Context: an optimization exercise on an open-source flow, tuned for small area and a short achievable clock period. The choices shown serve that exercise and are no tape-out recipe. Where RTL was checked, it was by simulation tests only, not by an equivalence proof against the original. The series may have gaps, and a smaller design here may also do less where the tests do not look. Function not checked in run 14: the RTL went through the layout flow alone. The clock port is modelled as an ideal driver; clocking choices that lean on that would not hold on a real chip.

==> run_1/layer_met2.png <==
Drawn at 2 px/um.
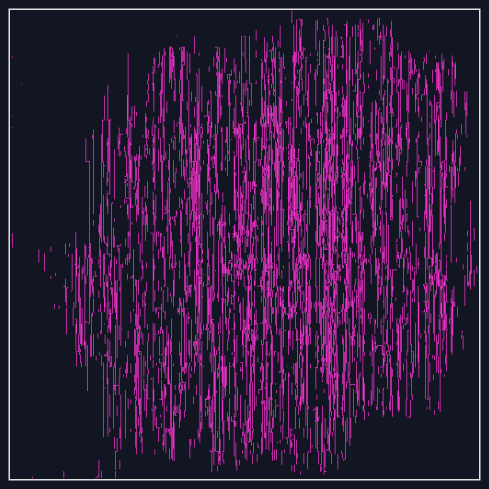
==> run_1/routing.png <==
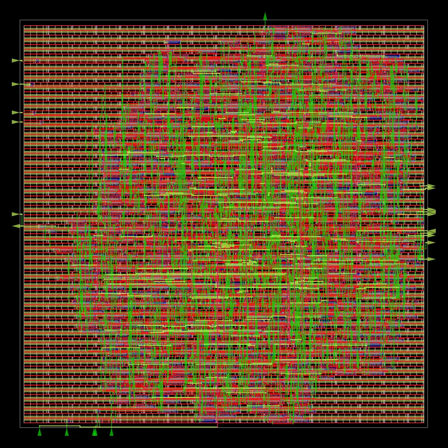
==> run_1/sizes.png <==
Drawn at 2 px/um.
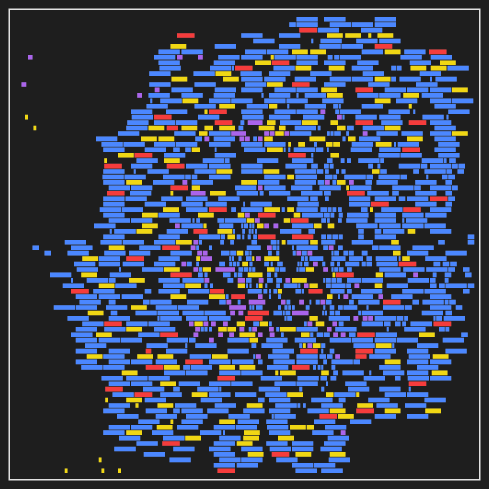
File: design.v
module sync_fifo #(parameter depth=64,parameter n=8,parameter addr_n=6)(input [n-1:0]din,input clk,rst,w_en,r_en,output reg [n-1:0]dout,output full,empty);
  reg [n-1:0]mem[depth-1:0];
  reg [addr_n-1:0]wptr;
  reg [addr_n-1:0]rptr;
  always @(posedge clk) begin
    if(rst)
      wptr<=6'b0;
    else if(w_en && !full) begin
      mem[wptr]<=din;
      wptr<=wptr+1;
    end
  end
  always @(posedge clk) begin
    if(rst) begin
      rptr<=6'b0;
      dout<=8'b0;
    end
    else if(r_en && !empty) begin
      dout<=mem[rptr];
      rptr<=rptr+1;
    end
  end
  assign empty=(wptr==rptr);
  assign full=(rptr==(wptr+1'b1));
endmodule
File: config.mk
export PLATFORM = sky130hd
export DESIGN_NAME = sync_fifo
export DESIGN_NICKNAME = sync_fifo
export VERILOG_FILES = /design/flow/design.v
export SDC_FILE = /design/flow/constraint.sdc
export NUM_CORES = 4
export LEC_CHECK = 0
export CAP_MARGIN = 20
export CORE_MARGIN = 2
export CORE_UTILIZATION = 40
export SLEW_MARGIN = 20
File: constraint.sdc
create_clock -name core_clock -period 4.0 [get_ports {clk}]
set_input_delay 0.8000 -clock core_clock [delete_from_list [all_inputs] [get_ports {clk}]]
set_output_delay 0.8000 -clock core_clock [all_outputs]
set_load 0.01 [all_outputs]
File: run.sh
#!/bin/bash
# synth_recipe.tcl (not shown) runs the flow's synth.tcl, then flattens the netlist and writes it again
# the make line also repeats each setting of config.mk as NAME=value (left out here)
make -C /OpenROAD-flow-scripts/flow DESIGN_CONFIG=/design/flow/config.mk WORK_HOME=/design/flow/orfs CLKGATE_MAP_FILE= SYNTH_SCRIPT=/design/flow/synth_recipe.tcl finish
==> run notes, run 1 <==
CP max FO=9; Final Cycle Share=between 90% and 100%; worst hold path type=flip-flop to flip-flop; Synth Register Bits=roughly 530; Setup TNS Final=0 ps; nets=~1200; first-pass GRT wire length=~76000 um; dpl hpwl=approximately 32000 um; die area=between 50000 and 60000 um2; hold_ws=555 ps; Post-Syn Instances=around 1100; CTS Hold Bufs=0; ys flop type=edfxtp_1; final hold vios=0; Unique masters post-synth=56; core footprint=approximately 53000 um2; syn_nets=roughly 1100; layout cells sized above 1=28.1%; Relative slew margins=29.4%; async set-or-reset flop fraction in the synthesized netlist=0%; post-route ant nets=0; Synth area leader=edfxtp_1; WP data arrival=~3100 ps; CP Data Required Time=around 3200 ps; post-synthesis sequential area ratio=about three quarters; top-area cell type share of the netlist area=72.4%; area of the multi-input gates=around 5300 um2; Num CTS Buffers=between 50 and 60; CP startpoint kind=flip-flop; CTS clk-pin slew, worst paths=~60 ps; # H-tree levels=2; Layout Skew=28.7 ps; gr usage total=a little under a fifth; antenna violations before repair=0; synthesized cell area=roughly 21000 um2; routed vias/inst=around 5.7; mean routed wirelength per cell=about 27 um; critical path type=flip-flop to primary output; DRC Markers=0; Resized cells post-CTS=0; Sequential Area=between 15000 and 20000 um2; First-pass DRT Iterations=5; outcome=timing/DRC/antenna clean; CTS sink cnt=532
About layer_met2.png:
The layer carries 24.0 mm of wire. The wires run mostly vertical.

About routing.png:
detailed-route via count: 10900
DR WL met2: 24000 um
Met1 Wirelength: 22900 um
top layer in use: met4

About sizes.png:
Key: blue = _0 and _1 cells [cells 879, share 72%, most used edfxtp_1]; purple = _3 and _4 cells [cells 88, share 7.2%, most used buf_4]; red = _6 and larger [cells 63, share 5.2%, most used clkbuf_16]; yellow = _2 cells [cells 192, share 16%, most used mux4_2]
area grow syn2layout: 15.0%
post-route cell area: 24400 um2
count of non-CTS buffers in the layout: 101

[run 1: synth_stat cells (all sizes together), types with 5 or more instances]
cell / instances
a211o: 9
a21oi: 12
a22o: 5
a22oi: 12
buf: 44
clkbuf: 31
dfxtp: 20
edfxtp: 512
inv: 6
mux2: 18
mux2i: 59
mux4: 104
nand2: 26
nand2b: 5
nand3: 13
nand3b: 12
nand4: 13
nor2: 26
nor2b: 8
nor3: 36
nor4: 30
o211ai: 14
o21ai: 12
o22a: 6
o22ai: 13
xnor2: 5
xor2: 5
[run 1: path summary, 6_finish.rpt]
path	start	end	slack [ps]	cells after the start
min	dout[5]	dout[5]	550	2
max reg2reg	wptr[1]	mem[57][5]	790	7
min reg2reg	dout[5]	dout[5]	550	2
max	wptr[1]	full	150	5
[run 1: cell type report]
cell class                      count  share of cell area (%)
Sequential cell                   532                    64.6
Multi-Input combinational cell    483                    21.7
Clock buffer                       64                    5.60
Tap cell                          688                    3.52
Timing Repair Buffer              101                    3.38
Clock inverter                     36                    1.11
Inverter                            6                  0.0922
[run 1: state kept, by name, summed over array words and instances, names as in the netlist]
name and flops:
mem 512, dout 8, rptr 6, wptr 6
[run 1: cell usage in the layout, fill, tap and decap left out, types with 13 or more instances in the layout]
cell type / synthesis / final
o22ai_1: 13 / 13
nor4_2: 0 / 22
mux4_2: 104 / 104
clkdlybuf4s50_1: 0 / 13
clkbuf_16: 0 / 53
buf_4: 10 / 78
clkinv_2: 0 / 17
nand4_1: 13 / 13
nor2_1: 26 / 25
o211ai_1: 14 / 14
dfxtp_1: 20 / 13
nand2_1: 26 / 26
edfxtp_1: 512 / 512
mux2i_1: 59 / 59
mux2_2: 18 / 18
nor3_1: 36 / 25
[run 1: per-stage QoR]
stage / instance area, um2 / utilization, % / instances / setup slack (ps)
6_report: 24400 / 46.5 / 1910 / 148
4_1_cts: 24400 / 46.4 / 1910 / 50.1
5_1_grt: 24400 / 46.5 / 1910 / 78.4
3_3_place_gp: 22700 / 43.2 / 1810 / 457
3_5_place_dp: 22700 / 43.2 / 1810 / 414
2_1_floorplan: 21200 / - / 1096 / 1110
[run 1: cell families after synthesis]
logic type	after synthesis	synth area share [%]
compound gates	108	3.87
xor+xnor	10	0.412
fa+ha+maj	2	0.118
buf+inv	81	1.97
flops	532	74.3
mux	181	14.8
simple gates	182	4.61
[run 1: critical path, stage by stage (launching register included)]
cell             delay (ps)
dfxtp_1                 520
nand3_2                 190
or3_4                   440
a2111o_1                500
nor2_2                  210
clkdlybuf4s50_1         590
[run 1: layer usage]
metal	wire length, um	GRT usage, %	vias up
met4	1100	5.09	0
li1	-	-	4718
met2	24000	29.5	358
met3	3450	3.84	76
met1	22900	28.0	5777
met5	0	0	-
==> run_1/placement_by_type.png <==
Drawn at 1.5 px/um.
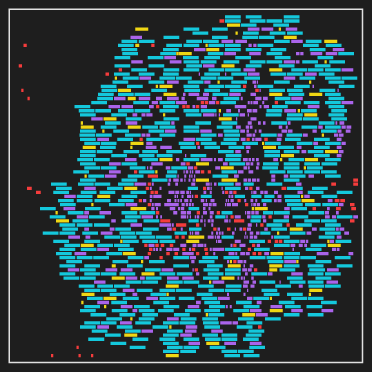

==> run 1 -> run 2 <==
==> design.v (replaced) <==
module sync_fifo #(parameter depth=64,parameter n=8,parameter addr_n=6)(input [n-1:0]din,input clk,rst,w_en,r_en,output reg [n-1:0]dout,output full,empty);
  localparam LO = 9;
  localparam HI = 7;
  reg [n-1:0] mem [0:LO*HI-1];
  reg [LO-1:0] wlo, rlo;
  reg [HI-1:0] whi, rhi;
  reg [addr_n-1:0] cnt;
  reg e_r, f_r;
  assign empty = e_r;
  assign full  = f_r;
  wire wr = w_en & ~f_r;
  wire rd = r_en & ~e_r;
  integer i, j;
  always @(posedge clk) begin
    for (i = 0; i < HI; i = i + 1)
      for (j = 0; j < LO; j = j + 1)
        if (wr & whi[i] & wlo[j])
          mem[i*LO+j] <= din;
  end
  reg [n-1:0] rdata;
  reg [n-1:0] row;
  always @* begin
    rdata = {n{1'b0}};
    for (i = 0; i < HI; i = i + 1) begin
      row = {n{1'b0}};
      for (j = 0; j < LO; j = j + 1)
        row = row | (mem[i*LO+j] & {n{rlo[j]}});
      rdata = rdata | (row & {n{rhi[i]}});
    end
  end
  always @(posedge clk) begin
    if (rst) begin
      wlo <= 1; whi <= 1;
      rlo <= 1; rhi <= 1;
      cnt <= 0; e_r <= 1'b1; f_r <= 1'b0;
      dout <= 0;
    end else begin
      if (wr) begin
        wlo <= {wlo[LO-2:0], wlo[LO-1]};
        if (wlo[LO-1]) whi <= {whi[HI-2:0], whi[HI-1]};
      end
      if (rd) begin
        dout <= rdata;
        rlo <= {rlo[LO-2:0], rlo[LO-1]};
        if (rlo[LO-1]) rhi <= {rhi[HI-2:0], rhi[HI-1]};
      end
      if (wr & ~rd) begin
        cnt <= cnt + 1'b1;
        e_r <= 1'b0;
        f_r <= (cnt == 6'd62);
      end else if (rd & ~wr) begin
        cnt <= cnt - 1'b1;
        f_r <= 1'b0;
        e_r <= (cnt == 6'd1);
      end
    end
  end
endmodule
--- a/config.mk
+++ b/config.mk
@@ -7,5 +7,5 @@
 export LEC_CHECK = 0
 export CAP_MARGIN = 20
 export CORE_MARGIN = 2
-export CORE_UTILIZATION = 40
+export CORE_UTILIZATION = 65
 export SLEW_MARGIN = 20
==> run_2/placement_by_type.png <==
Drawn at 2 px/um.
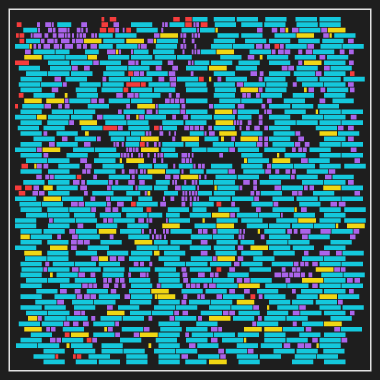
Key: cyan = flops [cells 552, share of their area 74%]; yellow = clock drivers and dummy loads [cells 95, share of their area 7.6%]; red = other buffers and delay cells [cells 42, share of their area 1.7%]; purple = combinational and other logic [cells 524, share of their area 17%]

==> run notes, run 2 <==
synthesized cell area=20100 um2 (-5.2%); CP max FO=35 (+26); synth cell count leaders=504 x edfxtp_1, 63 x nand2_1, 57 x and3_1; Synth area leader=edfxtp_1; syn_nets=1169 (+5.3%); async set-or-reset flop fraction in the synthesized netlist=0% (unchanged); layer carrying the most global-route usage=met1; r2r setup slk=1070 ps (+280 ps); post-route ant nets=0 (unchanged); Layout Skew=16.4 ps (-12.2 ps); Post-DP Area=20600 um2 (-9.3%); final hold vios=0 (unchanged); die area=32400 um2 (-41%); Relative slew margins=27.3% (-2.2 points); Layout Cells excl Fill=1610 (-16%); first-pass GRT wire length=75800 um (about the same); outcome=timing/DRC/antenna clean; Num CTS Buffers=51 (-3.8%); Worst Setup Slack, final=1070 ps (+923 ps); layout cells sized above 1=9.89% (-18 points); antenna violations before repair=1 (+1); M3 GR Usage=4.97% (+1.1 points); worst slack, placed=926 ps (+512 ps); DRC Markers=0 (unchanged); Reg with most FFs=mem; commonest non-fill, non-tap cell in the layout=edfxtp_1
==> run_2/routing.png <==
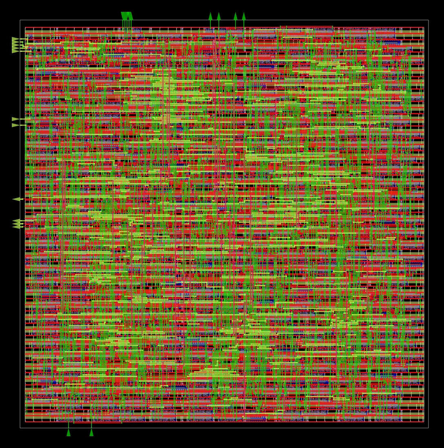
DR WL met3: 6100 um
Met1 Wirelength: 20400 um
DR WL met2: 23700 um
Routed Wire Length: 51700 um
detailed-route via count: 11800

run 2: changes by cell type in the layout (fill, tap and decap cells not counted), sizes merged, moves of 56 or more:
cell    previous run  this run
mux4             104         0
and3               1        57
buf               88        30
mux2i             59         1
a222oi             0        56
run 2: cell type report:
cell class | count | area [um2] | share of cell area, %
Sequential cell | 552 | 16100 | 72.3
Multi-Input combinational cell | 506 | 3580 | 16.1
Clock buffer | 70 | 1450 | 6.51
Tap cell | 396 | 495 | 2.23
Timing Repair Buffer | 42 | 370 | 1.66
Clock inverter | 25 | 194 | 0.871
Inverter | 18 | 67.6 | 0.303
Antenna cell | 1 | 2.50 | 0.0112
run 2: worst paths after layout:
check,from,endpoint,cells past startpoint
worst max register to register,rlo[1],dout[0],6
worst min-delay path,rhi[0],rhi[1],2
worst max-delay path,rlo[1],dout[0],6
worst min register to register,rhi[0],rhi[1],2
run 2: kinds of logic after synthesis:
kind of cell               after synthesis  share of synthesized area, %
xor gates and xnor gates                 5                         0.217
buffers and inverters                   94                          2.35
AOI/OAI and AO/OA                      329                          13.0
muxes                                    1                        0.0497
adders and majority gates                5                         0.311
and+or+nand+nor                        166                          4.16
DFF                                    552                          79.9
run 2: worst max-delay path, cell delays in order, from the launching register on:
cell	delay (ps)
dfxtp_2	610
buf_4	370
a22o_1	230
a221oi_1	230
a31oi_1	180
nor4_1	940
a311oi_1	210
run 2: routing by layer:
layer  vias to the layer above  routed length, um  share of wire, %
li1                       4884                  -                 -
met1                      5926              20400                39
met2                       859              23700                46
met3                        99               6100                12
met4                         0               1470               2.8
met5                         -                  0                 0
==> run_2/sizes.png <==
Drawn at 2 px/um.
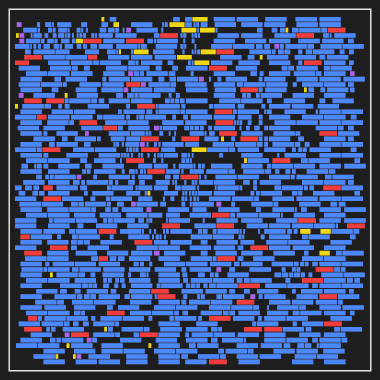

==> run 2 -> run 3 <==
--- a/config.mk
+++ b/config.mk
@@ -8,4 +8,5 @@
 export CAP_MARGIN = 20
 export CORE_MARGIN = 2
 export CORE_UTILIZATION = 65
+export SETUP_SLACK_MARGIN = 2.3
 export SLEW_MARGIN = 20
==> run_3/sizes.png <==
Drawn at 2 px/um.
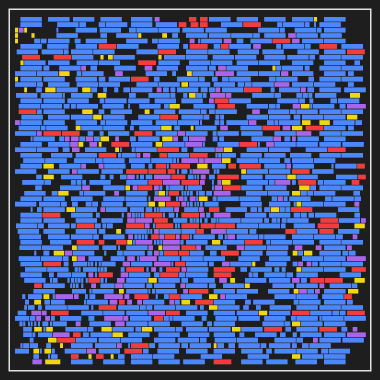
Worst Setup Slack, final: 1980 ps
post-route cell area: 24200 um2

==> run_3/routing.png <==
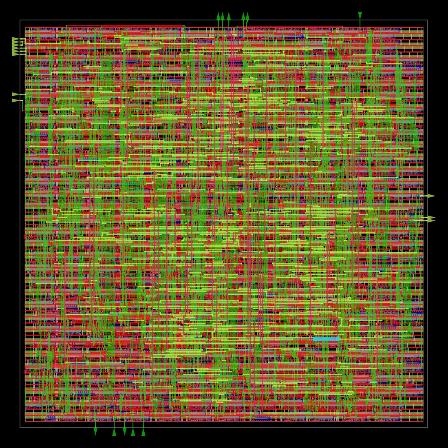
DR WL met2: 27400 um
gr usage total: 35.6%
Routed Wire Length: 58500 um
mean routed wirelength per cell: 34.6 um

==> run notes, run 3 <==
outcome=timing/DRC/antenna clean; Num CTS Buffers=52 (+2.0%); Die Y=about 180 um; commonest non-fill, non-tap cell in the layout=edfxtp_1; Layout Skew=28.0 ps (+11.6 ps); Layout Cells excl Fill=1690 (+5.0%); antenna violations before repair=1 (unchanged); Synth Register Bits=between 500 and 600; syn_nets=1169 (unchanged); DRC Markers=0 (unchanged); layer carrying the most global-route usage=met2; CP max FO=10 (-71%); first-pass GRT wire length=82700 um (+9.1%); synthesized cell area=20100 um2 (unchanged); area grow syn2layout=20.3%; CTS sink cnt=around 550; antenna cell count=0 (-1); core footprint=30600 um2; layout cells sized above 1=28.3% (+18 points); max-slew violations=0; detailed-route via count=12600 (+7.1%); async set-or-reset flop fraction in the synthesized netlist=0% (unchanged); final hold vios=0 (unchanged); M3 GR Usage=8.65% (+3.7 points); die area=32400 um2 (unchanged); post-route ant nets=0 (unchanged); synth cell count leaders=504 x edfxtp_1, 63 x nand2_1, 57 x and3_1; Relative slew margins=34.9% (+7.6 points); Synth area leader=edfxtp_1; WP data arrival=around 2500 ps
==> run 3: what timing repair did <==
action                                  in CTS  in global routing
gates cloned                                 2                  3
pin swaps                                   34                 34
gates resized for setup                    154                 47
setup buffers                               56                 17
endpoints found under the setup margin     547                134
==> run 3: kinds of logic after synthesis <==
family | Yosys count | share of synthesized area, %
xor gates and xnor gates | 5 | 0.217
adders and majority gates | 5 | 0.311
and+or+nand+nor | 166 | 4.16
DFF | 552 | 79.9
AOI/OAI and AO/OA | 329 | 13.0
buffers and inverters | 94 | 2.35
muxes | 1 | 0.0497
==> run 3: layout make-up <==
class | count | area [um2]
clock buffer | 64 | 1400
clock inverter | 29 | 323
fill | 1606 | 6360
inverter | 18 | 100
multi-input combinational | 506 | 4370
sequential | 552 | 16200
tap | 396 | 495
timing repair buffer | 124 | 1360
timing repair inverter | 1 | 8.76
==> run 3: final timing paths <==
kind	startpoint	end	slack, ps	cells after the start
setup / recovery	rlo[0]	dout[4]	1980	7
hold / removal	rhi[4]	rhi[5]	470	2
setup reg to reg	rlo[0]	dout[4]	1980	7
hold reg to reg	rhi[4]	rhi[5]	470	2
==> run 3: through the flow <==
| stage | cell area (um2) | setup WS [ps] | utilization (%) |
|---|---|---|---|
| detailed placement | 20900 | 1040 | 68.4 |
| global placement | 20900 | 1060 | 68.4 |
| CTS | 23700 | 2020 | 77.6 |
| floorplan | 20500 | 1540 | - |
| global route | 24200 | 1920 | 79.2 |
| finish | 24200 | 1980 | 79.2 |
==> run 3: worst max-delay path, cell delays in order, from the launching register on <==
cell and delay, ps:
dfxtp_4 440, buf_8 170, buf_12 150, a22o_1 180, a221oi_1 60, a31oi_1 450
nor3_2 110, a311oi_1 320
==> run 3: layer usage <==
metal  routed length [um]  up-vias
met3                 7810      163
met1                20800     6329
met2                27400     1045
li1                     -     5067
met5                   10        -
met4                 2430        2
==> run 3 -> run 4 <==
--- a/config.mk
+++ b/config.mk
@@ -5,6 +5,7 @@
 export SDC_FILE = /design/flow/constraint.sdc
 export NUM_CORES = 4
 export LEC_CHECK = 0
+export ABC_CLOCK_PERIOD_IN_PS = 1500
 export CAP_MARGIN = 20
 export CORE_MARGIN = 2
 export CORE_UTILIZATION = 65
==> run_4/placement_by_type.png <==
Drawn at 2 px/um.
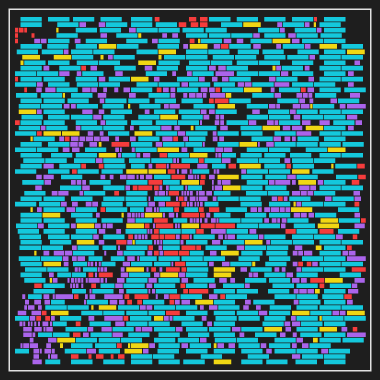
Key: purple = combinational and other logic [cells 525, share of their area 19%]; red = other buffers and delay cells [cells 124, share of their area 5.7%]; cyan = flops [cells 552, share of their area 68%]; yellow = clock drivers and dummy loads [cells 93, share of their area 7.3%]

==> run notes, run 4 <==
area grow syn2layout=20.3% (unchanged); antenna cell count=0 (unchanged); Die Y=180 um (unchanged); commonest non-fill, non-tap cell in the layout=edfxtp_1; Routed Wire Length=58500 um (unchanged); synthesized cell area=20100 um2 (unchanged); fin util=79.2% (unchanged); post-route cell area=24200 um2 (unchanged); layout cells sized above 1=28.3% (unchanged); Post-DP Area=20900 um2 (unchanged); core footprint=30600 um2 (unchanged); DRC Markers=0 (unchanged); Layout Skew=28.0 ps (unchanged); CTS sink cnt=552 (unchanged); synth cell count leaders=504 x edfxtp_1, 63 x nand2_1, 57 x and3_1; layer carrying the most global-route usage=met2; area of the multi-input gates=4370 um2 (unchanged); Synth Register Bits=552 (unchanged); max-slew violations=0 (unchanged); CTS tree=built; M3 GR Usage=8.65% (unchanged); Relative slew margins=34.9% (unchanged); outcome=timing/DRC/antenna clean; CP max FO=10 (unchanged); gr usage total=35.6% (unchanged); post-route ant nets=0 (unchanged); first-pass GRT wire length=82700 um (unchanged); Synth area leader=edfxtp_1; antenna violations before repair=1 (unchanged); mean routed wirelength per cell=34.6 um (unchanged); Sequential Area=16200 um2 (unchanged); detailed-route via count=12600 (unchanged); WP data arrival=2470 ps (about the same)
==> run_4/detail.png <==
Window x 33 to 58, y 33 to 58 um. Cells in gray, sequential cells in the stronger gray; small squares are vias.
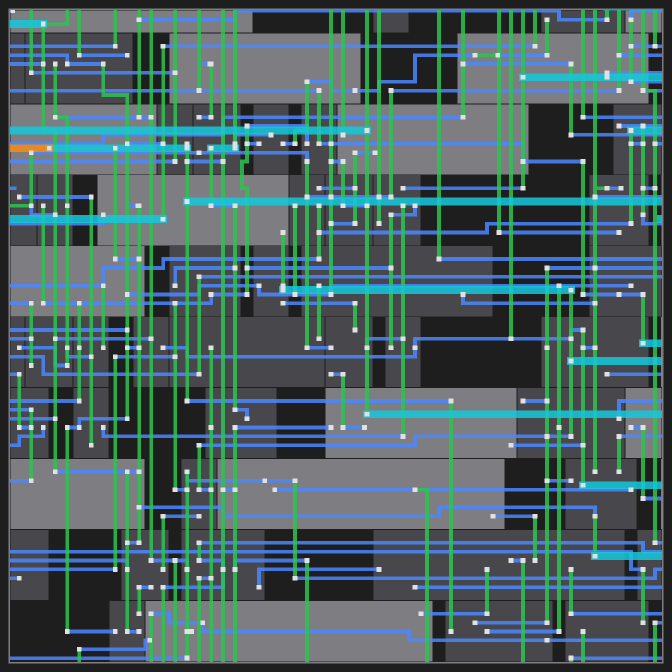
Key: blue = metal 1; orange = metal 4; cyan = metal 3; green = metal 2
Sequential cells in the window: 10. Most frequent: nand2_1 (12), a21oi_1 (8), dfxtp_1 (8). Netlist names of flops here include `wlo` (7), `mem` (2). 45 logic cells have their middle in the window.

## run 4: cell counts after synthesis
No cell type changed its count.
## run 4: worst max-delay path: stages, from the launching register on
cell	delay (ps)
dfxtp_4	440
buf_8	170
buf_12	150
a22o_1	180
a221oi_1	60
a31oi_1	450
nor3_2	110
a311oi_1	320
## run 4: cells by family after synthesis
kind of cell / share of synthesized area, %
flip-flops: 79.9
buffers and inverters: 2.35
XOR/XNOR: 0.217
adder cells (fa/ha/maj): 0.311
AO/OA/AOI/OAI: 13.0
AND/OR/NAND/NOR: 4.16
multiplexers: 0.0497
## run 4: repair_timing
| item | in CTS | in global routing |
|---|---|---|
| setup endpoints to repair | 547 | 134 |
| hold buffers | 0 | 0 |
| setup buffers | 56 | 17 |
| resized for setup | 154 | 47 |
| pin swaps | 34 | 34 |
| gates cloned | 2 | 3 |
## run 4: final cells by class
cell class                      instances  area share (%)
Sequential cell                       552            66.7
Multi-Input combinational cell        506            18.1
Clock buffer                           64            5.77
Timing Repair Buffer                  124            5.63
Tap cell                              396            2.05
Clock inverter                         29            1.33
Inverter                               18           0.413
Timing Repair inverter                  1          0.0361
## run 4: metal layers
layer	wire length (um)	up-vias
met1	20800	6329
met5	10	-
li1	-	5067
met4	2430	2
met3	7810	163
met2	27400	1045
## run 4: final timing paths
kind	cells past startpoint	slack [ps]	from	to
min reg2reg	2	470	rhi[4]	rhi[5]
max	7	1980	rlo[0]	dout[4]
min	2	470	rhi[4]	rhi[5]
max reg2reg	7	1980	rlo[0]	dout[4]
## run 4: per-stage QoR
| step | std cells | setup WS, ps |
|---|---|---|
| after floorplan | 1152 | 1540 |
| after global placement | 1519 | 1060 |
| after detailed placement | 1519 | 1040 |
| after CTS | 1670 | 2020 |
| after global routing | 1690 | 1920 |
| final | 1690 | 1980 |
==> run_4/layer_met2.png <==
Drawn at 2 px/um.
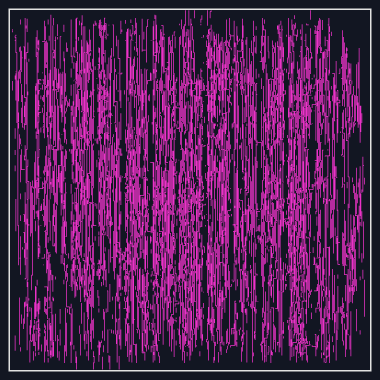

==> run 4 -> run 5 <==
==> config.mk (replaced) <==
export PLATFORM = sky130hd
export DESIGN_NAME = sync_fifo
export DESIGN_NICKNAME = sync_fifo
export VERILOG_FILES = /design/flow/design.v
export SDC_FILE = /design/flow/constraint.sdc
export NUM_CORES = 4
export LEC_CHECK = 0
export CAP_MARGIN = 20
export CORE_MARGIN = 2
export CORE_UTILIZATION = 40
export SLEW_MARGIN = 20
==> run_5/layer_met2.png <==
Drawn at 2 px/um.
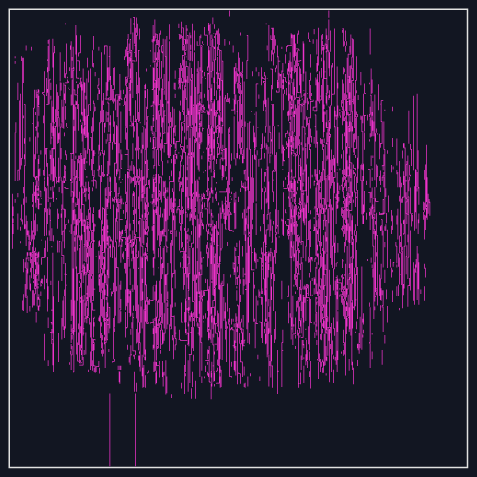
met2 usage: 31.0%
Routed Wire Length: 53700 um
detailed-route via count: 11700

==> run notes, run 5 <==
Synth Register Bits=552 (unchanged); CTS sink cnt=552 (unchanged); CP max FO=34 (+24); core footprint=50000 um2 (+63%); complex-gate fraction of the synthesized area=13.0% (unchanged); CTS Hold Bufs=0 (unchanged); Layout Skew=19.9 ps (-8.11 ps); post-synthesis xor/xnor area fraction=0.217% (unchanged); area grow syn2layout=13.7%; Crit-path slowest cell=nor4_1; synth cell count leaders=504 x edfxtp_1, 63 x nand2_1, 57 x and3_1; layout cells sized above 1=11.0% (-17 points); largest family of logic cells by synthesized area=compound AO/OA/AOI/OAI gates; CTS tree=built; antenna violations before repair=4 (+3); CP startpoint kind=flip-flop; Relative slew margins=32.9% (-2.0 points); CP peak stage delay=790 ps (+340 ps); Layout Cells excl Fill=1912 (+13%); mean routed wirelength per cell=28.1 um (-19%); synthesized cell area=20100 um2 (unchanged); final hold vios=0; WP data arrival=3520 ps (+1050 ps); post-synthesis mux area share=0.0497% (unchanged); Synth Area in Simple Gates=4.16% (unchanged); Cell Count Post-Placement=1807 (+19%); outcome=timing/DRC/antenna clean
==> run_5/routing.png <==
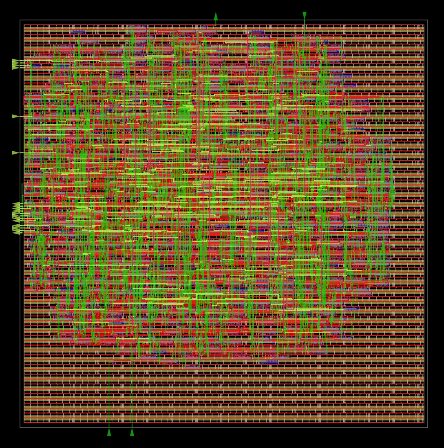
gr usage total: 20.5%
DR WL met3: 5520 um
DR WL met2: 24300 um
Met1 Wirelength: 22300 um

==> run 5: cell counts after synthesis <==
No cell type changed its count.
==> run 5: layout make-up <==
class | count | area (um2)
clock buffers | 77 | 1540
diodes | 4 | 10.0
well taps | 672 | 841
inverters | 18 | 67.6
multi-input cells | 506 | 3580
flip-flops and latches | 552 | 16100
repair buffers | 59 | 488
fillers | 4263 | 27100
clock inverters | 24 | 265
==> run 5: path summary, 6_finish.rpt <==
path	start	end	slack, ps	depth (start not counted)
worst max-delay path	rlo[4]	dout[4]	920	7
worst min-delay path	rhi[0]	rhi[1]	490	2
worst max register to register	rlo[4]	dout[4]	920	7
worst min register to register	rhi[0]	rhi[1]	490	2
==> run 5: metal layers <==
metal / vias to the layer above / wire (um) / track usage (%)
li1: 4943 / - / -
met1: 5983 / 22300 / 29.7
met2: 669 / 24300 / 31.0
met3: 106 / 5520 / 4.15
met4: 0 / 1560 / 6.74
met5: - / 0 / 0
==> run 5: critical path: cells and delay by family, from the launching register on <==
family                 cells  cell delay [ps]
buffers and inverters      2              580
AOI/OAI and AO/OA          4              930
and+or+nand+nor            1              790
DFF                        1              600
==> run 5: metrics by stage <==
| stage | util, % | worst slack, ps | area (um2) | hold WS [ps] |
|---|---|---|---|---|
| floorplan | - | 1360 | 20100 | 436 |
| global placement | 42.2 | 806 | 21100 | 460 |
| detailed placement | 42.2 | 794 | 21100 | 459 |
| CTS | 45.8 | 1100 | 22900 | 479 |
| global route | 45.8 | 958 | 22900 | 506 |
| finish | 45.8 | 919 | 22900 | 488 |
==> run 5: logic make-up (layout without fill, tap and decap cells) <==
kind of cell | Yosys count | after routing
AO/OA/AOI/OAI | 329 | 329
XOR/XNOR | 5 | 5
adder cells (fa/ha/maj) | 5 | 5
buffers and inverters | 94 | 178
flip-flops | 552 | 552
multiplexers | 1 | 1
other | 0 | 4
AND/OR/NAND/NOR | 166 | 166
==> run_5/sizes.png <==
Drawn at 2 px/um.
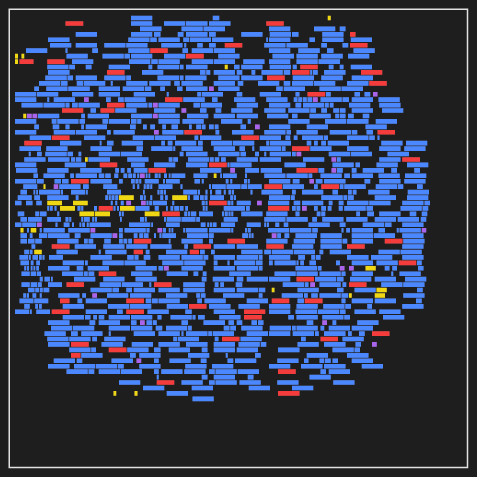

==> run 5 -> run 6 <==
--- a/config.mk
+++ b/config.mk
@@ -7,5 +7,9 @@
 export LEC_CHECK = 0
 export CAP_MARGIN = 20
 export CORE_MARGIN = 2
-export CORE_UTILIZATION = 40
+export CORE_UTILIZATION = 60
+export CTS_BUF_LIST = sky130_fd_sc_hd__clkbuf_8
+export CTS_CLUSTER_SIZE = 25
+export SETUP_SLACK_MARGIN = 2.1
 export SLEW_MARGIN = 20
+export TNS_END_PERCENT = 10
==> run_6/sizes.png <==
Drawn at 2 px/um.
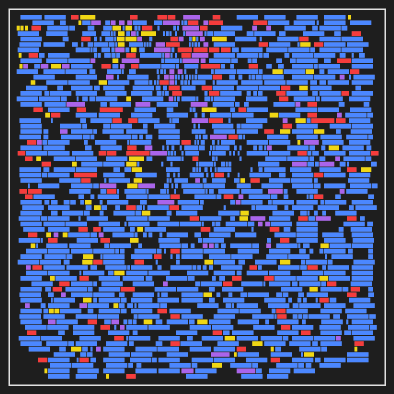
Key: purple = _3 and _4 cells [cells 84, share 6.4%, most used buf_4]; red = _6 and larger [cells 130, share 9.9%, most used clkbuf_8]; blue = _0 and _1 cells [cells 1024, share 78%, most used edfxtp_1]; yellow = _2 cells [cells 80, share 6.1%, most used a221oi_2]
count of non-CTS buffers in the layout: 96
Worst Setup Slack, final: 1810 ps
post-route cell area: 23400 um2
area grow syn2layout: 16.2%

==> run_6/routing.png <==
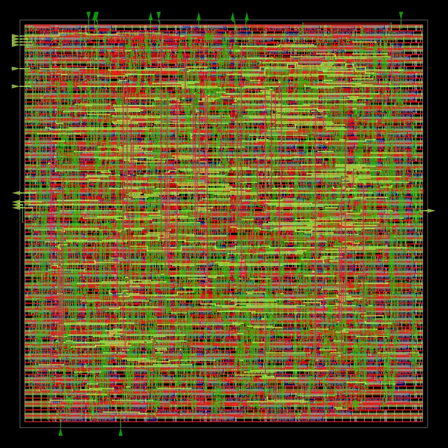
DR WL met2: 26800 um
Met1 Wirelength: 22200 um

==> run notes, run 6 <==
Sequential Area=16200 um2 (+0.29%); Post-DP Area=20800 um2 (-1.3%); GRT met1 Usage=47.1% (+17 points); M3 GR Usage=8.01% (+3.9 points); outcome=timing/DRC/antenna clean; num rows=67; Relative slew margins=26.9% (-6.0 points); Port Buf Inserts=21; Layout Skew=29.4 ps (+9.53 ps); synthesized cell area=20100 um2 (unchanged); synth cell count leaders=504 x edfxtp_1, 63 x nand2_1, 57 x and3_1; layout cells sized above 1=22.3% (+11 points); detailed-route via count=12200 (+3.9%); core footprint=33300 um2 (-33%); Routed Wire Length=57600 um (+7.2%); CP max FO=6 (-82%); mean routed wirelength per cell=32.6 um (+16%); CTS tree=built; layer carrying the most global-route usage=met2; final hold vios=0 (unchanged); Synth Register Bits=552 (unchanged); antenna violations before repair=2 (-2); Crit-path slowest cell=a222oi_1; gr usage total=33.3% (+13 points); Filler cells=2182 (-49%); WP data arrival=2670 ps (-850 ps); CP peak stage delay=580 ps (-210 ps); CTS sink cnt=552 (unchanged); CTS Hold Bufs=0 (unchanged)
-- run 6: worst paths after layout --
path,start,endpoint,slack [ps],cells after the start
worst max-delay path,rlo[4],dout[6],1810,5
worst min-delay path,rhi[0],rhi[1],450,2
worst max register to register,rlo[4],dout[6],1810,5
worst min register to register,rhi[0],rhi[1],450,2
-- run 6: through the flow --
step	utilization (%)	hold slack [ps]	std cells	setup WS [ps]
5_1_grt	70.3	463	1766	1780
3_5_place_dp	62.5	452	1576	1070
3_3_place_gp	62.5	448	1576	1090
4_1_cts	69.7	454	1749	1880
6_report	70.3	447	1767	1810
2_1_floorplan	-	436	1152	1540
-- run 6: cell type report --
type                    instances  share of cell area [%]
repair inverters                1                  0.0374
diodes                          1                  0.0107
well taps                     448                    2.39
clock buffers                  89                    5.23
flip-flops and latches        552                    69.0
clock inverters                56                   0.935
inverters                      18                   0.364
multi-input cells             506                    17.5
repair buffers                 96                    4.52
-- run 6: cell families after synthesis --
kind of cell    Yosys count  share of synthesized area [%]
mux                       1                         0.0497
buf+inv                  94                           2.35
xor+xnor                  5                          0.217
compound gates          329                           13.0
flops                   552                           79.9
simple gates            166                           4.16
fa+ha+maj                 5                          0.311
-- run 6: repair_timing --
item | in CTS | in global routing
resized for setup | 171 | 15
setup endpoints to repair | 508 | 451
cloned | 4 | 1
setup buffers | 24 | 16
pin swaps | 38 | 14
-- run 6: routing by layer --
metal,part of all wire [%],routed length [um],vias up
li1,-,-,5074
met1,39,22200,6141
met2,47,26800,823
met3,11,6460,123
met4,3.6,2090,0
met5,0,0,-
-- run 6: worst max-delay path, delay by kind of cell (launching register included) --
family / cells / cell delay [ps]
compound gates: 3 / 1080
flops: 1 / 390
simple gates: 1 / 380
buf+inv: 1 / 160
==> run_6/placement_by_type.png <==
Drawn at 2 px/um.
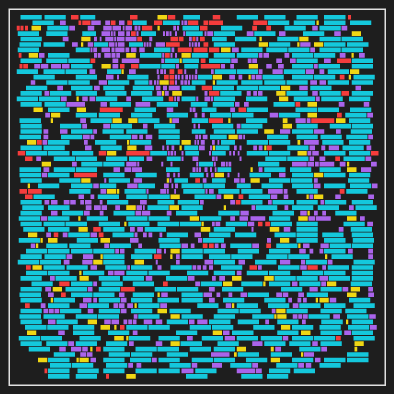

==> run 6 -> run 7 <==
--- a/config.mk
+++ b/config.mk
@@ -8,8 +8,7 @@
 export CAP_MARGIN = 20
 export CORE_MARGIN = 2
 export CORE_UTILIZATION = 60
-export CTS_BUF_LIST = sky130_fd_sc_hd__clkbuf_8
-export CTS_CLUSTER_SIZE = 25
+export CTS_BUF_LIST = sky130_fd_sc_hd__clkbuf_4 sky130_fd_sc_hd__clkbuf_8
 export SETUP_SLACK_MARGIN = 2.1
 export SLEW_MARGIN = 20
 export TNS_END_PERCENT = 10
==> run_7/placement_by_type.png <==
Drawn at 2 px/um.
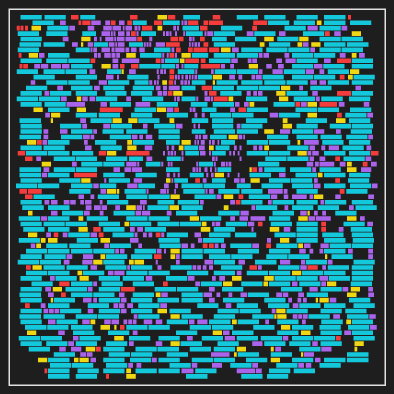
Key: purple = combinational and other logic [cells 525, share of their area 18%]; red = other buffers and delay cells [cells 101, share of their area 4.8%]; yellow = clock drivers and dummy loads [cells 145, share of their area 6.9%]; cyan = flops [cells 552, share of their area 70%]
Seq area share: 68.5%
core footprint: 33300 um2
post-route cell area: 23600 um2
num rows: 67
fin util: 70.9%

==> run_7/routing.png <==
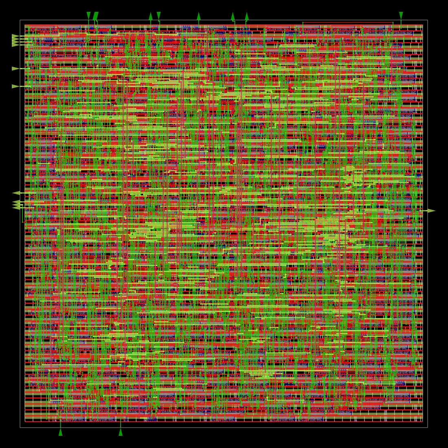
DR WL met3: 6930 um
Routed Wire Length: 57700 um
detailed-route via count: 12200
DR WL met2: 27000 um
mean routed wirelength per cell: 32.6 um

==> run notes, run 7 <==
r2r setup slk=1870 ps (+60 ps); antenna violations before repair=4 (+2); area grow syn2layout=17.1%; Worst Setup Slack, final=1870 ps (+63.6 ps); CTS Hold Bufs=0 (unchanged); layer carrying the most global-route usage=met2; Crit-path slowest cell=dfxtp_4; Layout Cells excl Fill=1772 (+0.28%); outcome=timing/DRC/antenna clean; CTS tree=built; critical path endpoint=dout[6]; final hold vios=0 (unchanged); WP buf/inv=2 (+1); Post-DP Area=20800 um2 (unchanged); RR Endpoint=dout[6]; GRT met1 Usage=46.9% (-0.25 points); Crit path max-delay family=compound AO/OA/AOI/OAI gates; CP max FO=12 (+6); synth cell count leaders=504 x edfxtp_1, 63 x nand2_1, 57 x and3_1; M3 GR Usage=7.92% (-0.094 points); Layout Skew=25.9 ps (-3.52 ps); synthesized cell area=20100 um2 (unchanged); Relative slew margins=27.0% (+0.11 points); critical path launch point=rlo[1]; critical path depth=6 (+1); reg2reg path depth=6 (+1); reg2reg start=rlo[1]; layout cells sized above 1=25.5% (+3.2 points); Cell Count Post-Placement=1576 (unchanged); gr usage total=33.2% (-0.083 points)
-- run 7: cell counts after synthesis --
Identical to the previous run, type by type.
-- run 7: logic make-up after synthesis --
logic type	Yosys count	synth area share [%]
AO/OA/AOI/OAI	329	13.0
XOR/XNOR	5	0.217
adder cells (fa/ha/maj)	5	0.311
buffers and inverters	94	2.35
flip-flops	552	79.9
multiplexers	1	0.0497
AND/OR/NAND/NOR	166	4.16
-- run 7: stage by stage --
stage               hold slack, ps
floorplan                      436
global placement               448
detailed placement             452
CTS                            454
global route                   463
finish                         452
-- run 7: timing repair --
action / 4_1_cts / 5_1_grt
cloned: 3 / 2
pin swaps: 38 / 16
setup endpoints to repair: 500 / 482
resized for setup: 164 / 21
buffers inserted: 24 / 21
-- run 7: final cells by class --
class	instances	area [um2]
well taps	448	561
fillers	2155	9690
repair inverters	1	8.76
inverters	18	85.1
flip-flops and latches	552	16200
clock buffers	127	1510
repair buffers	101	1100
diodes	1	2.50
multi-input cells	506	4100
clock inverters	18	76.3
-- run 7: worst min-delay path by stage --
stage                     cells past startpoint  startpoint     end  slack (ps)
final                                         2      rhi[0]  rhi[1]         450
after CTS                                     2      rhi[0]  rhi[1]         450
after floorplan                               2      rhi[0]  rhi[1]         440
after detailed placement                      2      rhi[0]  rhi[1]         450
after global placement                        2      rhi[0]  rhi[1]         450
after global routing                          2      rhi[0]  rhi[1]         460
-- run 7: worst register-to-register path: stages, from the launching register on --
cell,delay (ps)
dfxtp_4,430
buf_4,190
bufbuf_16,290
a22oi_1,280
a31oi_2,220
nor3_1,410
a311oi_2,160
-- run 7: per-layer routing --
metal	vias up	wire length (um)
met2	868	27000
met1	6169	21700
li1	5082	-
met5	-	0
met3	116	6930
met4	0	2050
==> run_7/layer_met2.png <==
Drawn at 2 px/um.
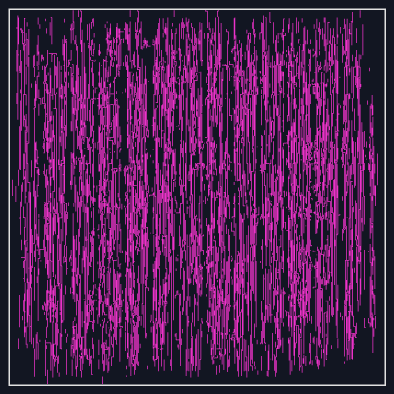

==> run 7 -> run 8 <==
==> design.v (replaced) <==
module sync_fifo #(parameter depth=64,parameter n=8,parameter addr_n=6)(input [n-1:0]din,input clk,rst,w_en,r_en,output reg [n-1:0]dout,output full,empty);
  localparam LO = 9;
  localparam HI = 7;
  localparam H  = n/2;
  reg [n-1:0] mem [0:LO*HI-1];
  reg [3:0] wlo;
  reg [2:0] whi, rhi;
  reg [LO-1:0] rloa, rlob;
  reg [addr_n-1:0] cnt;
  reg e_r, f_r;
  assign empty = e_r;
  assign full  = f_r;
  wire wr = w_en & ~f_r;
  wire rd = r_en & ~e_r;
  integer i, j;
  always @(posedge clk) begin
    for (i = 0; i < HI; i = i + 1)
      for (j = 0; j < LO; j = j + 1)
        if (wr && whi == i && wlo == j)
          mem[i*LO+j] <= din;
  end
  reg [n-1:0] rdata;
  reg [n-1:0] row;
  always @* begin
    rdata = {n{1'b0}};
    for (i = 0; i < HI; i = i + 1) begin
      row = {n{1'b0}};
      for (j = 0; j < LO; j = j + 1)
        row = row | (mem[i*LO+j] & {{(n-H){rlob[j]}}, {H{rloa[j]}}});
      rdata = rdata | (row & {n{rhi == i}});
    end
  end
  always @(posedge clk) begin
    if (rst) begin
      wlo <= 0; whi <= 0;
      rloa <= 1; rlob <= 1; rhi <= 0;
      cnt <= 0; e_r <= 1'b1; f_r <= 1'b0;
      dout <= 0;
    end else begin
      if (wr) begin
        wlo <= (wlo == LO-1) ? 4'd0 : wlo + 1'b1;
        if (wlo == LO-1) whi <= (whi == HI-1) ? 3'd0 : whi + 1'b1;
      end
      if (rd) begin
        dout <= rdata;
        rloa <= {rloa[LO-2:0], rloa[LO-1]};
        rlob <= {rlob[LO-2:0], rlob[LO-1]};
        if (rloa[LO-1]) rhi <= (rhi == HI-1) ? 3'd0 : rhi + 1'b1;
      end
      if (wr & ~rd) begin
        cnt <= cnt + 1'b1;
        e_r <= 1'b0;
        f_r <= (cnt == 6'd62);
      end else if (rd & ~wr) begin
        cnt <= cnt - 1'b1;
        f_r <= 1'b0;
        e_r <= (cnt == 6'd1);
      end
    end
  end
endmodule
==> config.mk (replaced) <==
export PLATFORM = sky130hd
export DESIGN_NAME = sync_fifo
export DESIGN_NICKNAME = sync_fifo
export VERILOG_FILES = /design/flow/design.v
export SDC_FILE = /design/flow/constraint.sdc
export NUM_CORES = 4
export LEC_CHECK = 0
export CAP_MARGIN = 20
export CORE_MARGIN = 2
export CORE_UTILIZATION = 65
export SETUP_SLACK_MARGIN = 2.3
export SLEW_MARGIN = 20
==> run_8/layer_met2.png <==
Drawn at 3 px/um.
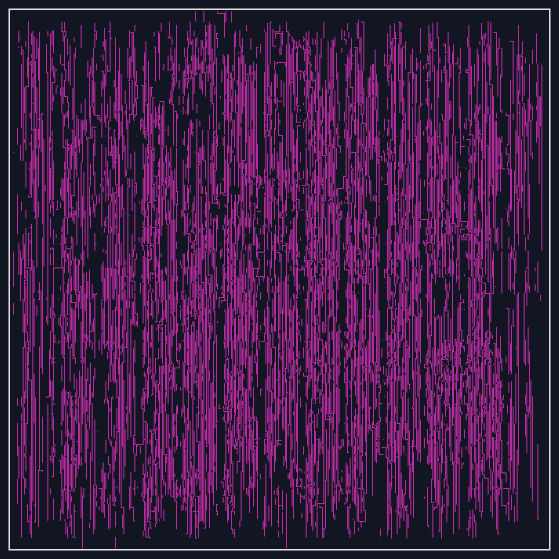
The layer carries 29.4 mm of wire. The longest straight run is 113 um. 1217 nets have wire on it.
met2 usage: 57.0%
detailed-route via count: 13100
Routed Wire Length: 62300 um

==> run_8/detail.png <==
Window x 32 to 57, y 32 to 57 um. Cells in gray, sequential cells in the stronger gray; small squares are vias.
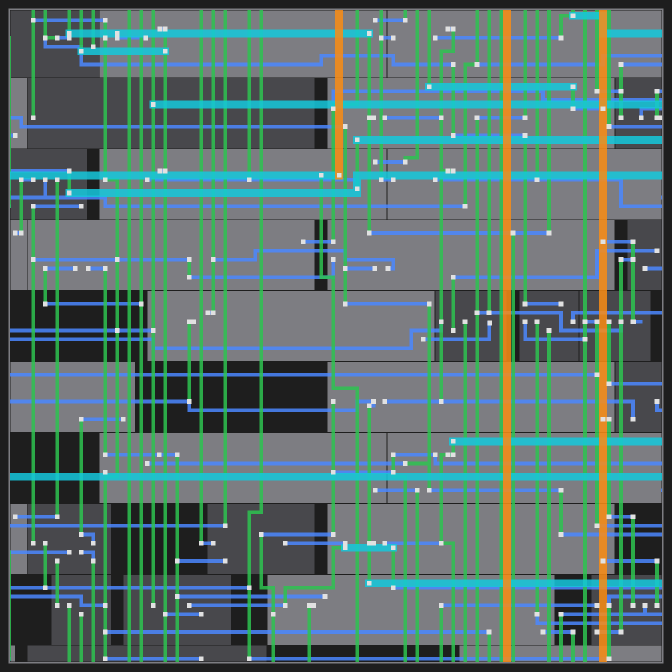

==> run notes, run 8 <==
outcome=timing/DRC/antenna clean; layout cells sized above 1=34.6% (+9.1 points); synth cell count leaders=504 x edfxtp_1, 86 x nor2_1, 57 x nand2_1; ys flop type=edfxtp_1; largest net degree at the start of global routing=50; CTS tree=built; Worst Setup Slack, final=1840 ps (-24.7 ps); max FFs per register=504; Setup TNS Final=0 ps; beginning of the worst hold path=wlo[1]; hold-critical path depth=2 (unchanged); Layout Skew=25.1 ps (-0.769 ps); Relative slew margins=26.9% (-0.13 points); num rows=64 (-4.5%); mean routed wirelength per cell=35.4 um (+8.6%); area grow syn2layout=27.2%; CTS Hold Bufs=0 (unchanged); Layout Cells excl Fill=1762 (-0.56%); Port Buf Inserts=21; CTS clk-pin slew, worst paths=around 60 ps; top flop regs=mem: 504 flops, rloa: 9 flops, rlob: 9 flops; synthesized cell area=20100 um2 (-0.45%); most common cell in the netlist=edfxtp_1; post-route cell area=25500 um2 (+8.1%); gr usage total=36.3% (+3.1 points); final hold vios=0 (unchanged); CP max FO=22 (+10); fin util=83.6% (+13 points); critical path launch point=rloa[2]; Die Wd=~180 um; Synth Register Bits=548; top-area cell type share of the netlist area=about three quarters; reg2reg path depth=6 (unchanged); Cell Count Post-Placement=1555 (-1.3%); Final Cycle Share=approximately 54%; hold_ws=505 ps (+52.2 ps); Post-DP Area=21400 um2 (+2.7%); antenna violations before repair=0 (-4); reg2reg start=rloa[2]
[run 8: path summary, 6_finish.rpt]
| kind | endpoint | slack (ps) |
|---|---|---|
| setup / recovery | dout[0] | 1840 |
| hold / removal | wlo[1] | 500 |
| setup reg to reg | dout[0] | 1840 |
| hold reg to reg | wlo[1] | 500 |
[run 8: worst max-delay path, stage by stage (launching register included)]
cell	delay (ps)
dfxtp_4	410
buf_12	200
a22o_1	260
a221oi_1	400
a31oi_2	260
nor4_4	320
a211oi_2	130
[run 8: timing repair]
action                     4_1_cts  5_1_grt
cloned                           4        2
buffers inserted                58       47
gates resized for setup        232       75
pin swaps                       76       78
setup endpoints to repair      535      515
[run 8: cell type report]
class | count | area [um2]
Timing Repair inverter | 1 | 6.26
Clock inverter | 31 | 315
Sequential cell | 548 | 16100
Inverter | 8 | 55.1
Fill cell | 1359 | 5000
Clock buffer | 64 | 1380
Antenna cell | 1 | 2.50
Timing Repair Buffer | 170 | 1950
Tap cell | 396 | 495
Multi-Input combinational cell | 543 | 5160
[run 8: layer usage]
| layer | up-vias | global-route usage [%] | wire [um] |
|---|---|---|---|
| li1 | 5210 | - | - |
| met1 | 6460 | 48.9 | 20900 |
| met2 | 1153 | 57.0 | 29400 |
| met3 | 236 | 9.12 | 8460 |
| met4 | 0 | 16.2 | 3520 |
| met5 | - | 0 | 0 |
[run 8: kinds of logic after synthesis]
| logic type | Yosys count | synth area share, % |
|---|---|---|
| AO/OA/AOI/OAI | 324 | 13.0 |
| XOR/XNOR | 8 | 0.349 |
| adder cells (fa/ha/maj) | 11 | 0.686 |
| buffers and inverters | 79 | 1.82 |
| flip-flops | 548 | 79.9 |
| AND/OR/NAND/NOR | 198 | 4.33 |
==> run_8/sizes.png <==
Drawn at 3 px/um.
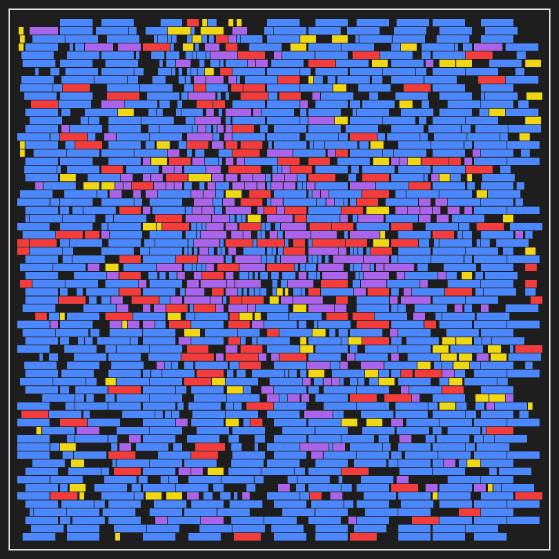

==> run 8 -> run 9 <==
--- a/config.mk
+++ b/config.mk
@@ -7,6 +7,7 @@
 export LEC_CHECK = 0
 export CAP_MARGIN = 20
 export CORE_MARGIN = 2
-export CORE_UTILIZATION = 65
-export SETUP_SLACK_MARGIN = 2.3
+export CORE_UTILIZATION = 60
+export SETUP_SLACK_MARGIN = 2.1
 export SLEW_MARGIN = 20
+export TNS_END_PERCENT = 10
==> run_9/sizes.png <==
Drawn at 2 px/um.
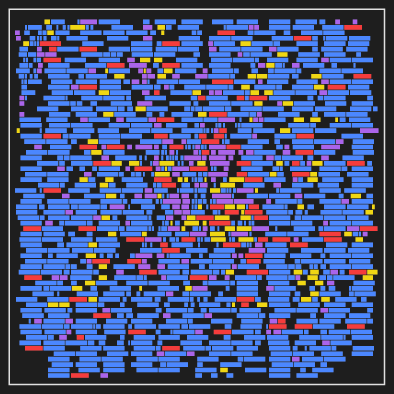
Key: purple = _3 and _4 cells [cells 179, share 14%, most used buf_4]; red = _6 and larger [cells 88, share 6.8%, most used clkbuf_16]; yellow = _2 cells [cells 111, share 8.6%, most used a221oi_2]; blue = _0 and _1 cells [cells 917, share 71%, most used edfxtp_1]

==> run_9/layer_met2.png <==
Drawn at 2 px/um.
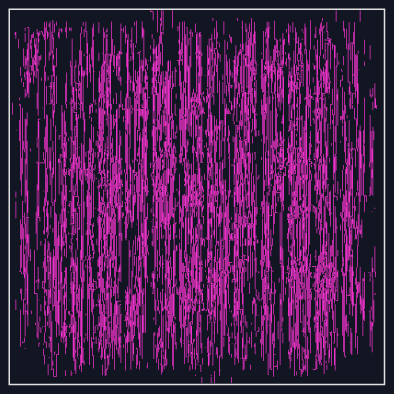
The wires run mostly vertical. The layer holds 45% of the routed length.
detailed-route via count: 12500
met2 usage: 50.5%
Routed Wire Length: 60000 um

==> run notes, run 9 <==
outcome=timing/DRC/antenna clean; Layout Skew=25.3 ps (+0.155 ps); final hold vios=0 (unchanged); mean routed wirelength per cell=34.6 um (-2.3%); most common cell in the netlist=edfxtp_1; Sequential Area=16100 um2 (-0.27%); Post-DP Area=20800 um2 (-2.6%); beginning of the worst hold path=rloa[6]; Crit-path slowest cell=a222oi_1; RR Endpoint=dout[7]; WP buf/inv=1 (unchanged); max FFs per register=504 (unchanged); reg2reg start=rlob[5]; crit-path cells=buf_6 > a222oi_1 > a31oi_4 > a2111oi_4 > a311oi_1; top-area cell type share of the netlist area=75.5% (unchanged); layout cells sized above 1=29.2% (-5.4 points); synthesized cell area=20100 um2 (unchanged); top flop regs=mem: 504 flops, rloa: 9 flops, rlob: 9 flops; ys flop type=edfxtp_1; Final Cycle Share=50.3% (-3.6 points); num rows=66 (+3.1%); Hold Path End=rloa[7]; antenna cell count=0 (-1); post-route cell area=24300 um2 (-4.6%); r2r setup slk=1990 ps (+140 ps); Relative slew margins=23.9% (-3.0 points); largest net degree at the start of global routing=64 (+28%); reg2reg path depth=5 (-1); hold-critical path depth=2 (unchanged)
## run 9: cell counts after synthesis
Identical to the previous run, type by type.
## run 9: per-stage QoR
step	hold slack (ps)	std cells	utilization [%]	setup slack, ps
floorplan	482	1168	-	1470
global placement	506	1594	63.7	847
detailed placement	517	1594	63.7	795
CTS	504	1712	72.2	2000
global route	536	1737	74.4	1990
finish	521	1737	74.4	1990
## run 9: tightest hold or removal path, delay by kind of cell, from the launching register on
kind / cells / cell delay (ps)
AO/OA/AOI/OAI: 1 / 50
AND/OR/NAND/NOR: 1 / 60
flip-flops: 1 / 370
## run 9: how the worst max path moves through the flow
stage | startpoint | end | slack (ps) | depth (start not counted)
after floorplan | r_en | cnt[5] | 1470 | 11
after global placement | w_en | mem[48][6] | 850 | 5
after CTS | rlob[2] | dout[6] | 2000 | 6
after detailed placement | w_en | mem[37][3] | 790 | 4
final | rlob[5] | dout[7] | 1990 | 5
after global routing | rlob[7] | dout[5] | 1990 | 6
## run 9: layout make-up
class / instances / area share, %
clock buffer: 65 / 5.64
clock inverter: 27 / 1.05
inverter: 8 / 0.144
multi-input combinational: 541 / 20.3
sequential: 548 / 66.1
tap: 442 / 2.27
timing repair buffer: 106 / 4.44
## run 9: kinds of logic (layout without fill, tap and decap cells)
logic type	count (synthesis)	after routing	share of synthesized area, %
AO/OA/AOI/OAI	324	324	13.0
XOR/XNOR	8	8	0.349
adder cells (fa/ha/maj)	11	11	0.686
buffers and inverters	79	206	1.82
flip-flops	548	548	79.9
AND/OR/NAND/NOR	198	198	4.33
## run 9: routing by layer
| metal | global-route usage, % | wire length (um) | vias up |
|---|---|---|---|
| li1 | - | - | 5060 |
| met1 | 48.3 | 22200 | 6215 |
| met2 | 50.5 | 27000 | 1090 |
| met3 | 9.08 | 8190 | 171 |
| met4 | 12.3 | 2660 | 0 |
| met5 | 0 | 0 | - |
## run 9: repair_timing
action | in CTS | in global routing
pin swaps | 39 | 51
buffers inserted | 26 | 22
gates cloned | 0 | 3
endpoints found under the setup margin | 529 | 435
resized for setup | 265 | 87
==> run_9/placement_by_type.png <==
Drawn at 2 px/um.
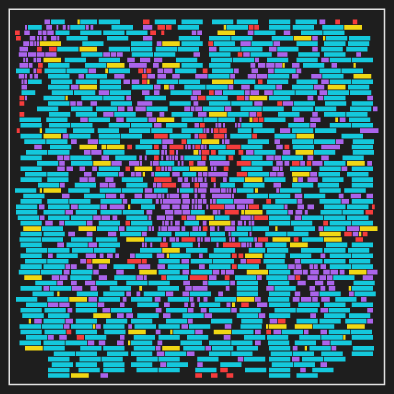

==> run 9 -> run 10 <==
--- a/config.mk
+++ b/config.mk
@@ -8,6 +8,8 @@
 export CAP_MARGIN = 20
 export CORE_MARGIN = 2
 export CORE_UTILIZATION = 60
+export CTS_CLUSTER_DIAMETER = 100
+export CTS_CLUSTER_SIZE = 30
 export SETUP_SLACK_MARGIN = 2.1
 export SLEW_MARGIN = 20
 export TNS_END_PERCENT = 10
==> run_10/placement_by_type.png <==
Drawn at 2 px/um.
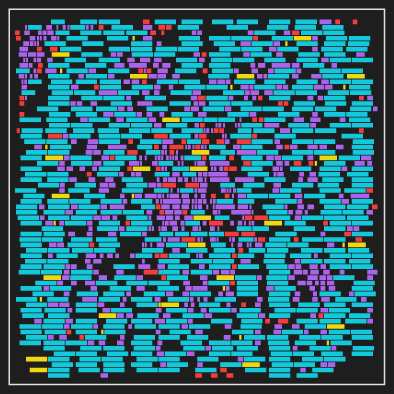
Key: yellow = clock drivers and dummy loads [cells 40, share of their area 2.9%]; red = other buffers and delay cells [cells 103, share of their area 4.4%]; purple = combinational and other logic [cells 549, share of their area 22%]; cyan = flops [cells 548, share of their area 71%]

==> run_10/routing.png <==
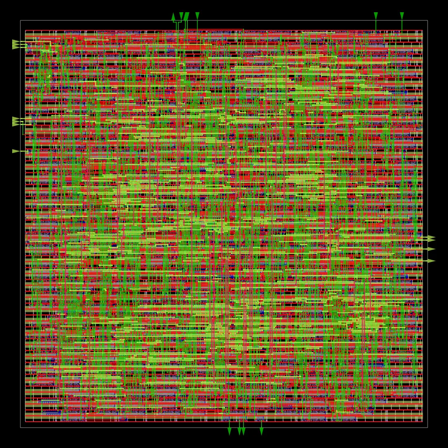
gr usage total: 33.3%
Routed Wire Length: 58600 um
DR WL met2: 27400 um
mean routed wirelength per cell: 34.9 um
detailed-route via count: 12200

==> run notes, run 10 <==
layer carrying the most global-route usage=met2; antenna cell count=0 (unchanged); final hold vios=0 (unchanged); ys flop type=edfxtp_1; complex-gate fraction of the synthesized area=13.0% (unchanged); post-route cell area=23300 um2 (-4.1%); Port Buf Inserts=21; layout cells sized above 1=25.9% (-3.3 points); hold_ws=516 ps (-4.78 ps); Post-synth EDFFs=roughly 500; Post-DP Area=20800 um2 (unchanged); num rows=66 (unchanged); RSZ-0062 raised after global routing=true; Layout Skew=33.2 ps (+7.95 ps); I/O pins=22; CP Data Required Time=about 4400 ps; Adder-Cell Fraction of Synth Area=0.686% (unchanged); fin util=71.3% (-3.1 points); Num CTS Buffers=22; largest net degree at the start of global routing=64 (unchanged); synthesized cell area=20100 um2 (unchanged); post-synthesis mux area share=0% (unchanged); CP startpoint kind=flip-flop; antenna violations before repair=0; M3 GR Usage=6.60% (-2.5 points); CTS tree=built; top flop regs=mem: 504 flops, rloa: 9 flops, rlob: 9 flops; most common cell in the netlist=edfxtp_1; outcome=timing/DRC/antenna clean; max FFs per register=504 (unchanged); CP max FO=7; async set-or-reset flop fraction in the synthesized netlist=0%; post-synthesis xor/xnor area fraction=0.349% (unchanged); Final Cycle Share=51.7% (+1.4 points); largest family of logic cells by synthesized area=compound AO/OA/AOI/OAI gates; CTS sink cnt=548; root buf cell=clkbuf_16; crit end category=flip-flop; Synth Area in Simple Gates=4.33% (unchanged); most frequent cells in the layout=504 x edfxtp_1, 62 x buf_4, 61 x nor2_4; Filler cells=~2100; top-area cell type share of the netlist area=75.5% (unchanged); met2 usage=51.1% (+0.53 points); Relative slew margins=35.1% (+11 points); Post-Syn Instances=between 1000 and 1500; GRT met1 Usage=49.1% (+0.77 points); CTS clk-pin slew, worst paths=approximately 110 ps; first-pass GRT wire length=83200 um; commonest non-fill, non-tap cell in the layout=edfxtp_1; syn_nets=1191
run 10: cell counts after synthesis:
Identical to the previous run, type by type.
run 10: cell families (layout without fill, tap and decap cells):
kind of cell	Yosys count	count (layout)
DFF	548	548
AOI/OAI and AO/OA	324	324
and+or+nand+nor	198	198
buffers and inverters	79	151
adders and majority gates	11	11
xor gates and xnor gates	8	8
run 10: per-layer routing:
metal	vias to the layer above	routed length (um)
li1	4954	-
met2	995	27400
met1	6120	21900
met3	116	7410
met4	0	1920
met5	-	0
run 10: final cells by class:
cell class / instances / area, um2 / share of cell area, %
sequential: 548 / 16100 / 68.9
clock inverter: 1 / 30.0 / 0.129
tap: 442 / 553 / 2.37
timing repair buffer: 103 / 1000 / 4.31
clock buffer: 39 / 636 / 2.72
multi-input combinational: 541 / 4990 / 21.4
inverter: 8 / 35.0 / 0.150
run 10: per-stage QoR:
| step | setup slack [ps] | std cells |
|---|---|---|
| after floorplan | 1470 | 1168 |
| after global routing | 1920 | 1682 |
| after CTS | 1980 | 1667 |
| after detailed placement | 795 | 1594 |
| final | 1930 | 1682 |
| after global placement | 847 | 1594 |
run 10: what timing repair did:
action	in CTS	in global routing
buffers inserted	33	14
cloned	0	0
resized for setup	276	64
setup endpoints to repair	528	410
pin swaps	45	30
run 10: final timing paths:
kind / to / slack [ps] / depth (start not counted) / start
worst min register to register: wlo[1] / 520 / 2 / wlo[1]
worst max register to register: dout[7] / 1930 / 5 / rlob[5]
worst max-delay path: dout[7] / 1930 / 5 / rlob[5]
worst min-delay path: wlo[1] / 520 / 2 / wlo[1]
run 10: worst max-delay path, stage by stage, from the launching register on:
cell and delay (ps):
dfxtp_4 430, buf_4 190, a222oi_1 560, a31oi_4 200
a2111oi_4 390, a311oi_1 140
==> run_10/detail.png <==
Window x 34 to 59, y 34 to 59 um. Cells in gray, sequential cells in the stronger gray; small squares are vias.
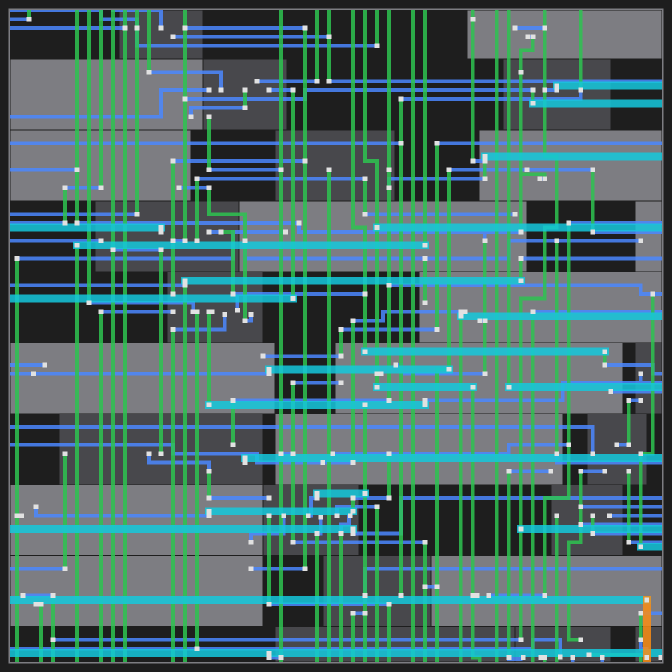

==> run 10 -> run 11 <==
==> flow/run.sh (new file) <==
#!/bin/bash
# Standard ORFS layout (standard.sh) with two changes:
#  - ports are buffered with buf_4 instead of the delay cell buffer_ports picks by default;
#  - CTS uses larger sink clusters and no dummy loads.
set -euo pipefail
bash standard.sh \
  "BUFFER_PORTS_ARGS=-buffer_cell sky130_fd_sc_hd__buf_4" \
  "CTS_ARGS=-sink_clustering_enable -repair_clock_nets -sink_clustering_size 25 -sink_clustering_max_diameter 100 -dont_use_dummy_load" \
  finish > standard.log 2>&1
==> standard.sh (new file) <==
#!/bin/bash
# synth_recipe.tcl (not shown) runs the flow's synth.tcl, then flattens the netlist and writes it again
# the make line also repeats each setting of config.mk as NAME=value (left out here)
make -C /OpenROAD-flow-scripts/flow DESIGN_CONFIG=/design/flow/config.mk WORK_HOME=/design/flow/orfs CLKGATE_MAP_FILE= SYNTH_SCRIPT=/design/flow/synth_recipe.tcl "${@:-finish}"
--- a/config.mk
+++ b/config.mk
@@ -8,8 +8,6 @@
 export CAP_MARGIN = 20
 export CORE_MARGIN = 2
 export CORE_UTILIZATION = 60
-export CTS_CLUSTER_DIAMETER = 100
-export CTS_CLUSTER_SIZE = 30
 export SETUP_SLACK_MARGIN = 2.1
 export SLEW_MARGIN = 20
 export TNS_END_PERCENT = 10
removed: run.sh
==> run_11/detail.png <==
Window x 34 to 59, y 34 to 59 um. Cells in gray, sequential cells in the stronger gray; small squares are vias.
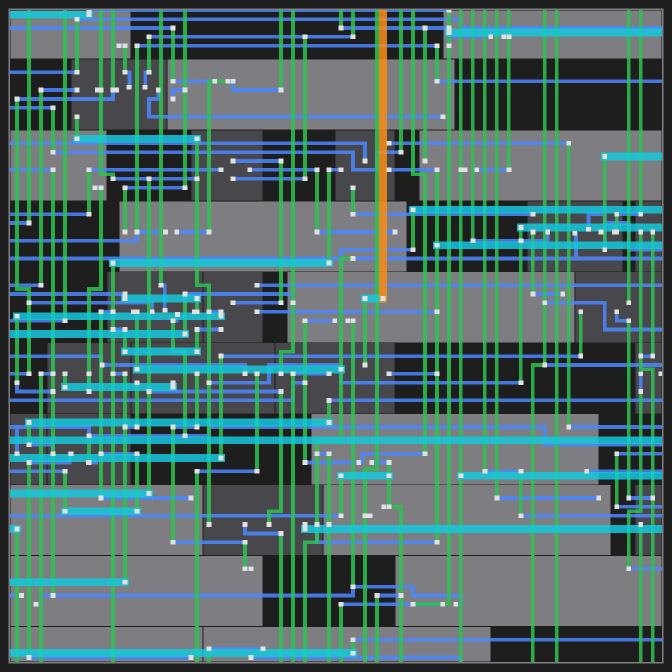
Key: cyan = metal 3; green = metal 2; blue = metal 1; orange = metal 4
Most frequent: edfxtp_1 (12), a31oi_2 (3), a222oi_1 (3). Netlist names of flops here include `mem` (12). 24 logic cells have their middle in the window. Sequential cells in the window: 12.

==> run_11/sizes.png <==
Drawn at 2 px/um.
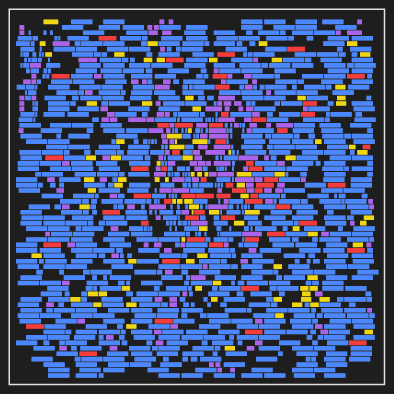
Key: yellow = _2 cells [cells 91, share 7.5%, most used a221oi_2]; blue = _0 and _1 cells [cells 900, share 74%, most used edfxtp_1]; red = _6 and larger [cells 58, share 4.8%, most used clkbuf_16]; purple = _3 and _4 cells [cells 166, share 14%, most used buf_4]
count of non-CTS buffers in the layout: 92
area grow syn2layout: 15.7%
Worst Setup Slack, final: 1950 ps
post-route cell area: 23200 um2

==> run notes, run 11 <==
DR WL met3=6310 um (-15%); top-area cell type share of the netlist area=75.5% (unchanged); CP peak stage delay=660 ps (+100 ps); Port Buf Inserts=21 (unchanged); worst slack, placed=1240 ps (+448 ps); Filler cells=2102 (-0.095%); Sequential Area=16100 um2 (-0.12%); outcome=timing/DRC/antenna clean; crit-path cells=buf_12 > a222oi_1 > a31oi_2 > nor4_2 > a211oi_1; CP startpoint kind=flip-flop; CP Data Required Time=4430 ps (about the same); mean routed wirelength per cell=34.5 um (-1.1%); Routed Wire Length=57100 um (-2.6%); # H-tree levels=1; commonest non-fill, non-tap cell in the layout=edfxtp_1; Layout Skew=38.0 ps (+4.72 ps); Post-Syn Instances=1168 (unchanged); ys flop type=edfxtp_1; CTS tree=built; Cell Count Post-Placement=1585 (-0.56%); Initial Util=roughly 61%; top layer in use=met4; Reg with most FFs=mem; DR WL met2=27000 um (-1.5%); root buf cell=clkbuf_16; most frequent cells in the layout=504 x edfxtp_1, 61 x buf_4, 60 x nor2_4; largest net degree at the start of global routing=64 (unchanged); Die Y=187 um; Relative slew margins=43.5% (+8.4 points); Final Cycle Share=51.1% (-0.56 points); area of the multi-input gates=4920 um2 (-1.3%); antenna violations before repair=0 (unchanged); max FFs per register=504 (unchanged); Crit-path slowest cell=a222oi_1; CTS Hold Bufs=0; Post-DP Area=20700 um2 (-0.33%); layout cells sized above 1=25.9% (+0.039 points); num rows=66 (unchanged); Layout Cells excl Fill=1657 (-1.5%); CTS sink cnt=548 (unchanged); syn_nets=1191 (unchanged); crit end category=flip-flop; WP buf/inv=1 (unchanged); antenna cell count=0 (unchanged); detailed-route via count=11900 (-2.0%); synthesized cell area=20100 um2 (unchanged); top flop regs=mem: 504 flops, rloa: 9 flops, rlob: 9 flops; Post-synth EDFFs=504 (unchanged); CTS clk-pin slew, worst paths=100 ps (about the same); Num CTS Buffers=25 (+14%); most common cell in the netlist=edfxtp_1; YS warnings=2; first-pass GRT wire length=80800 um (-2.9%); async set-or-reset flop fraction in the synthesized netlist=0% (unchanged)
## run 11: changes by cell type in the layout (fill, tap and decap cells not counted), sizes merged
cell | before | now
buf | 90 | 89
dlygate4sd2 | 3 | 0
clkdlybuf4s15 | 9 | 0
clkbuf | 40 | 28
## run 11: path summary, 6_finish.rpt
check	startpoint	end	slack (ps)	cells after the start
worst max-delay path	rlob[1]	dout[5]	1950	5
worst max register to register	rlob[1]	dout[5]	1950	5
worst min-delay path	f_r	f_r	530	2
worst min register to register	f_r	f_r	530	2
## run 11: metal layers
layer | track usage (%) | vias up
li1 | - | 4929
met1 | 46.6 | 6057
met2 | 50.6 | 837
met3 | 5.03 | 114
met4 | 11.3 | 0
met5 | 0 | -
## run 11: cell type report
class                   count  area share (%)
clock buffers              25            2.70
repair inverters            1          0.0377
inverters                   8           0.205
repair buffers             92            4.22
multi-input cells         541            21.2
well taps                 442            2.38
flip-flops and latches    548            69.2
## run 11: what timing repair did
item	CTS	global route
cloned	0	3
buffers inserted	20	24
endpoints found under the setup margin	526	473
pin swaps	24	47
resized for setup	212	94
## run 11: logic make-up (layout without fill, tap and decap cells)
group                      Yosys count  after routing  synth area share (%)
adders and majority gates           11             11                 0.686
buffers and inverters               79            126                  1.82
DFF                                548            548                  79.9
xor gates and xnor gates             8              8                 0.349
AOI/OAI and AO/OA                  324            324                  13.0
and+or+nand+nor                    198            198                  4.33
## run 11: worst register-to-register path, cell delays in order (launching register included)
cell and delay (ps):
dfxtp_4 370, buf_12 170, a222oi_1 680, a31oi_2 300
nor4_2 270, a211oi_1 130
## run 11: through the flow
step	hold WS [ps]	util (%)
after floorplan	482	-
after global placement	497	63.4
after detailed placement	523	63.4
after CTS	544	68.6
after global routing	561	71.0
final	531	71.0
==> run_11/placement_by_type.png <==
Drawn at 2 px/um.
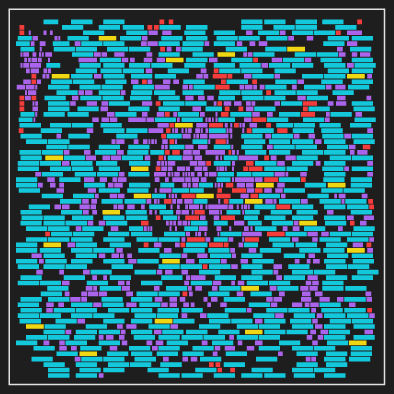

==> run 11 -> run 12 <==
--- a/flow/run.sh
+++ b/flow/run.sh
@@ -5,5 +5,5 @@
 set -euo pipefail
 bash standard.sh \
   "BUFFER_PORTS_ARGS=-buffer_cell sky130_fd_sc_hd__buf_4" \
-  "CTS_ARGS=-sink_clustering_enable -repair_clock_nets -sink_clustering_size 25 -sink_clustering_max_diameter 100 -dont_use_dummy_load" \
+  "CTS_ARGS=-sink_clustering_enable -repair_clock_nets -sink_clustering_size 30 -sink_clustering_max_diameter 100 -dont_use_dummy_load" \
   finish > standard.log 2>&1
--- a/config.mk
+++ b/config.mk
@@ -8,6 +8,6 @@
 export CAP_MARGIN = 20
 export CORE_MARGIN = 2
 export CORE_UTILIZATION = 60
-export SETUP_SLACK_MARGIN = 2.1
+export SETUP_SLACK_MARGIN = 1.8
 export SLEW_MARGIN = 20
 export TNS_END_PERCENT = 10
==> run_12/placement_by_type.png <==
Drawn at 2 px/um.
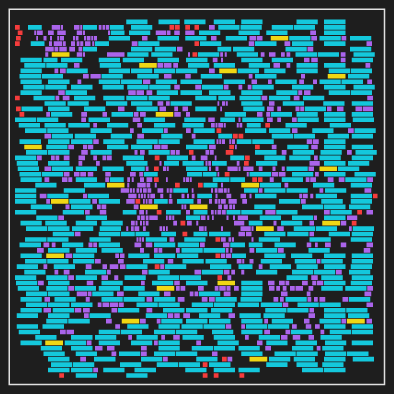
Key: red = other buffers and delay cells [cells 48, share of their area 1.7%]; yellow = clock drivers [cells 22, share of their area 2.6%]; cyan = flops [cells 548, share of their area 76%]; purple = combinational and other logic [cells 549, share of their area 19%]

==> run notes, run 12 <==
fin util=65.9% (-5.1 points); async set-or-reset flop fraction in the synthesized netlist=0% (unchanged); CP peak stage delay=610 ps (-50 ps); Cell Count Post-Placement=1585 (unchanged); post-synthesis sequential area ratio=approximately 80%; layout cells sized above 1=14.7% (-11 points); Filler cells=2315 (+10%); crit-path cells=nor2b_1 > nand2_1 > nor2_2; CP Data Required Time=4210 ps (-220 ps); Post-DP Area=20600 um2 (-0.48%); synthesized cell area=20100 um2 (unchanged); Post-synth EDFFs=504 (unchanged); crit end category=flip-flop; Routed Wire Length=56400 um (-1.2%); commonest non-fill, non-tap cell in the layout=edfxtp_1; YS warnings=2 (unchanged); post-route cell area=21500 um2 (-7.2%); largest family of logic cells by synthesized area=compound AO/OA/AOI/OAI gates; ys flop type=edfxtp_1; r2r setup slk=1660 ps (-300 ps); detailed-route via count=11700 (-1.8%); top flop regs=mem: 504 flops, rloa: 9 flops, rlob: 9 flops; mean routed wirelength per cell=35.1 um (+1.7%); top-area cell type share of the netlist area=75.5% (unchanged); largest net degree at the start of global routing=64 (unchanged); antenna violations before repair=0 (unchanged); most frequent cells in the layout=504 x edfxtp_1, 56 x a22oi_1, 56 x a222oi_1, 56 x a22o_1, 55 x nand2_1; syn_nets=1191 (unchanged); Die Y=187 um (unchanged); first-pass GRT wire length=80200 um (-0.82%); I/O pins=22; Reg with most FFs=mem; Initial Util=61.3% (unchanged); most common cell in the netlist=edfxtp_1; Final Cycle Share=58.5% (+7.4 points); Synth Area in Simple Gates=4.33% (unchanged); num rows=66 (unchanged); Crit-path slowest cell=nand2_1; Post-Syn Instances=1168 (unchanged); root buf cell=clkbuf_16; CTS sink cnt=548 (unchanged); # H-tree levels=1 (unchanged); antenna cell count=0 (unchanged); Layout Skew=62.0 ps (+24.0 ps); post-synthesis xor/xnor area fraction=0.349% (unchanged); post-synthesis mux area share=0% (unchanged); area grow syn2layout=7.41%; CP max FO=8; CTS tree=built; outcome=timing/DRC/antenna clean; Clk Latency, worst-skew pair=about 570 ps; Port Buf Inserts=21 (unchanged); CTS clk-pin slew, worst paths=120 ps (+20 ps); Num CTS Buffers=22 (-12%); Layout Cells excl Fill=1609 (-2.9%); max FFs per register=504 (unchanged)
==> run_12/detail.png <==
Window x 34 to 59, y 34 to 59 um. Cells in gray, sequential cells in the stronger gray; small squares are vias.
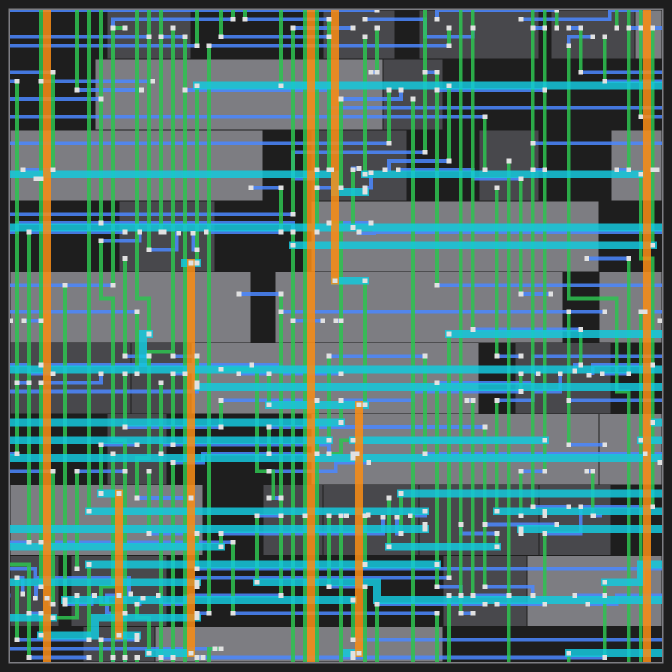

## run 12: cell count changes in the layout (fill, tap and decap cells not counted), sizes merged
cell / delta
buf: -41
clkinv: -1
clkbuf: -6
## run 12: worst max-delay path, delay by kind of cell, from the launching register on
family	cells	cell delay [ps]
flip-flops	1	430
AND/OR/NAND/NOR	3	1550
## run 12: routing by layer
layer	part of all wire, %	wire length (um)	GRT usage (%)
met1	38	21600	47.2
met2	46	25900	49.4
met3	12	6850	6.75
met4	3.7	2070	10.9
met5	0.071	40	0.824
## run 12: path summary, 6_finish.rpt
path,start,end,cells after the start
setup / recovery,wlo[2],mem[31][6],3
hold / removal,wlo[1],wlo[1],2
setup reg to reg,wlo[2],mem[31][6],3
hold reg to reg,wlo[1],wlo[1],2
## run 12: cell families after synthesis
group                      count (synthesis)
buffers and inverters                     79
xor gates and xnor gates                   8
DFF                                      548
and+or+nand+nor                          198
AOI/OAI and AO/OA                        324
adders and majority gates                 11
## run 12: layout make-up
| cell class | instances | area, um2 | share of cell area (%) |
|---|---|---|---|
| sequential | 548 | 16000 | 74.5 |
| multi-input combinational | 541 | 4000 | 18.6 |
| tap | 442 | 553 | 2.57 |
| clock buffer | 22 | 551 | 2.56 |
| timing repair buffer | 48 | 364 | 1.69 |
| inverter | 8 | 30.0 | 0.139 |
## run 12: per-stage QoR
step	hold slack, ps	worst slack [ps]
after floorplan	482	1470
final	533	1660
after CTS	530	1510
after global routing	556	1590
after global placement	507	1130
after detailed placement	514	1060
## run 12: repair_timing
action / in CTS / in global routing
setup buffers: 2 / 0
setup endpoints to repair: 489 / 490
pin swaps: 2 / 0
hold buffers: 0 / 0
gates resized for setup: 30 / 79
==> run_12/layer_met2.png <==
Drawn at 2 px/um.
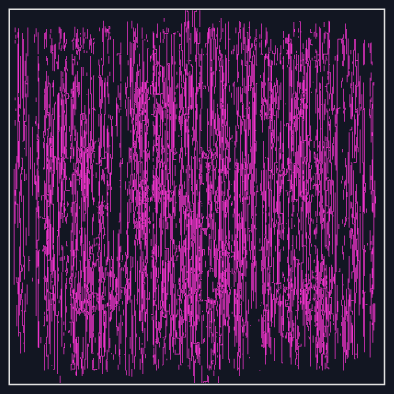

==> run 12 -> run 13 <==
--- a/config.mk
+++ b/config.mk
@@ -8,6 +8,6 @@
 export CAP_MARGIN = 20
 export CORE_MARGIN = 2
 export CORE_UTILIZATION = 60
-export SETUP_SLACK_MARGIN = 1.8
+export SETUP_SLACK_MARGIN = 2.1
 export SLEW_MARGIN = 20
 export TNS_END_PERCENT = 10
==> run_13/layer_met2.png <==
Drawn at 2 px/um.
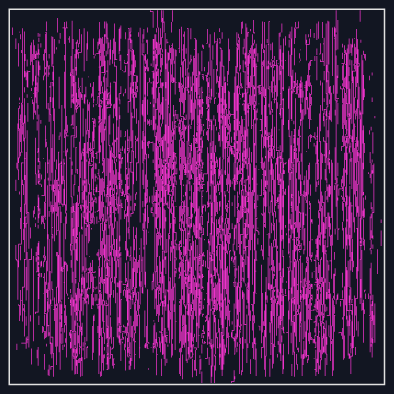
1081 nets have wire on it. The layer holds 47% of the routed length. The wires run mostly vertical. The longest straight run is 97.2 um.
Routed Wire Length: 57300 um
detailed-route via count: 12000

==> run_13/detail.png <==
Window x 34 to 59, y 34 to 59 um. Cells in gray, sequential cells in the stronger gray; small squares are vias.
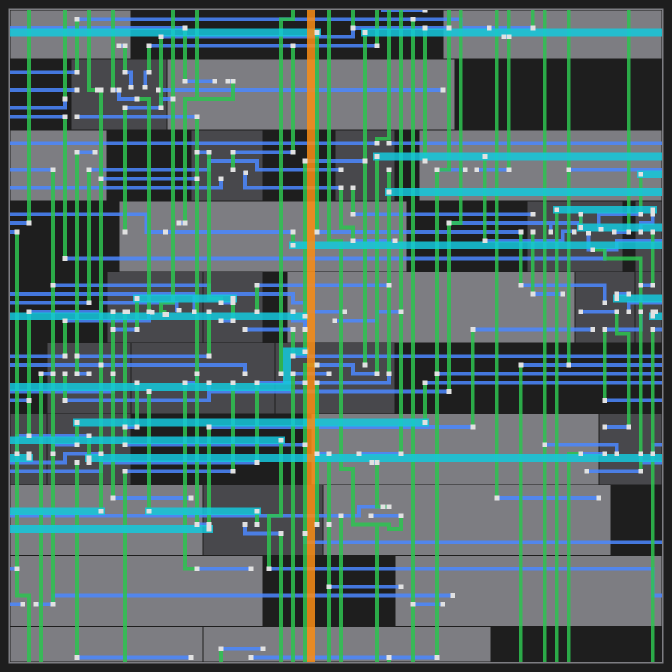
Key: blue = metal 1; orange = metal 4; green = metal 2; cyan = metal 3
Netlist names of flops here include `mem` (12). Sequential cells in the window: 12. 25 logic cells have their middle in the window. Most frequent: edfxtp_1 (12), a31oi_1 (3), a222oi_1 (3).

==> run notes, run 13 <==
outcome=timing/DRC/antenna clean; I/O pins=22 (unchanged); syn_nets=1191 (unchanged); commonest non-fill, non-tap cell in the layout=edfxtp_1; CP Data Required Time=4230 ps (+20 ps); most common cell in the netlist=edfxtp_1; DR iter-0 viols=roughly 2300; crit end category=flip-flop; beginning of the worst hold path=rlob[8]; top flop regs=mem: 504 flops, rloa: 9 flops, rlob: 9 flops; final hold vios=0; Die Y=187 um (unchanged); post-route cell area=23100 um2 (+7.4%); Relative slew margins=between 40% and 50%; reg2reg path depth=3 (unchanged); CTS sink cnt=548 (unchanged); RR Endpoint=mem[54][7]; CP startpoint kind=flip-flop; ys flop type=edfxtp_1; num rows=66 (unchanged); Filler cells=2125 (-8.2%); CTS tree=built; Final Cycle Share=50.6% (-7.9 points); r2r setup slk=1980 ps (+320 ps); top-area cell type share of the netlist area=75.5% (unchanged); first-pass GRT wire length=81600 um (+1.8%); area grow syn2layout=15.4%; Initial Util=61.3% (unchanged); leading post-synthesis cells by cell area=edfxtp_1 75%, dfxtp_1 4.4%, a222oi_1 2.8%, a22o_1 2.4%, a221oi_1 2.3%; Port Buf Inserts=21 (unchanged); antenna violations before repair=0 (unchanged); largest net degree at the start of global routing=64 (unchanged); max FFs per register=504 (unchanged); CTS clk-pin slew, worst paths=120 ps (about the same); YS warnings=2 (unchanged); reg2reg start=wlo[3]; CTS Hold Bufs=0 (unchanged); synth cell count leaders=504 x edfxtp_1, 86 x nor2_1, 57 x nand2_1; # H-tree levels=1 (unchanged); Hold Path End=rlob[8]; Clk Latency, worst-skew pair=580 ps (about the same); hold-critical path depth=2 (unchanged); async set-or-reset flop fraction in the synthesized netlist=0% (unchanged); RSZ-0062 raised after global routing=true; antenna cell count=0 (unchanged); post-synthesis sequential area ratio=79.9% (unchanged); Post-synth EDFFs=504 (unchanged); Reg with most FFs=mem; worst hold path type=flip-flop to flip-flop; root buf cell=clkbuf_16; most frequent cells in the layout=504 x edfxtp_1, 65 x buf_4, 61 x nor2_4; Post-DP Area=20700 um2 (+0.48%); mean routed wirelength per cell=34.6 um (-1.4%); Num CTS Buffers=22 (unchanged); Post-Syn Instances=1168 (unchanged); layout cells sized above 1=26.3% (+12 points); Die Wd=approximately 190 um
## run 13: changes by cell type in the layout (fill, tap and decap cells not counted), moves of 7 or more
cell,change
a221oi_1,-24
a221oi_2,+23
a31oi_1,-25
a31oi_2,+23
buf_12,+17
buf_4,+18
dfxtp_1,-7
dfxtp_4,+11
nand2_1,-11
nand2_4,+8
nor2_2,-46
nor2_4,+49
## run 13: area by class of cell
class | instances | area, um2 | area share (%)
timing repair inverter | 1 | 8.76 | 0.0379
timing repair buffer | 94 | 1000 | 4.32
inverter | 8 | 47.5 | 0.205
multi-input combinational | 541 | 4900 | 21.2
tap | 442 | 553 | 2.39
clock buffer | 22 | 551 | 2.38
sequential | 548 | 16100 | 69.5
## run 13: critical path, cell delays in order, from the launching register on
cell     delay [ps]
dfxtp_1         410
nor2_2          390
nand2_2         450
nor2_4          410
## run 13: timing repair
item                       CTS  global route
pin swaps                   31            22
setup endpoints to repair  527           506
buffers inserted            27            20
resized for setup          235            79
cloned                       1             1
hold endpoints to repair     0             0
## run 13: worst max path at each step
stage / cells past startpoint / slack (ps) / startpoint / end
floorplan: 11 / 1470 / r_en / cnt[5]
global placement: 4 / 1290 / w_en / mem[38][1]
detailed placement: 5 / 1240 / w_en / mem[51][4]
CTS: 4 / 1940 / f_r / mem[7][0]
global route: 5 / 1960 / rlob[3] / dout[6]
finish: 3 / 1980 / wlo[3] / mem[54][7]
## run 13: cell families after synthesis
family	after synthesis	synth area share, %
and+or+nand+nor	198	4.33
buffers and inverters	79	1.82
xor gates and xnor gates	8	0.349
adders and majority gates	11	0.686
AOI/OAI and AO/OA	324	13.0
DFF	548	79.9
## run 13: stage by stage
stage | utilization [%] | setup WS [ps] | instances | hold WS, ps
after floorplan | - | 1470 | 1168 | 482
after global routing | 70.8 | 1960 | 1656 | 552
after detailed placement | 63.4 | 1240 | 1585 | 523
after global placement | 63.4 | 1290 | 1585 | 497
after CTS | 69.0 | 1940 | 1635 | 514
final | 70.8 | 1980 | 1656 | 527
## run 13: metal layers
metal	vias to the layer above	routed length (um)	track usage, %
li1	4925	-	-
met1	6053	21800	47.6
met2	876	26900	51.0
met3	116	6600	4.73
met4	0	1940	10.7
met5	-	0	0
==> run_13/routing.png <==
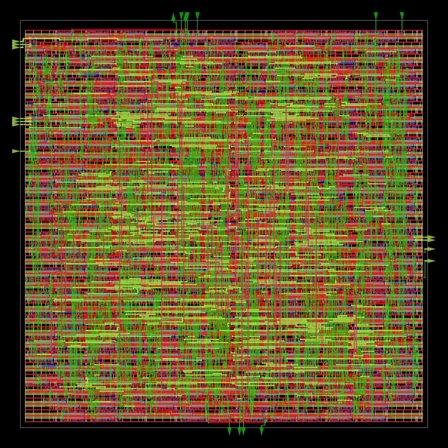

==> run 13 -> run 14 <==
==> design.v (replaced) <==
module sync_fifo #(parameter depth=64,parameter n=8,parameter addr_n=6)(input [n-1:0]din,input clk,rst,w_en,r_en,output reg [n-1:0]dout,output full,empty);
  localparam LO = 9;
  localparam HI = 7;
  localparam NC = 4;
  localparam BPC = n/NC;
  reg [n-1:0] mem [0:LO*HI-1];
  reg [3:0] wlo;
  reg [2:0] whi, rhi;
  reg [LO-1:0] rlo [0:NC-1];
  reg [addr_n-1:0] cnt;
  reg e_r, f_r;
  assign empty = e_r;
  assign full  = f_r;
  wire wr = w_en & ~f_r;
  wire rd = r_en & ~e_r;
  integer i, j, k;
  always @(posedge clk) begin
    for (i = 0; i < HI; i = i + 1)
      for (j = 0; j < LO; j = j + 1)
        if (wr && whi == i && wlo == j)
          mem[i*LO+j] <= din;
  end
  reg [n-1:0] rdata;
  reg [n-1:0] row;
  reg [n-1:0] csel;
  always @* begin
    rdata = {n{1'b0}};
    for (i = 0; i < HI; i = i + 1) begin
      row = {n{1'b0}};
      for (j = 0; j < LO; j = j + 1) begin
        for (k = 0; k < n; k = k + 1)
          csel[k] = rlo[k/BPC][j];
        row = row | (mem[i*LO+j] & csel);
      end
      rdata = rdata | (row & {n{rhi == i}});
    end
  end
  wire [addr_n-1:0] cnt_up = cnt + 1'b1;
  wire [addr_n-1:0] cnt_dn = cnt - 1'b1;
  wire cnt_is1  = (cnt == 6'd1);
  wire cnt_is62 = (cnt == 6'd62);
  always @(posedge clk) begin
    if (rst) begin
      wlo <= 0; whi <= 0; rhi <= 0;
      for (k = 0; k < NC; k = k + 1) rlo[k] <= 1;
      cnt <= 0; e_r <= 1'b1; f_r <= 1'b0;
      dout <= 0;
    end else begin
      if (wr) begin
        wlo <= (wlo == LO-1) ? 4'd0 : wlo + 1'b1;
        if (wlo == LO-1) whi <= (whi == HI-1) ? 3'd0 : whi + 1'b1;
      end
      if (rd) begin
        dout <= rdata;
        for (k = 0; k < NC; k = k + 1) rlo[k] <= {rlo[k][LO-2:0], rlo[k][LO-1]};
        if (rlo[0][LO-1]) rhi <= (rhi == HI-1) ? 3'd0 : rhi + 1'b1;
      end
      if (wr & ~rd) begin
        cnt <= cnt_up;
        e_r <= 1'b0;
        f_r <= cnt_is62;
      end else if (rd & ~wr) begin
        cnt <= cnt_dn;
        f_r <= 1'b0;
        e_r <= cnt_is1;
      end
    end
  end
endmodule
--- a/config.mk
+++ b/config.mk
@@ -8,6 +8,6 @@
 export CAP_MARGIN = 20
 export CORE_MARGIN = 2
 export CORE_UTILIZATION = 60
-export SETUP_SLACK_MARGIN = 2.1
+export SETUP_SLACK_MARGIN = 2.2
 export SLEW_MARGIN = 20
 export TNS_END_PERCENT = 10
==> run_14/routing.png <==
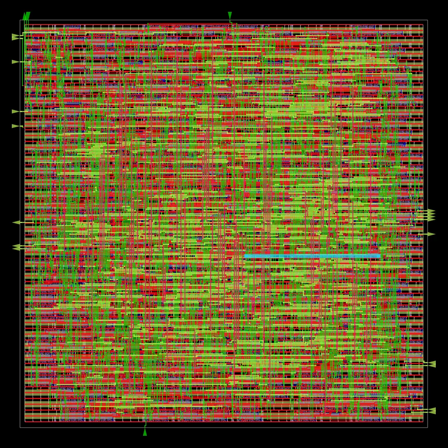
DR WL met2: 28900 um
gr usage total: 37.4%

==> run_14/layer_met2.png <==
Drawn at 2 px/um.
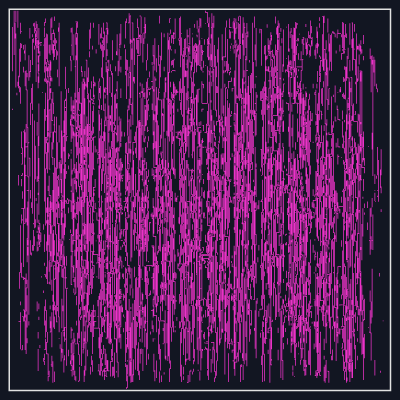
The wires run mostly vertical. 1176 nets have wire on it. The layer carries 28.9 mm of wire.

==> run notes, run 14 <==
outcome=timing/DRC/antenna clean; M3 GR Usage=7.64% (+2.9 points); layout cells sized above 1=28.3% (+2.0 points); area grow syn2layout=16.4%; worst slack, placed=1080 ps (-166 ps); Num CTS Buffers=22 (unchanged); largest family of logic cells by synthesized area=compound AO/OA/AOI/OAI gates; leading post-synthesis cells by cell area=edfxtp_1 73%, dfxtp_1 6.0%, a222oi_1 2.7%, a221oi_1 2.4%, a22o_1 2.4%; met2 usage=54.3% (+3.3 points); CP peak stage delay=600 ps (+150 ps); Worst Setup Slack, final=1960 ps (-13.8 ps); Routed Wire Length=67500 um (+18%); Die Wd=190 um (+1.6%); detailed-route via count=13300 (+11%); CP Data Required Time=4440 ps (+210 ps); top flop regs=mem: 504 flops, rlo: 36 flops, dout: 8 flops; post-synthesis mux area share=0% (unchanged); Port Buf Inserts=21 (unchanged); Reg with most FFs=mem; Filler cells=2229 (+4.9%); most frequent cells in the layout=504 x edfxtp_1, 93 x buf_4, 80 x nand2_1; num rows=68 (+3.0%); async set-or-reset flop fraction in the synthesized netlist=0% (unchanged); root buf cell=clkbuf_16; post-synthesis sequential area ratio=79.0% (-0.83 points); CP startpoint kind=flip-flop; Clk Latency, worst-skew pair=580 ps (about the same); mean routed wirelength per cell=38.1 um (+10%); Synth Area in Simple Gates=4.92% (+0.59 points); final hold vios=0 (unchanged); commonest non-fill, non-tap cell in the layout=edfxtp_1; top-area cell type share of the netlist area=73.0% (-2.4 points)
==> run 14: changes by cell type after synthesis, moves of 5 or more <==
cell      previous run  this run
a21oi_1             31        47
buf_2               28        18
buf_4                5         0
buf_6                2         8
clkbuf_1            31        60
dfxtp_1             44        62
nand2_1             57        93
==> run 14: logic make-up (layout without fill, tap and decap cells) <==
logic type	after synthesis	after routing
AOI/OAI and AO/OA	340	340
xor gates and xnor gates	8	8
adders and majority gates	11	11
DFF	566	566
and+or+nand+nor	236	237
buffers and inverters	99	155
==> run 14: final timing paths <==
path | from | endpoint | slack (ps) | cells after the start
min | wlo[1] | wlo[1] | 510 | 2
min reg2reg | wlo[1] | wlo[1] | 510 | 2
max reg2reg | rlo[3][1] | dout[7] | 1960 | 5
max | rlo[3][1] | dout[7] | 1960 | 5
==> run 14: routing by layer <==
| metal | share of wire, % | wire length [um] | vias up |
|---|---|---|---|
| met5 | 0.090 | 61 | - |
| met4 | 5.4 | 3650 | 2 |
| met3 | 15 | 10200 | 195 |
| met2 | 43 | 28900 | 1170 |
| met1 | 36 | 24600 | 6679 |
| li1 | - | - | 5236 |
==> run 14: cell type report <==
| cell class | count | area, um2 | share of cell area (%) |
|---|---|---|---|
| well taps | 455 | 569 | 2.36 |
| repair buffers | 125 | 1220 | 5.07 |
| inverters | 8 | 42.5 | 0.176 |
| multi-input cells | 596 | 5220 | 21.7 |
| flip-flops and latches | 566 | 16500 | 68.5 |
| clock buffers | 22 | 551 | 2.28 |
==> run 14: what timing repair did <==
| item | 4_1_cts | 5_1_grt |
|---|---|---|
| pin swaps | 49 | 37 |
| gates cloned | 1 | 1 |
| hold buffers | 0 | 0 |
| endpoints found under the setup margin | 536 | 520 |
| hold endpoints to repair | 0 | 0 |
| setup buffers | 50 | 23 |
| gates resized for setup | 294 | 73 |
==> run 14: metrics by stage <==
stage	cells	instance area, um2	utilization (%)	hold slack, ps
floorplan	1260	20900	-	482
global placement	1675	21300	62.2	477
detailed placement	1675	21300	62.2	480
CTS	1748	23500	68.5	497
global route	1772	24100	70.3	525
finish	1772	24100	70.3	509
==> run 14: tightest hold or removal path, cell delays in order (launching register included) <==
cell     delay, ps
dfxtp_2        360
nand2_1         60
a21oi_1         60
==> run_14/detail.png <==
Window x 35 to 60, y 35 to 60 um. Cells in gray, sequential cells in the stronger gray; small squares are vias.
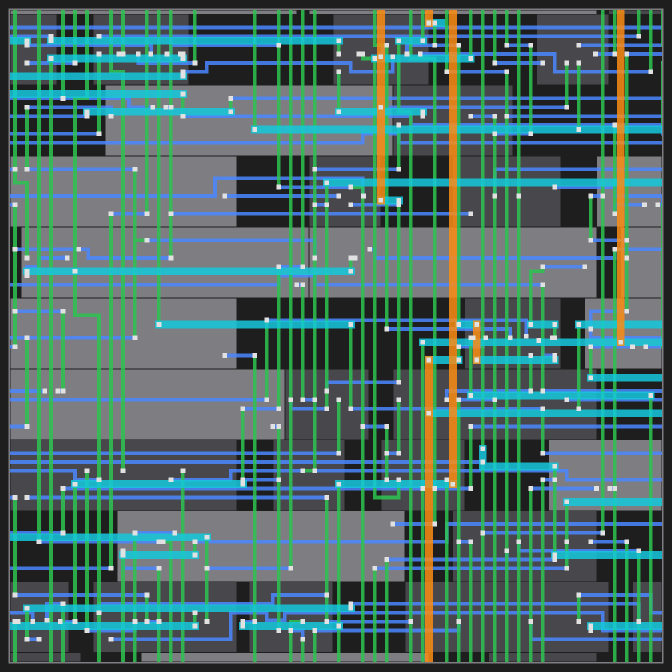

==> run 14 -> run 15 <==
--- a/design.v
+++ b/design.v
@@ -1,11 +1,12 @@
 module sync_fifo #(parameter depth=64,parameter n=8,parameter addr_n=6)(input [n-1:0]din,input clk,rst,w_en,r_en,output reg [n-1:0]dout,output full,empty);
   localparam LO = 9;
   localparam HI = 7;
-  localparam NC = 4;
+  localparam NC = 2;
   localparam BPC = n/NC;
   reg [n-1:0] mem [0:LO*HI-1];
-  reg [3:0] wlo;
-  reg [2:0] whi, rhi;
+  reg [LO-1:0] wlo;
+  reg [HI-1:0] whi;
+  reg [2:0] rhi;
   reg [LO-1:0] rlo [0:NC-1];
   reg [addr_n-1:0] cnt;
   reg e_r, f_r;
@@ -17,7 +18,7 @@
   always @(posedge clk) begin
     for (i = 0; i < HI; i = i + 1)
       for (j = 0; j < LO; j = j + 1)
-        if (wr && whi == i && wlo == j)
+        if (wr & whi[i] & wlo[j])
           mem[i*LO+j] <= din;
   end
   reg [n-1:0] rdata;
@@ -41,14 +42,14 @@
   wire cnt_is62 = (cnt == 6'd62);
   always @(posedge clk) begin
     if (rst) begin
-      wlo <= 0; whi <= 0; rhi <= 0;
+      wlo <= 1; whi <= 1; rhi <= 0;
       for (k = 0; k < NC; k = k + 1) rlo[k] <= 1;
       cnt <= 0; e_r <= 1'b1; f_r <= 1'b0;
       dout <= 0;
     end else begin
       if (wr) begin
-        wlo <= (wlo == LO-1) ? 4'd0 : wlo + 1'b1;
-        if (wlo == LO-1) whi <= (whi == HI-1) ? 3'd0 : whi + 1'b1;
+        wlo <= {wlo[LO-2:0], wlo[LO-1]};
+        if (wlo[LO-1]) whi <= {whi[HI-2:0], whi[HI-1]};
       end
       if (rd) begin
         dout <= rdata;
--- a/config.mk
+++ b/config.mk
@@ -8,6 +8,6 @@
 export CAP_MARGIN = 20
 export CORE_MARGIN = 2
 export CORE_UTILIZATION = 60
-export SETUP_SLACK_MARGIN = 2.2
+export SETUP_SLACK_MARGIN = 2.1
 export SLEW_MARGIN = 20
 export TNS_END_PERCENT = 10
==> run_15/detail.png <==
Window x 34 to 59, y 34 to 59 um. Cells in gray, sequential cells in the stronger gray; small squares are vias.
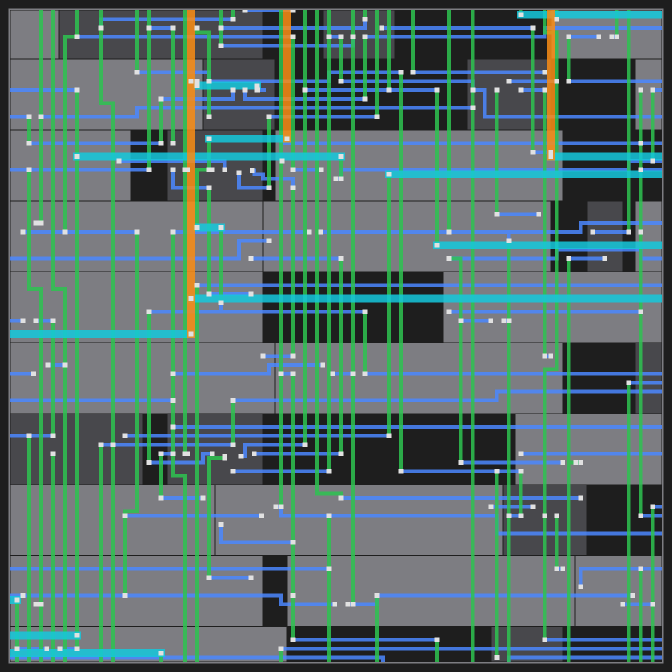
Key: orange = metal 4; blue = metal 1; green = metal 2; cyan = metal 3
24 logic cells have their middle in the window. Netlist names of flops here include `mem` (14). Sequential cells in the window: 14. Most frequent: edfxtp_1 (14).

==> run notes, run 15 <==
leading post-synthesis cells by cell area=edfxtp_1 75%, dfxtp_1 5.2%, a222oi_1 2.8%, a22o_1 2.4%, a221oi_1 2.3%; outcome=timing/DRC/antenna clean; layout cells sized above 1=19.0% (-9.3 points); CP Data Required Time=4430 ps (about the same); root buf cell=clkbuf_16; die area=about 35000 um2; RSZ-0062 raised after global routing=true; Clk Latency, worst-skew pair=580 ps (about the same); fmax=around 490 MHz; # H-tree levels=1; post-synthesis xor/xnor area fraction=0.259%; YS warnings=3; hold_ws=478 ps (-31.2 ps); top-area cell type share of the netlist area=74.6% (+1.6 points); top layer in use=met4; synthesized cell area=between 20000 and 25000 um2; most frequent cells in the layout=504 x edfxtp_1, 77 x buf_4, 69 x nand2_1; num rows=67 (-1.5%); CP startpoint kind=flip-flop; async set-or-reset flop fraction in the synthesized netlist=0% (unchanged); area grow syn2layout=12.2%; critical path type=flip-flop to flip-flop; syn_nets=1195; largest net degree at the start of global routing=slightly below 70; Final Wtd Congestion=around 0.84; Initial Util=60.6%; Port Buf Inserts=21 (unchanged); top flop regs=mem: 504 flops, rlo: 18 flops, wlo: 9 flops; DR iter-0 viols=1914; MaxCap Viol Count=0; number of global-route vias before repair=approximately 11000; commonest non-fill, non-tap cell in the layout=edfxtp_1; CTS Hold Bufs=0 (unchanged); detailed-route via count=12000 (-9.9%); post-route ant nets=0; Met1 Wirelength=21900 um (-11%); reg2reg path depth=5 (unchanged); Synth Area in Simple Gates=4.63% (-0.30 points); Die Wd=188 um (-1.0%); Worst Tran Pin Value=721 ps; DRC Markers=0; gr usage total=31.8% (-5.7 points); core footprint=between 30000 and 40000 um2; hold-critical path depth=2 (unchanged); final hold vios=0 (unchanged); Synth Register Bits=557; Post-Syn Instances=roughly 1200; Reg with most FFs=mem; first-pass GRT wire length=between 70000 and 80000 um; Relative slew margins=a little over 50%; Num CTS Buffers=22 (unchanged); post-synthesis mux area share=0% (unchanged); First-pass DRT Iterations=8; largest family of logic cells by synthesized area=compound AO/OA/AOI/OAI gates; post-synthesis sequential area ratio=79.8% (+0.80 points); ys flop type=edfxtp_1
==> run_15/routing.png <==
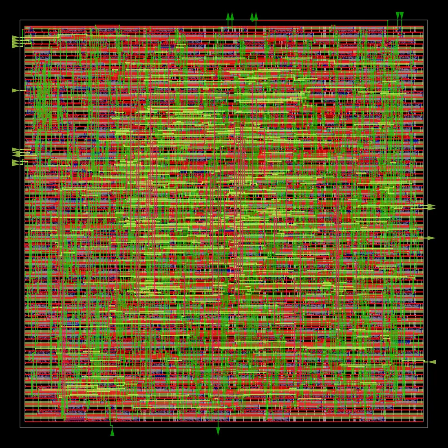
DR WL met2: 26900 um
Routed Wire Length: 56900 um
mean routed wirelength per cell: 34.0 um
DR WL met3: 5940 um

-- run 15: final cells by class --
class                      instances  area, um2
inverter                          11       67.6
tap                              448        561
clock buffer                      22        551
timing repair inverter             2       22.5
timing repair buffer             103       1000
multi-input combinational        531       4300
sequential                       557      16200
fill                            2170      10700
-- run 15: logic make-up after synthesis --
kind of cell	count (synthesis)
flops	557
compound gates	332
simple gates	187
buf+inv	89
xor+xnor	6
fa+ha+maj	6
-- run 15: worst max-delay path, cell delays in order (launching register included) --
cell	delay, ps
dfxtp_2	360
buf_12	160
a222oi_1	520
a31oi_2	190
a2111oi_4	500
a311oi_1	160
-- run 15: worst paths after layout --
check	slack, ps	to	from
worst max-delay path	1950	dout[0]	rlo[0][0]
worst min-delay path	480	f_r	f_r
worst max register to register	1950	dout[0]	rlo[0][0]
worst min register to register	480	f_r	f_r
-- run 15: through the flow --
stage          instance area [um2]  setup slack, ps  instances  util (%)
6_report                     22800             1950       1674      68.0
3_5_place_dp                 21000             1100       1600      62.7
3_3_place_gp                 21000              797       1600      62.7
4_1_cts                      22400             2030       1657      67.0
2_1_floorplan                20400             1540       1177         -
5_1_grt                      22800             1910       1674      68.0
-- run 15: metal layers --
metal	global-route usage [%]	vias up
met5	0	-
met4	10.1	0
met3	4.06	143
met2	50.6	774
met1	46.4	6067
li1	-	4985
-- run 15: repair_timing --
item / in CTS / in global routing
gates cloned: 1 / 3
setup buffers: 34 / 14
resized for setup: 125 / 28
pin swaps: 32 / 24
setup endpoints to repair: 317 / 123
==> run_15/placement_by_type.png <==
Drawn at 2 px/um.
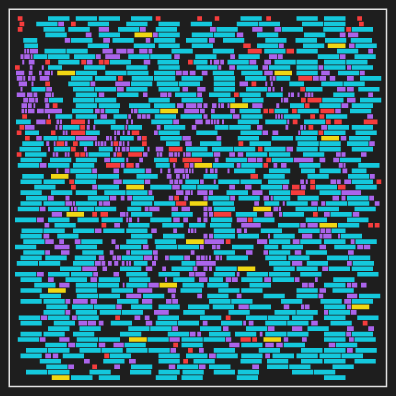

==> run 15 -> run 16 <==
--- a/config.mk
+++ b/config.mk
@@ -7,7 +7,7 @@
 export LEC_CHECK = 0
 export CAP_MARGIN = 20
 export CORE_MARGIN = 2
-export CORE_UTILIZATION = 60
-export SETUP_SLACK_MARGIN = 2.1
+export CORE_UTILIZATION = 70
+export SETUP_SLACK_MARGIN = 2.3
 export SLEW_MARGIN = 20
 export TNS_END_PERCENT = 10
==> run_16/placement_by_type.png <==
Drawn at 2 px/um.
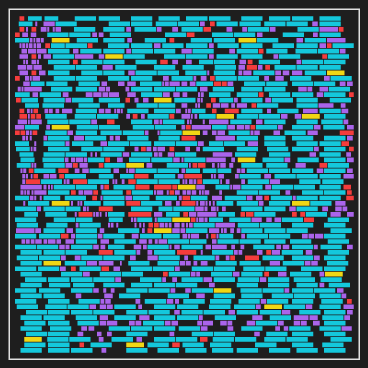
Key: red = other buffers and delay cells [cells 113, share of their area 5.2%]; cyan = flops [cells 557, share of their area 72%]; yellow = clock drivers [cells 22, share of their area 2.4%]; purple = combinational and other logic [cells 545, share of their area 20%]
Seq area share: 70.5%
fin util: 80.6%
core footprint: 28600 um2
num rows: 62
post-route cell area: 23100 um2

==> run_16/routing.png <==
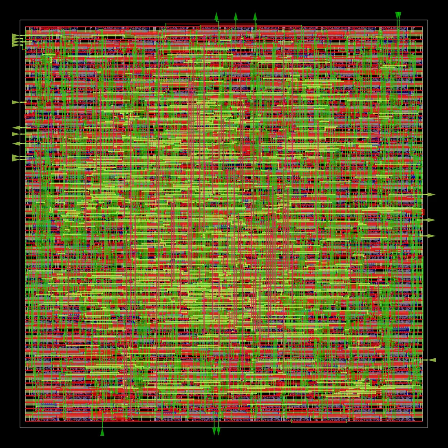
Met1 Wirelength: 19800 um
detailed-route via count: 12400
Routed Wire Length: 56800 um
DR WL met3: 8110 um

==> run notes, run 16 <==
Relative slew margins=46.9% (-5.1 points); ys flop type=edfxtp_1; Die Wd=174 um (-7.3%); fmax=466 MHz (-4.4%); mean routed wirelength per cell=35.0 um (+3.0%); Filler cells=1443 (-34%); gr usage total=36.2% (+4.4 points); Cell Count Post-Placement=1538 (-3.9%); area grow syn2layout=13.8%; RSZ-0062 raised after global routing=true; CP peak stage delay=530 ps (about the same); Worst Tran Pin Value=796 ps (+74.7 ps); CP Data Required Time=4410 ps (-20 ps); Post-Syn Instances=1177 (unchanged); outcome=timing/DRC/antenna clean; critical path type=flip-flop to flip-flop; CP dominant cell by count=buf_4; Final Wtd Congestion=0.950 (+13%); Clk Latency, worst-skew pair=560 ps (-20 ps); CTS Hold Bufs=0 (unchanged); Post-synth EDFFs=504; number of global-route vias before repair=11500 (+1.1%); first-pass GRT wire length=78300 um (-2.1%); top flop regs=mem: 504 flops, rlo: 18 flops, wlo: 9 flops; top-area cell type share of the netlist area=74.6% (unchanged); Crit path max-delay family=compound AO/OA/AOI/OAI gates; post-synthesis sequential area ratio=79.8% (unchanged); syn_nets=1195 (unchanged); commonest non-fill, non-tap cell in the layout=edfxtp_1; Post-DP Area=20900 um2 (-0.17%); leading post-synthesis cells by cell area=edfxtp_1 75%, dfxtp_1 5.2%, a222oi_1 2.8%, a22o_1 2.4%, a221oi_1 2.3%; # H-tree levels=1 (unchanged); MaxCap Viol Count=0 (unchanged); Port Buf Inserts=21 (unchanged); CP startpoint kind=flip-flop; crit-path cells=buf_4 > buf_4 > a222oi_1 > a31oi_2 > a2111oi_4 > a311oi_1; Layout Skew=~39 ps; root buf cell=clkbuf_16; DRC Markers=0 (unchanged); most frequent cells in the layout=504 x edfxtp_1, 75 x buf_4, 69 x nand2_1; r2r setup slk=1850 ps (-90 ps); synthesized cell area=20300 um2 (unchanged); Layout Cells excl Fill=1623 (-3.0%); final hold vios=0 (unchanged); YS warnings=3 (unchanged); largest net degree at the start of global routing=64 (-7.2%)
## run 16: stage by stage
step | worst slack (ps) | hold slack, ps
2_1_floorplan | 1540 | 454
3_3_place_gp | 841 | 470
3_5_place_dp | 897 | 483
4_1_cts | 1950 | 494
5_1_grt | 1840 | 495
6_report | 1850 | 478
## run 16: final cells by class
class / instances / area [um2] / share of cell area [%]
inverters: 11 / 87.6 / 0.379
diodes: 2 / 5.00 / 0.0217
multi-input cells: 531 / 4480 / 19.4
repair buffers: 113 / 1180 / 5.12
well taps: 384 / 480 / 2.08
clock buffers: 22 / 551 / 2.39
flip-flops and latches: 557 / 16300 / 70.5
repair inverters: 3 / 31.3 / 0.136
## run 16: final timing paths
kind,from,endpoint,cells after the start
worst max register to register,rlo[1][7],dout[5],6
worst min-delay path,f_r,f_r,2
worst max-delay path,rlo[1][7],dout[5],6
worst min register to register,f_r,f_r,2
## run 16: timing repair
| item | 4_1_cts | 5_1_grt |
|---|---|---|
| setup buffers | 27 | 27 |
| pin swaps | 27 | 44 |
| gates cloned | 2 | 5 |
| endpoints found under the setup margin | 514 | 240 |
| resized for setup | 117 | 95 |
## run 16: routing by layer
| metal | wire [um] | track usage (%) | up-vias |
|---|---|---|---|
| li1 | - | - | 5025 |
| met1 | 19800 | 52.5 | 6159 |
| met2 | 26400 | 55.9 | 1052 |
| met3 | 8110 | 6.76 | 178 |
| met4 | 2500 | 14.0 | 0 |
| met5 | 0 | 0 | - |
## run 16: logic make-up (layout without fill, tap and decap cells)
group           Yosys count  after routing  share of synthesized area, %
other cells               0              2                             0
compound gates          332            332                          13.0
fa+ha+maj                 6              6                         0.370
simple gates            187            187                          4.63
buf+inv                  89            149                          1.88
xor+xnor                  6              6                         0.259
flops                   557            557                          79.8
## run 16: tightest hold or removal path: stages, from the launching register on
cell     delay (ps)
dfxtp_2         340
nand2_1          50
a21oi_1          50

==> layout pictures side by side <==
Zoomed window.
Plate I
Window x 31 to 56, y 31 to 56 um. Cells in gray, sequential cells in the stronger gray; small squares are vias.
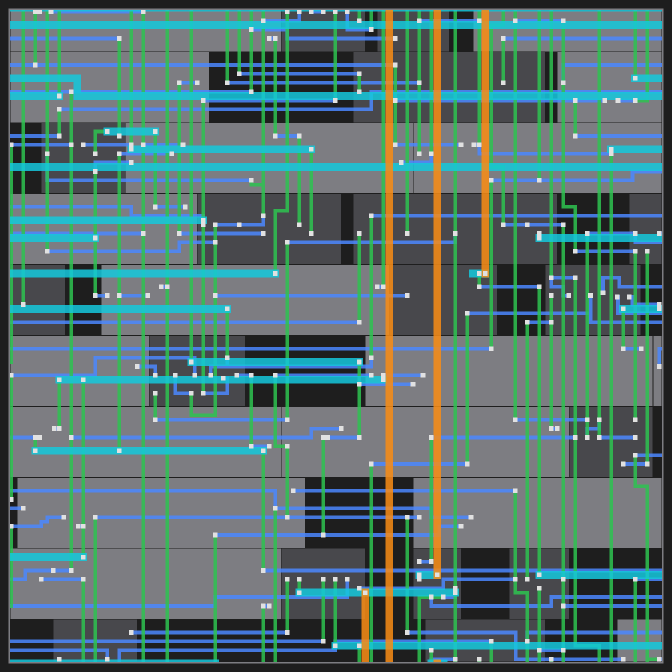
Plate II
Window x 34 to 59, y 34 to 59 um. Cells in gray, sequential cells in the stronger gray; small squares are vias.
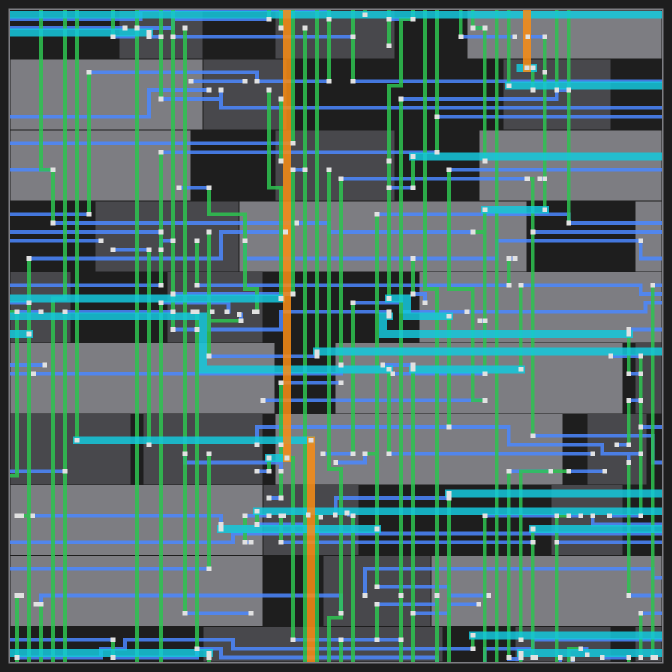
Plate III
Window x 46 to 71, y 46 to 71 um. Cells in gray, sequential cells in the stronger gray; small squares are vias.
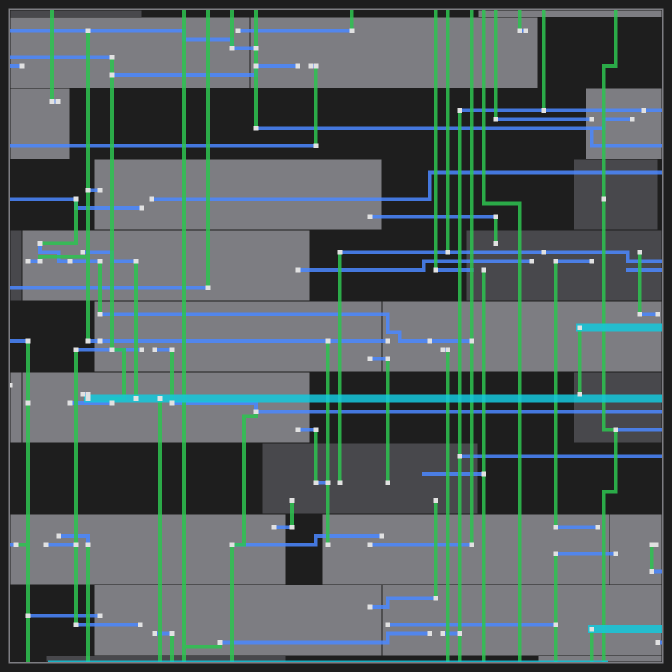
Plate IV
Window x 33 to 58, y 33 to 58 um. Cells in gray, sequential cells in the stronger gray; small squares are vias.
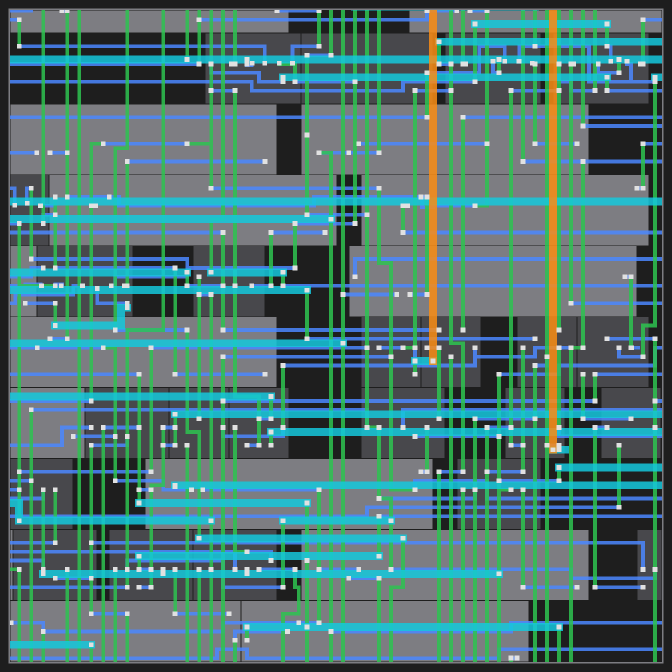
Plate V
Window x 45 to 70, y 45 to 70 um. Cells in gray, sequential cells in the stronger gray; small squares are vias.
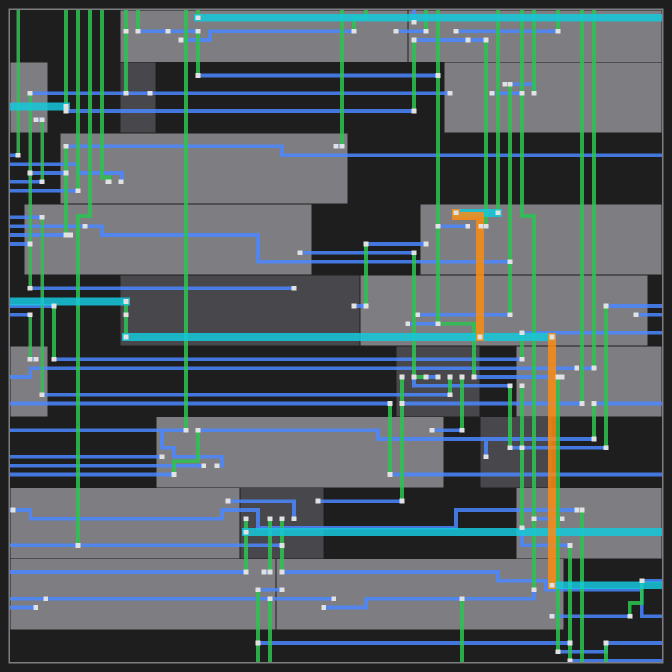
Plate VI
Window x 34 to 59, y 34 to 59 um. Cells in gray, sequential cells in the stronger gray; small squares are vias.
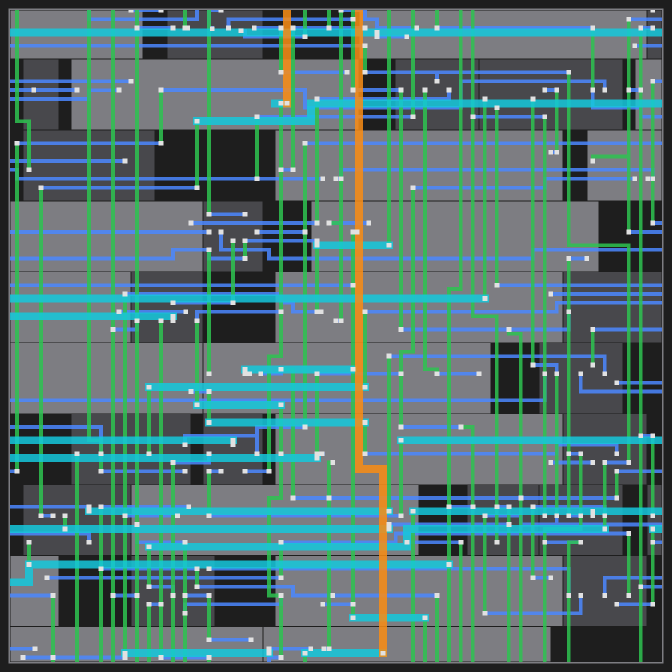
run 5 -> Plate V
run 1 -> Plate III
run 16 -> Plate I
run 2 -> Plate IV
run 6 -> Plate VI
run 9 -> Plate II

Key to Plate V:
Key: blue = metal 1; cyan = metal 3; orange = metal 4; green = metal 2
Most frequent: edfxtp_1 (13). Sequential cells in the window: 13. Netlist names of flops here include `mem` (13). 18 logic cells have their middle in the window.

## afterwards: timing with drivers on the ports
In the flow no input, the clock included, has a driving cell. The finished layouts below were timed again as built, in two steps.
Step 1 (the two cells are an assumption about what drives the block):
set clk [get_ports {clk}]
set_driving_cell -lib_cell sky130_fd_sc_hd__clkbuf_16 $clk
set_driving_cell -lib_cell sky130_fd_sc_hd__buf_2 [delete_from_list [all_inputs] $clk]
Step 2 adds t to the input delays and takes it off the output delays; t is the mean of the earliest and latest rising clock arrival at the registers after step 1. Input paths then give back, and output paths get back, about the clock's delay inside the block.
a / b / c = ideal ports / drivers / drivers and shift; a / b = the first two.
| run | shift t [ns] | setup slack, ns | worst setup path at the end | slew at the worst register clock pin (ns) | worst data-port slew with drivers (ns) |
|---|---|---|---|---|---|
| run 1 | 0.657 | 0.148 / 0.092 / 0.440 | input to register | 0.06 / 0.06 | 0.07 |
| run 2 | 0.607 | 1.071 / 1.071 / 0.916 | input to register | 0.07 / 0.07 | 0.03 |
| run 3 | 0.610 | 1.978 / 1.978 / 1.629 | input to register | 0.07 / 0.07 | 0.03 |
| run 4 | 0.610 | 1.978 / 1.978 / 1.629 | input to register | 0.07 / 0.07 | 0.03 |
| run 5 | 0.649 | 0.919 / 0.919 / 0.761 | input to register | 0.06 / 0.06 | 0.06 |
| run 6 | 0.689 | 1.805 / 1.805 / 1.608 | input to register | 0.07 / 0.07 | 0.03 |
| run 7 | 0.681 | 1.869 / 1.856 / 1.609 | input to register | 0.07 / 0.07 | 0.03 |
| run 8 | 0.619 | 1.844 / 1.844 / 1.663 | input to register | 0.07 / 0.07 | 0.03 |
| run 9 | 0.628 | 1.989 / 1.961 / 1.445 | input to register | 0.07 / 0.07 | 0.03 |
| run 10 | 0.616 | 1.932 / 1.923 / 1.431 | input to register | 0.12 / 0.12 | 0.03 |
| run 11 | 0.623 | 1.955 / 1.955 / 1.594 | input to register | 0.10 / 0.10 | 0.04 |
| run 12 | 0.594 | 1.659 / 1.659 / 1.278 | input to register | 0.12 / 0.12 | 0.04 |
| run 13 | 0.603 | 1.975 / 1.975 / 1.614 | input to register | 0.12 / 0.12 | 0.04 |
| run 14 | 0.619 | 1.962 / 1.961 / 1.599 | input to register | 0.12 / 0.12 | 0.04 |
| run 15 | 0.607 | 1.948 / 1.948 / 1.679 | input to register | 0.12 / 0.12 | 0.03 |
| run 16 | 0.599 | 1.855 / 1.855 / 1.640 | input to register | 0.12 / 0.12 | 0.04 |
After both steps setup and hold are still met in every run listed. The setup slack of run 9, which loses most, moves by -0.028 ns with the drivers and by -0.544 ns with both steps.
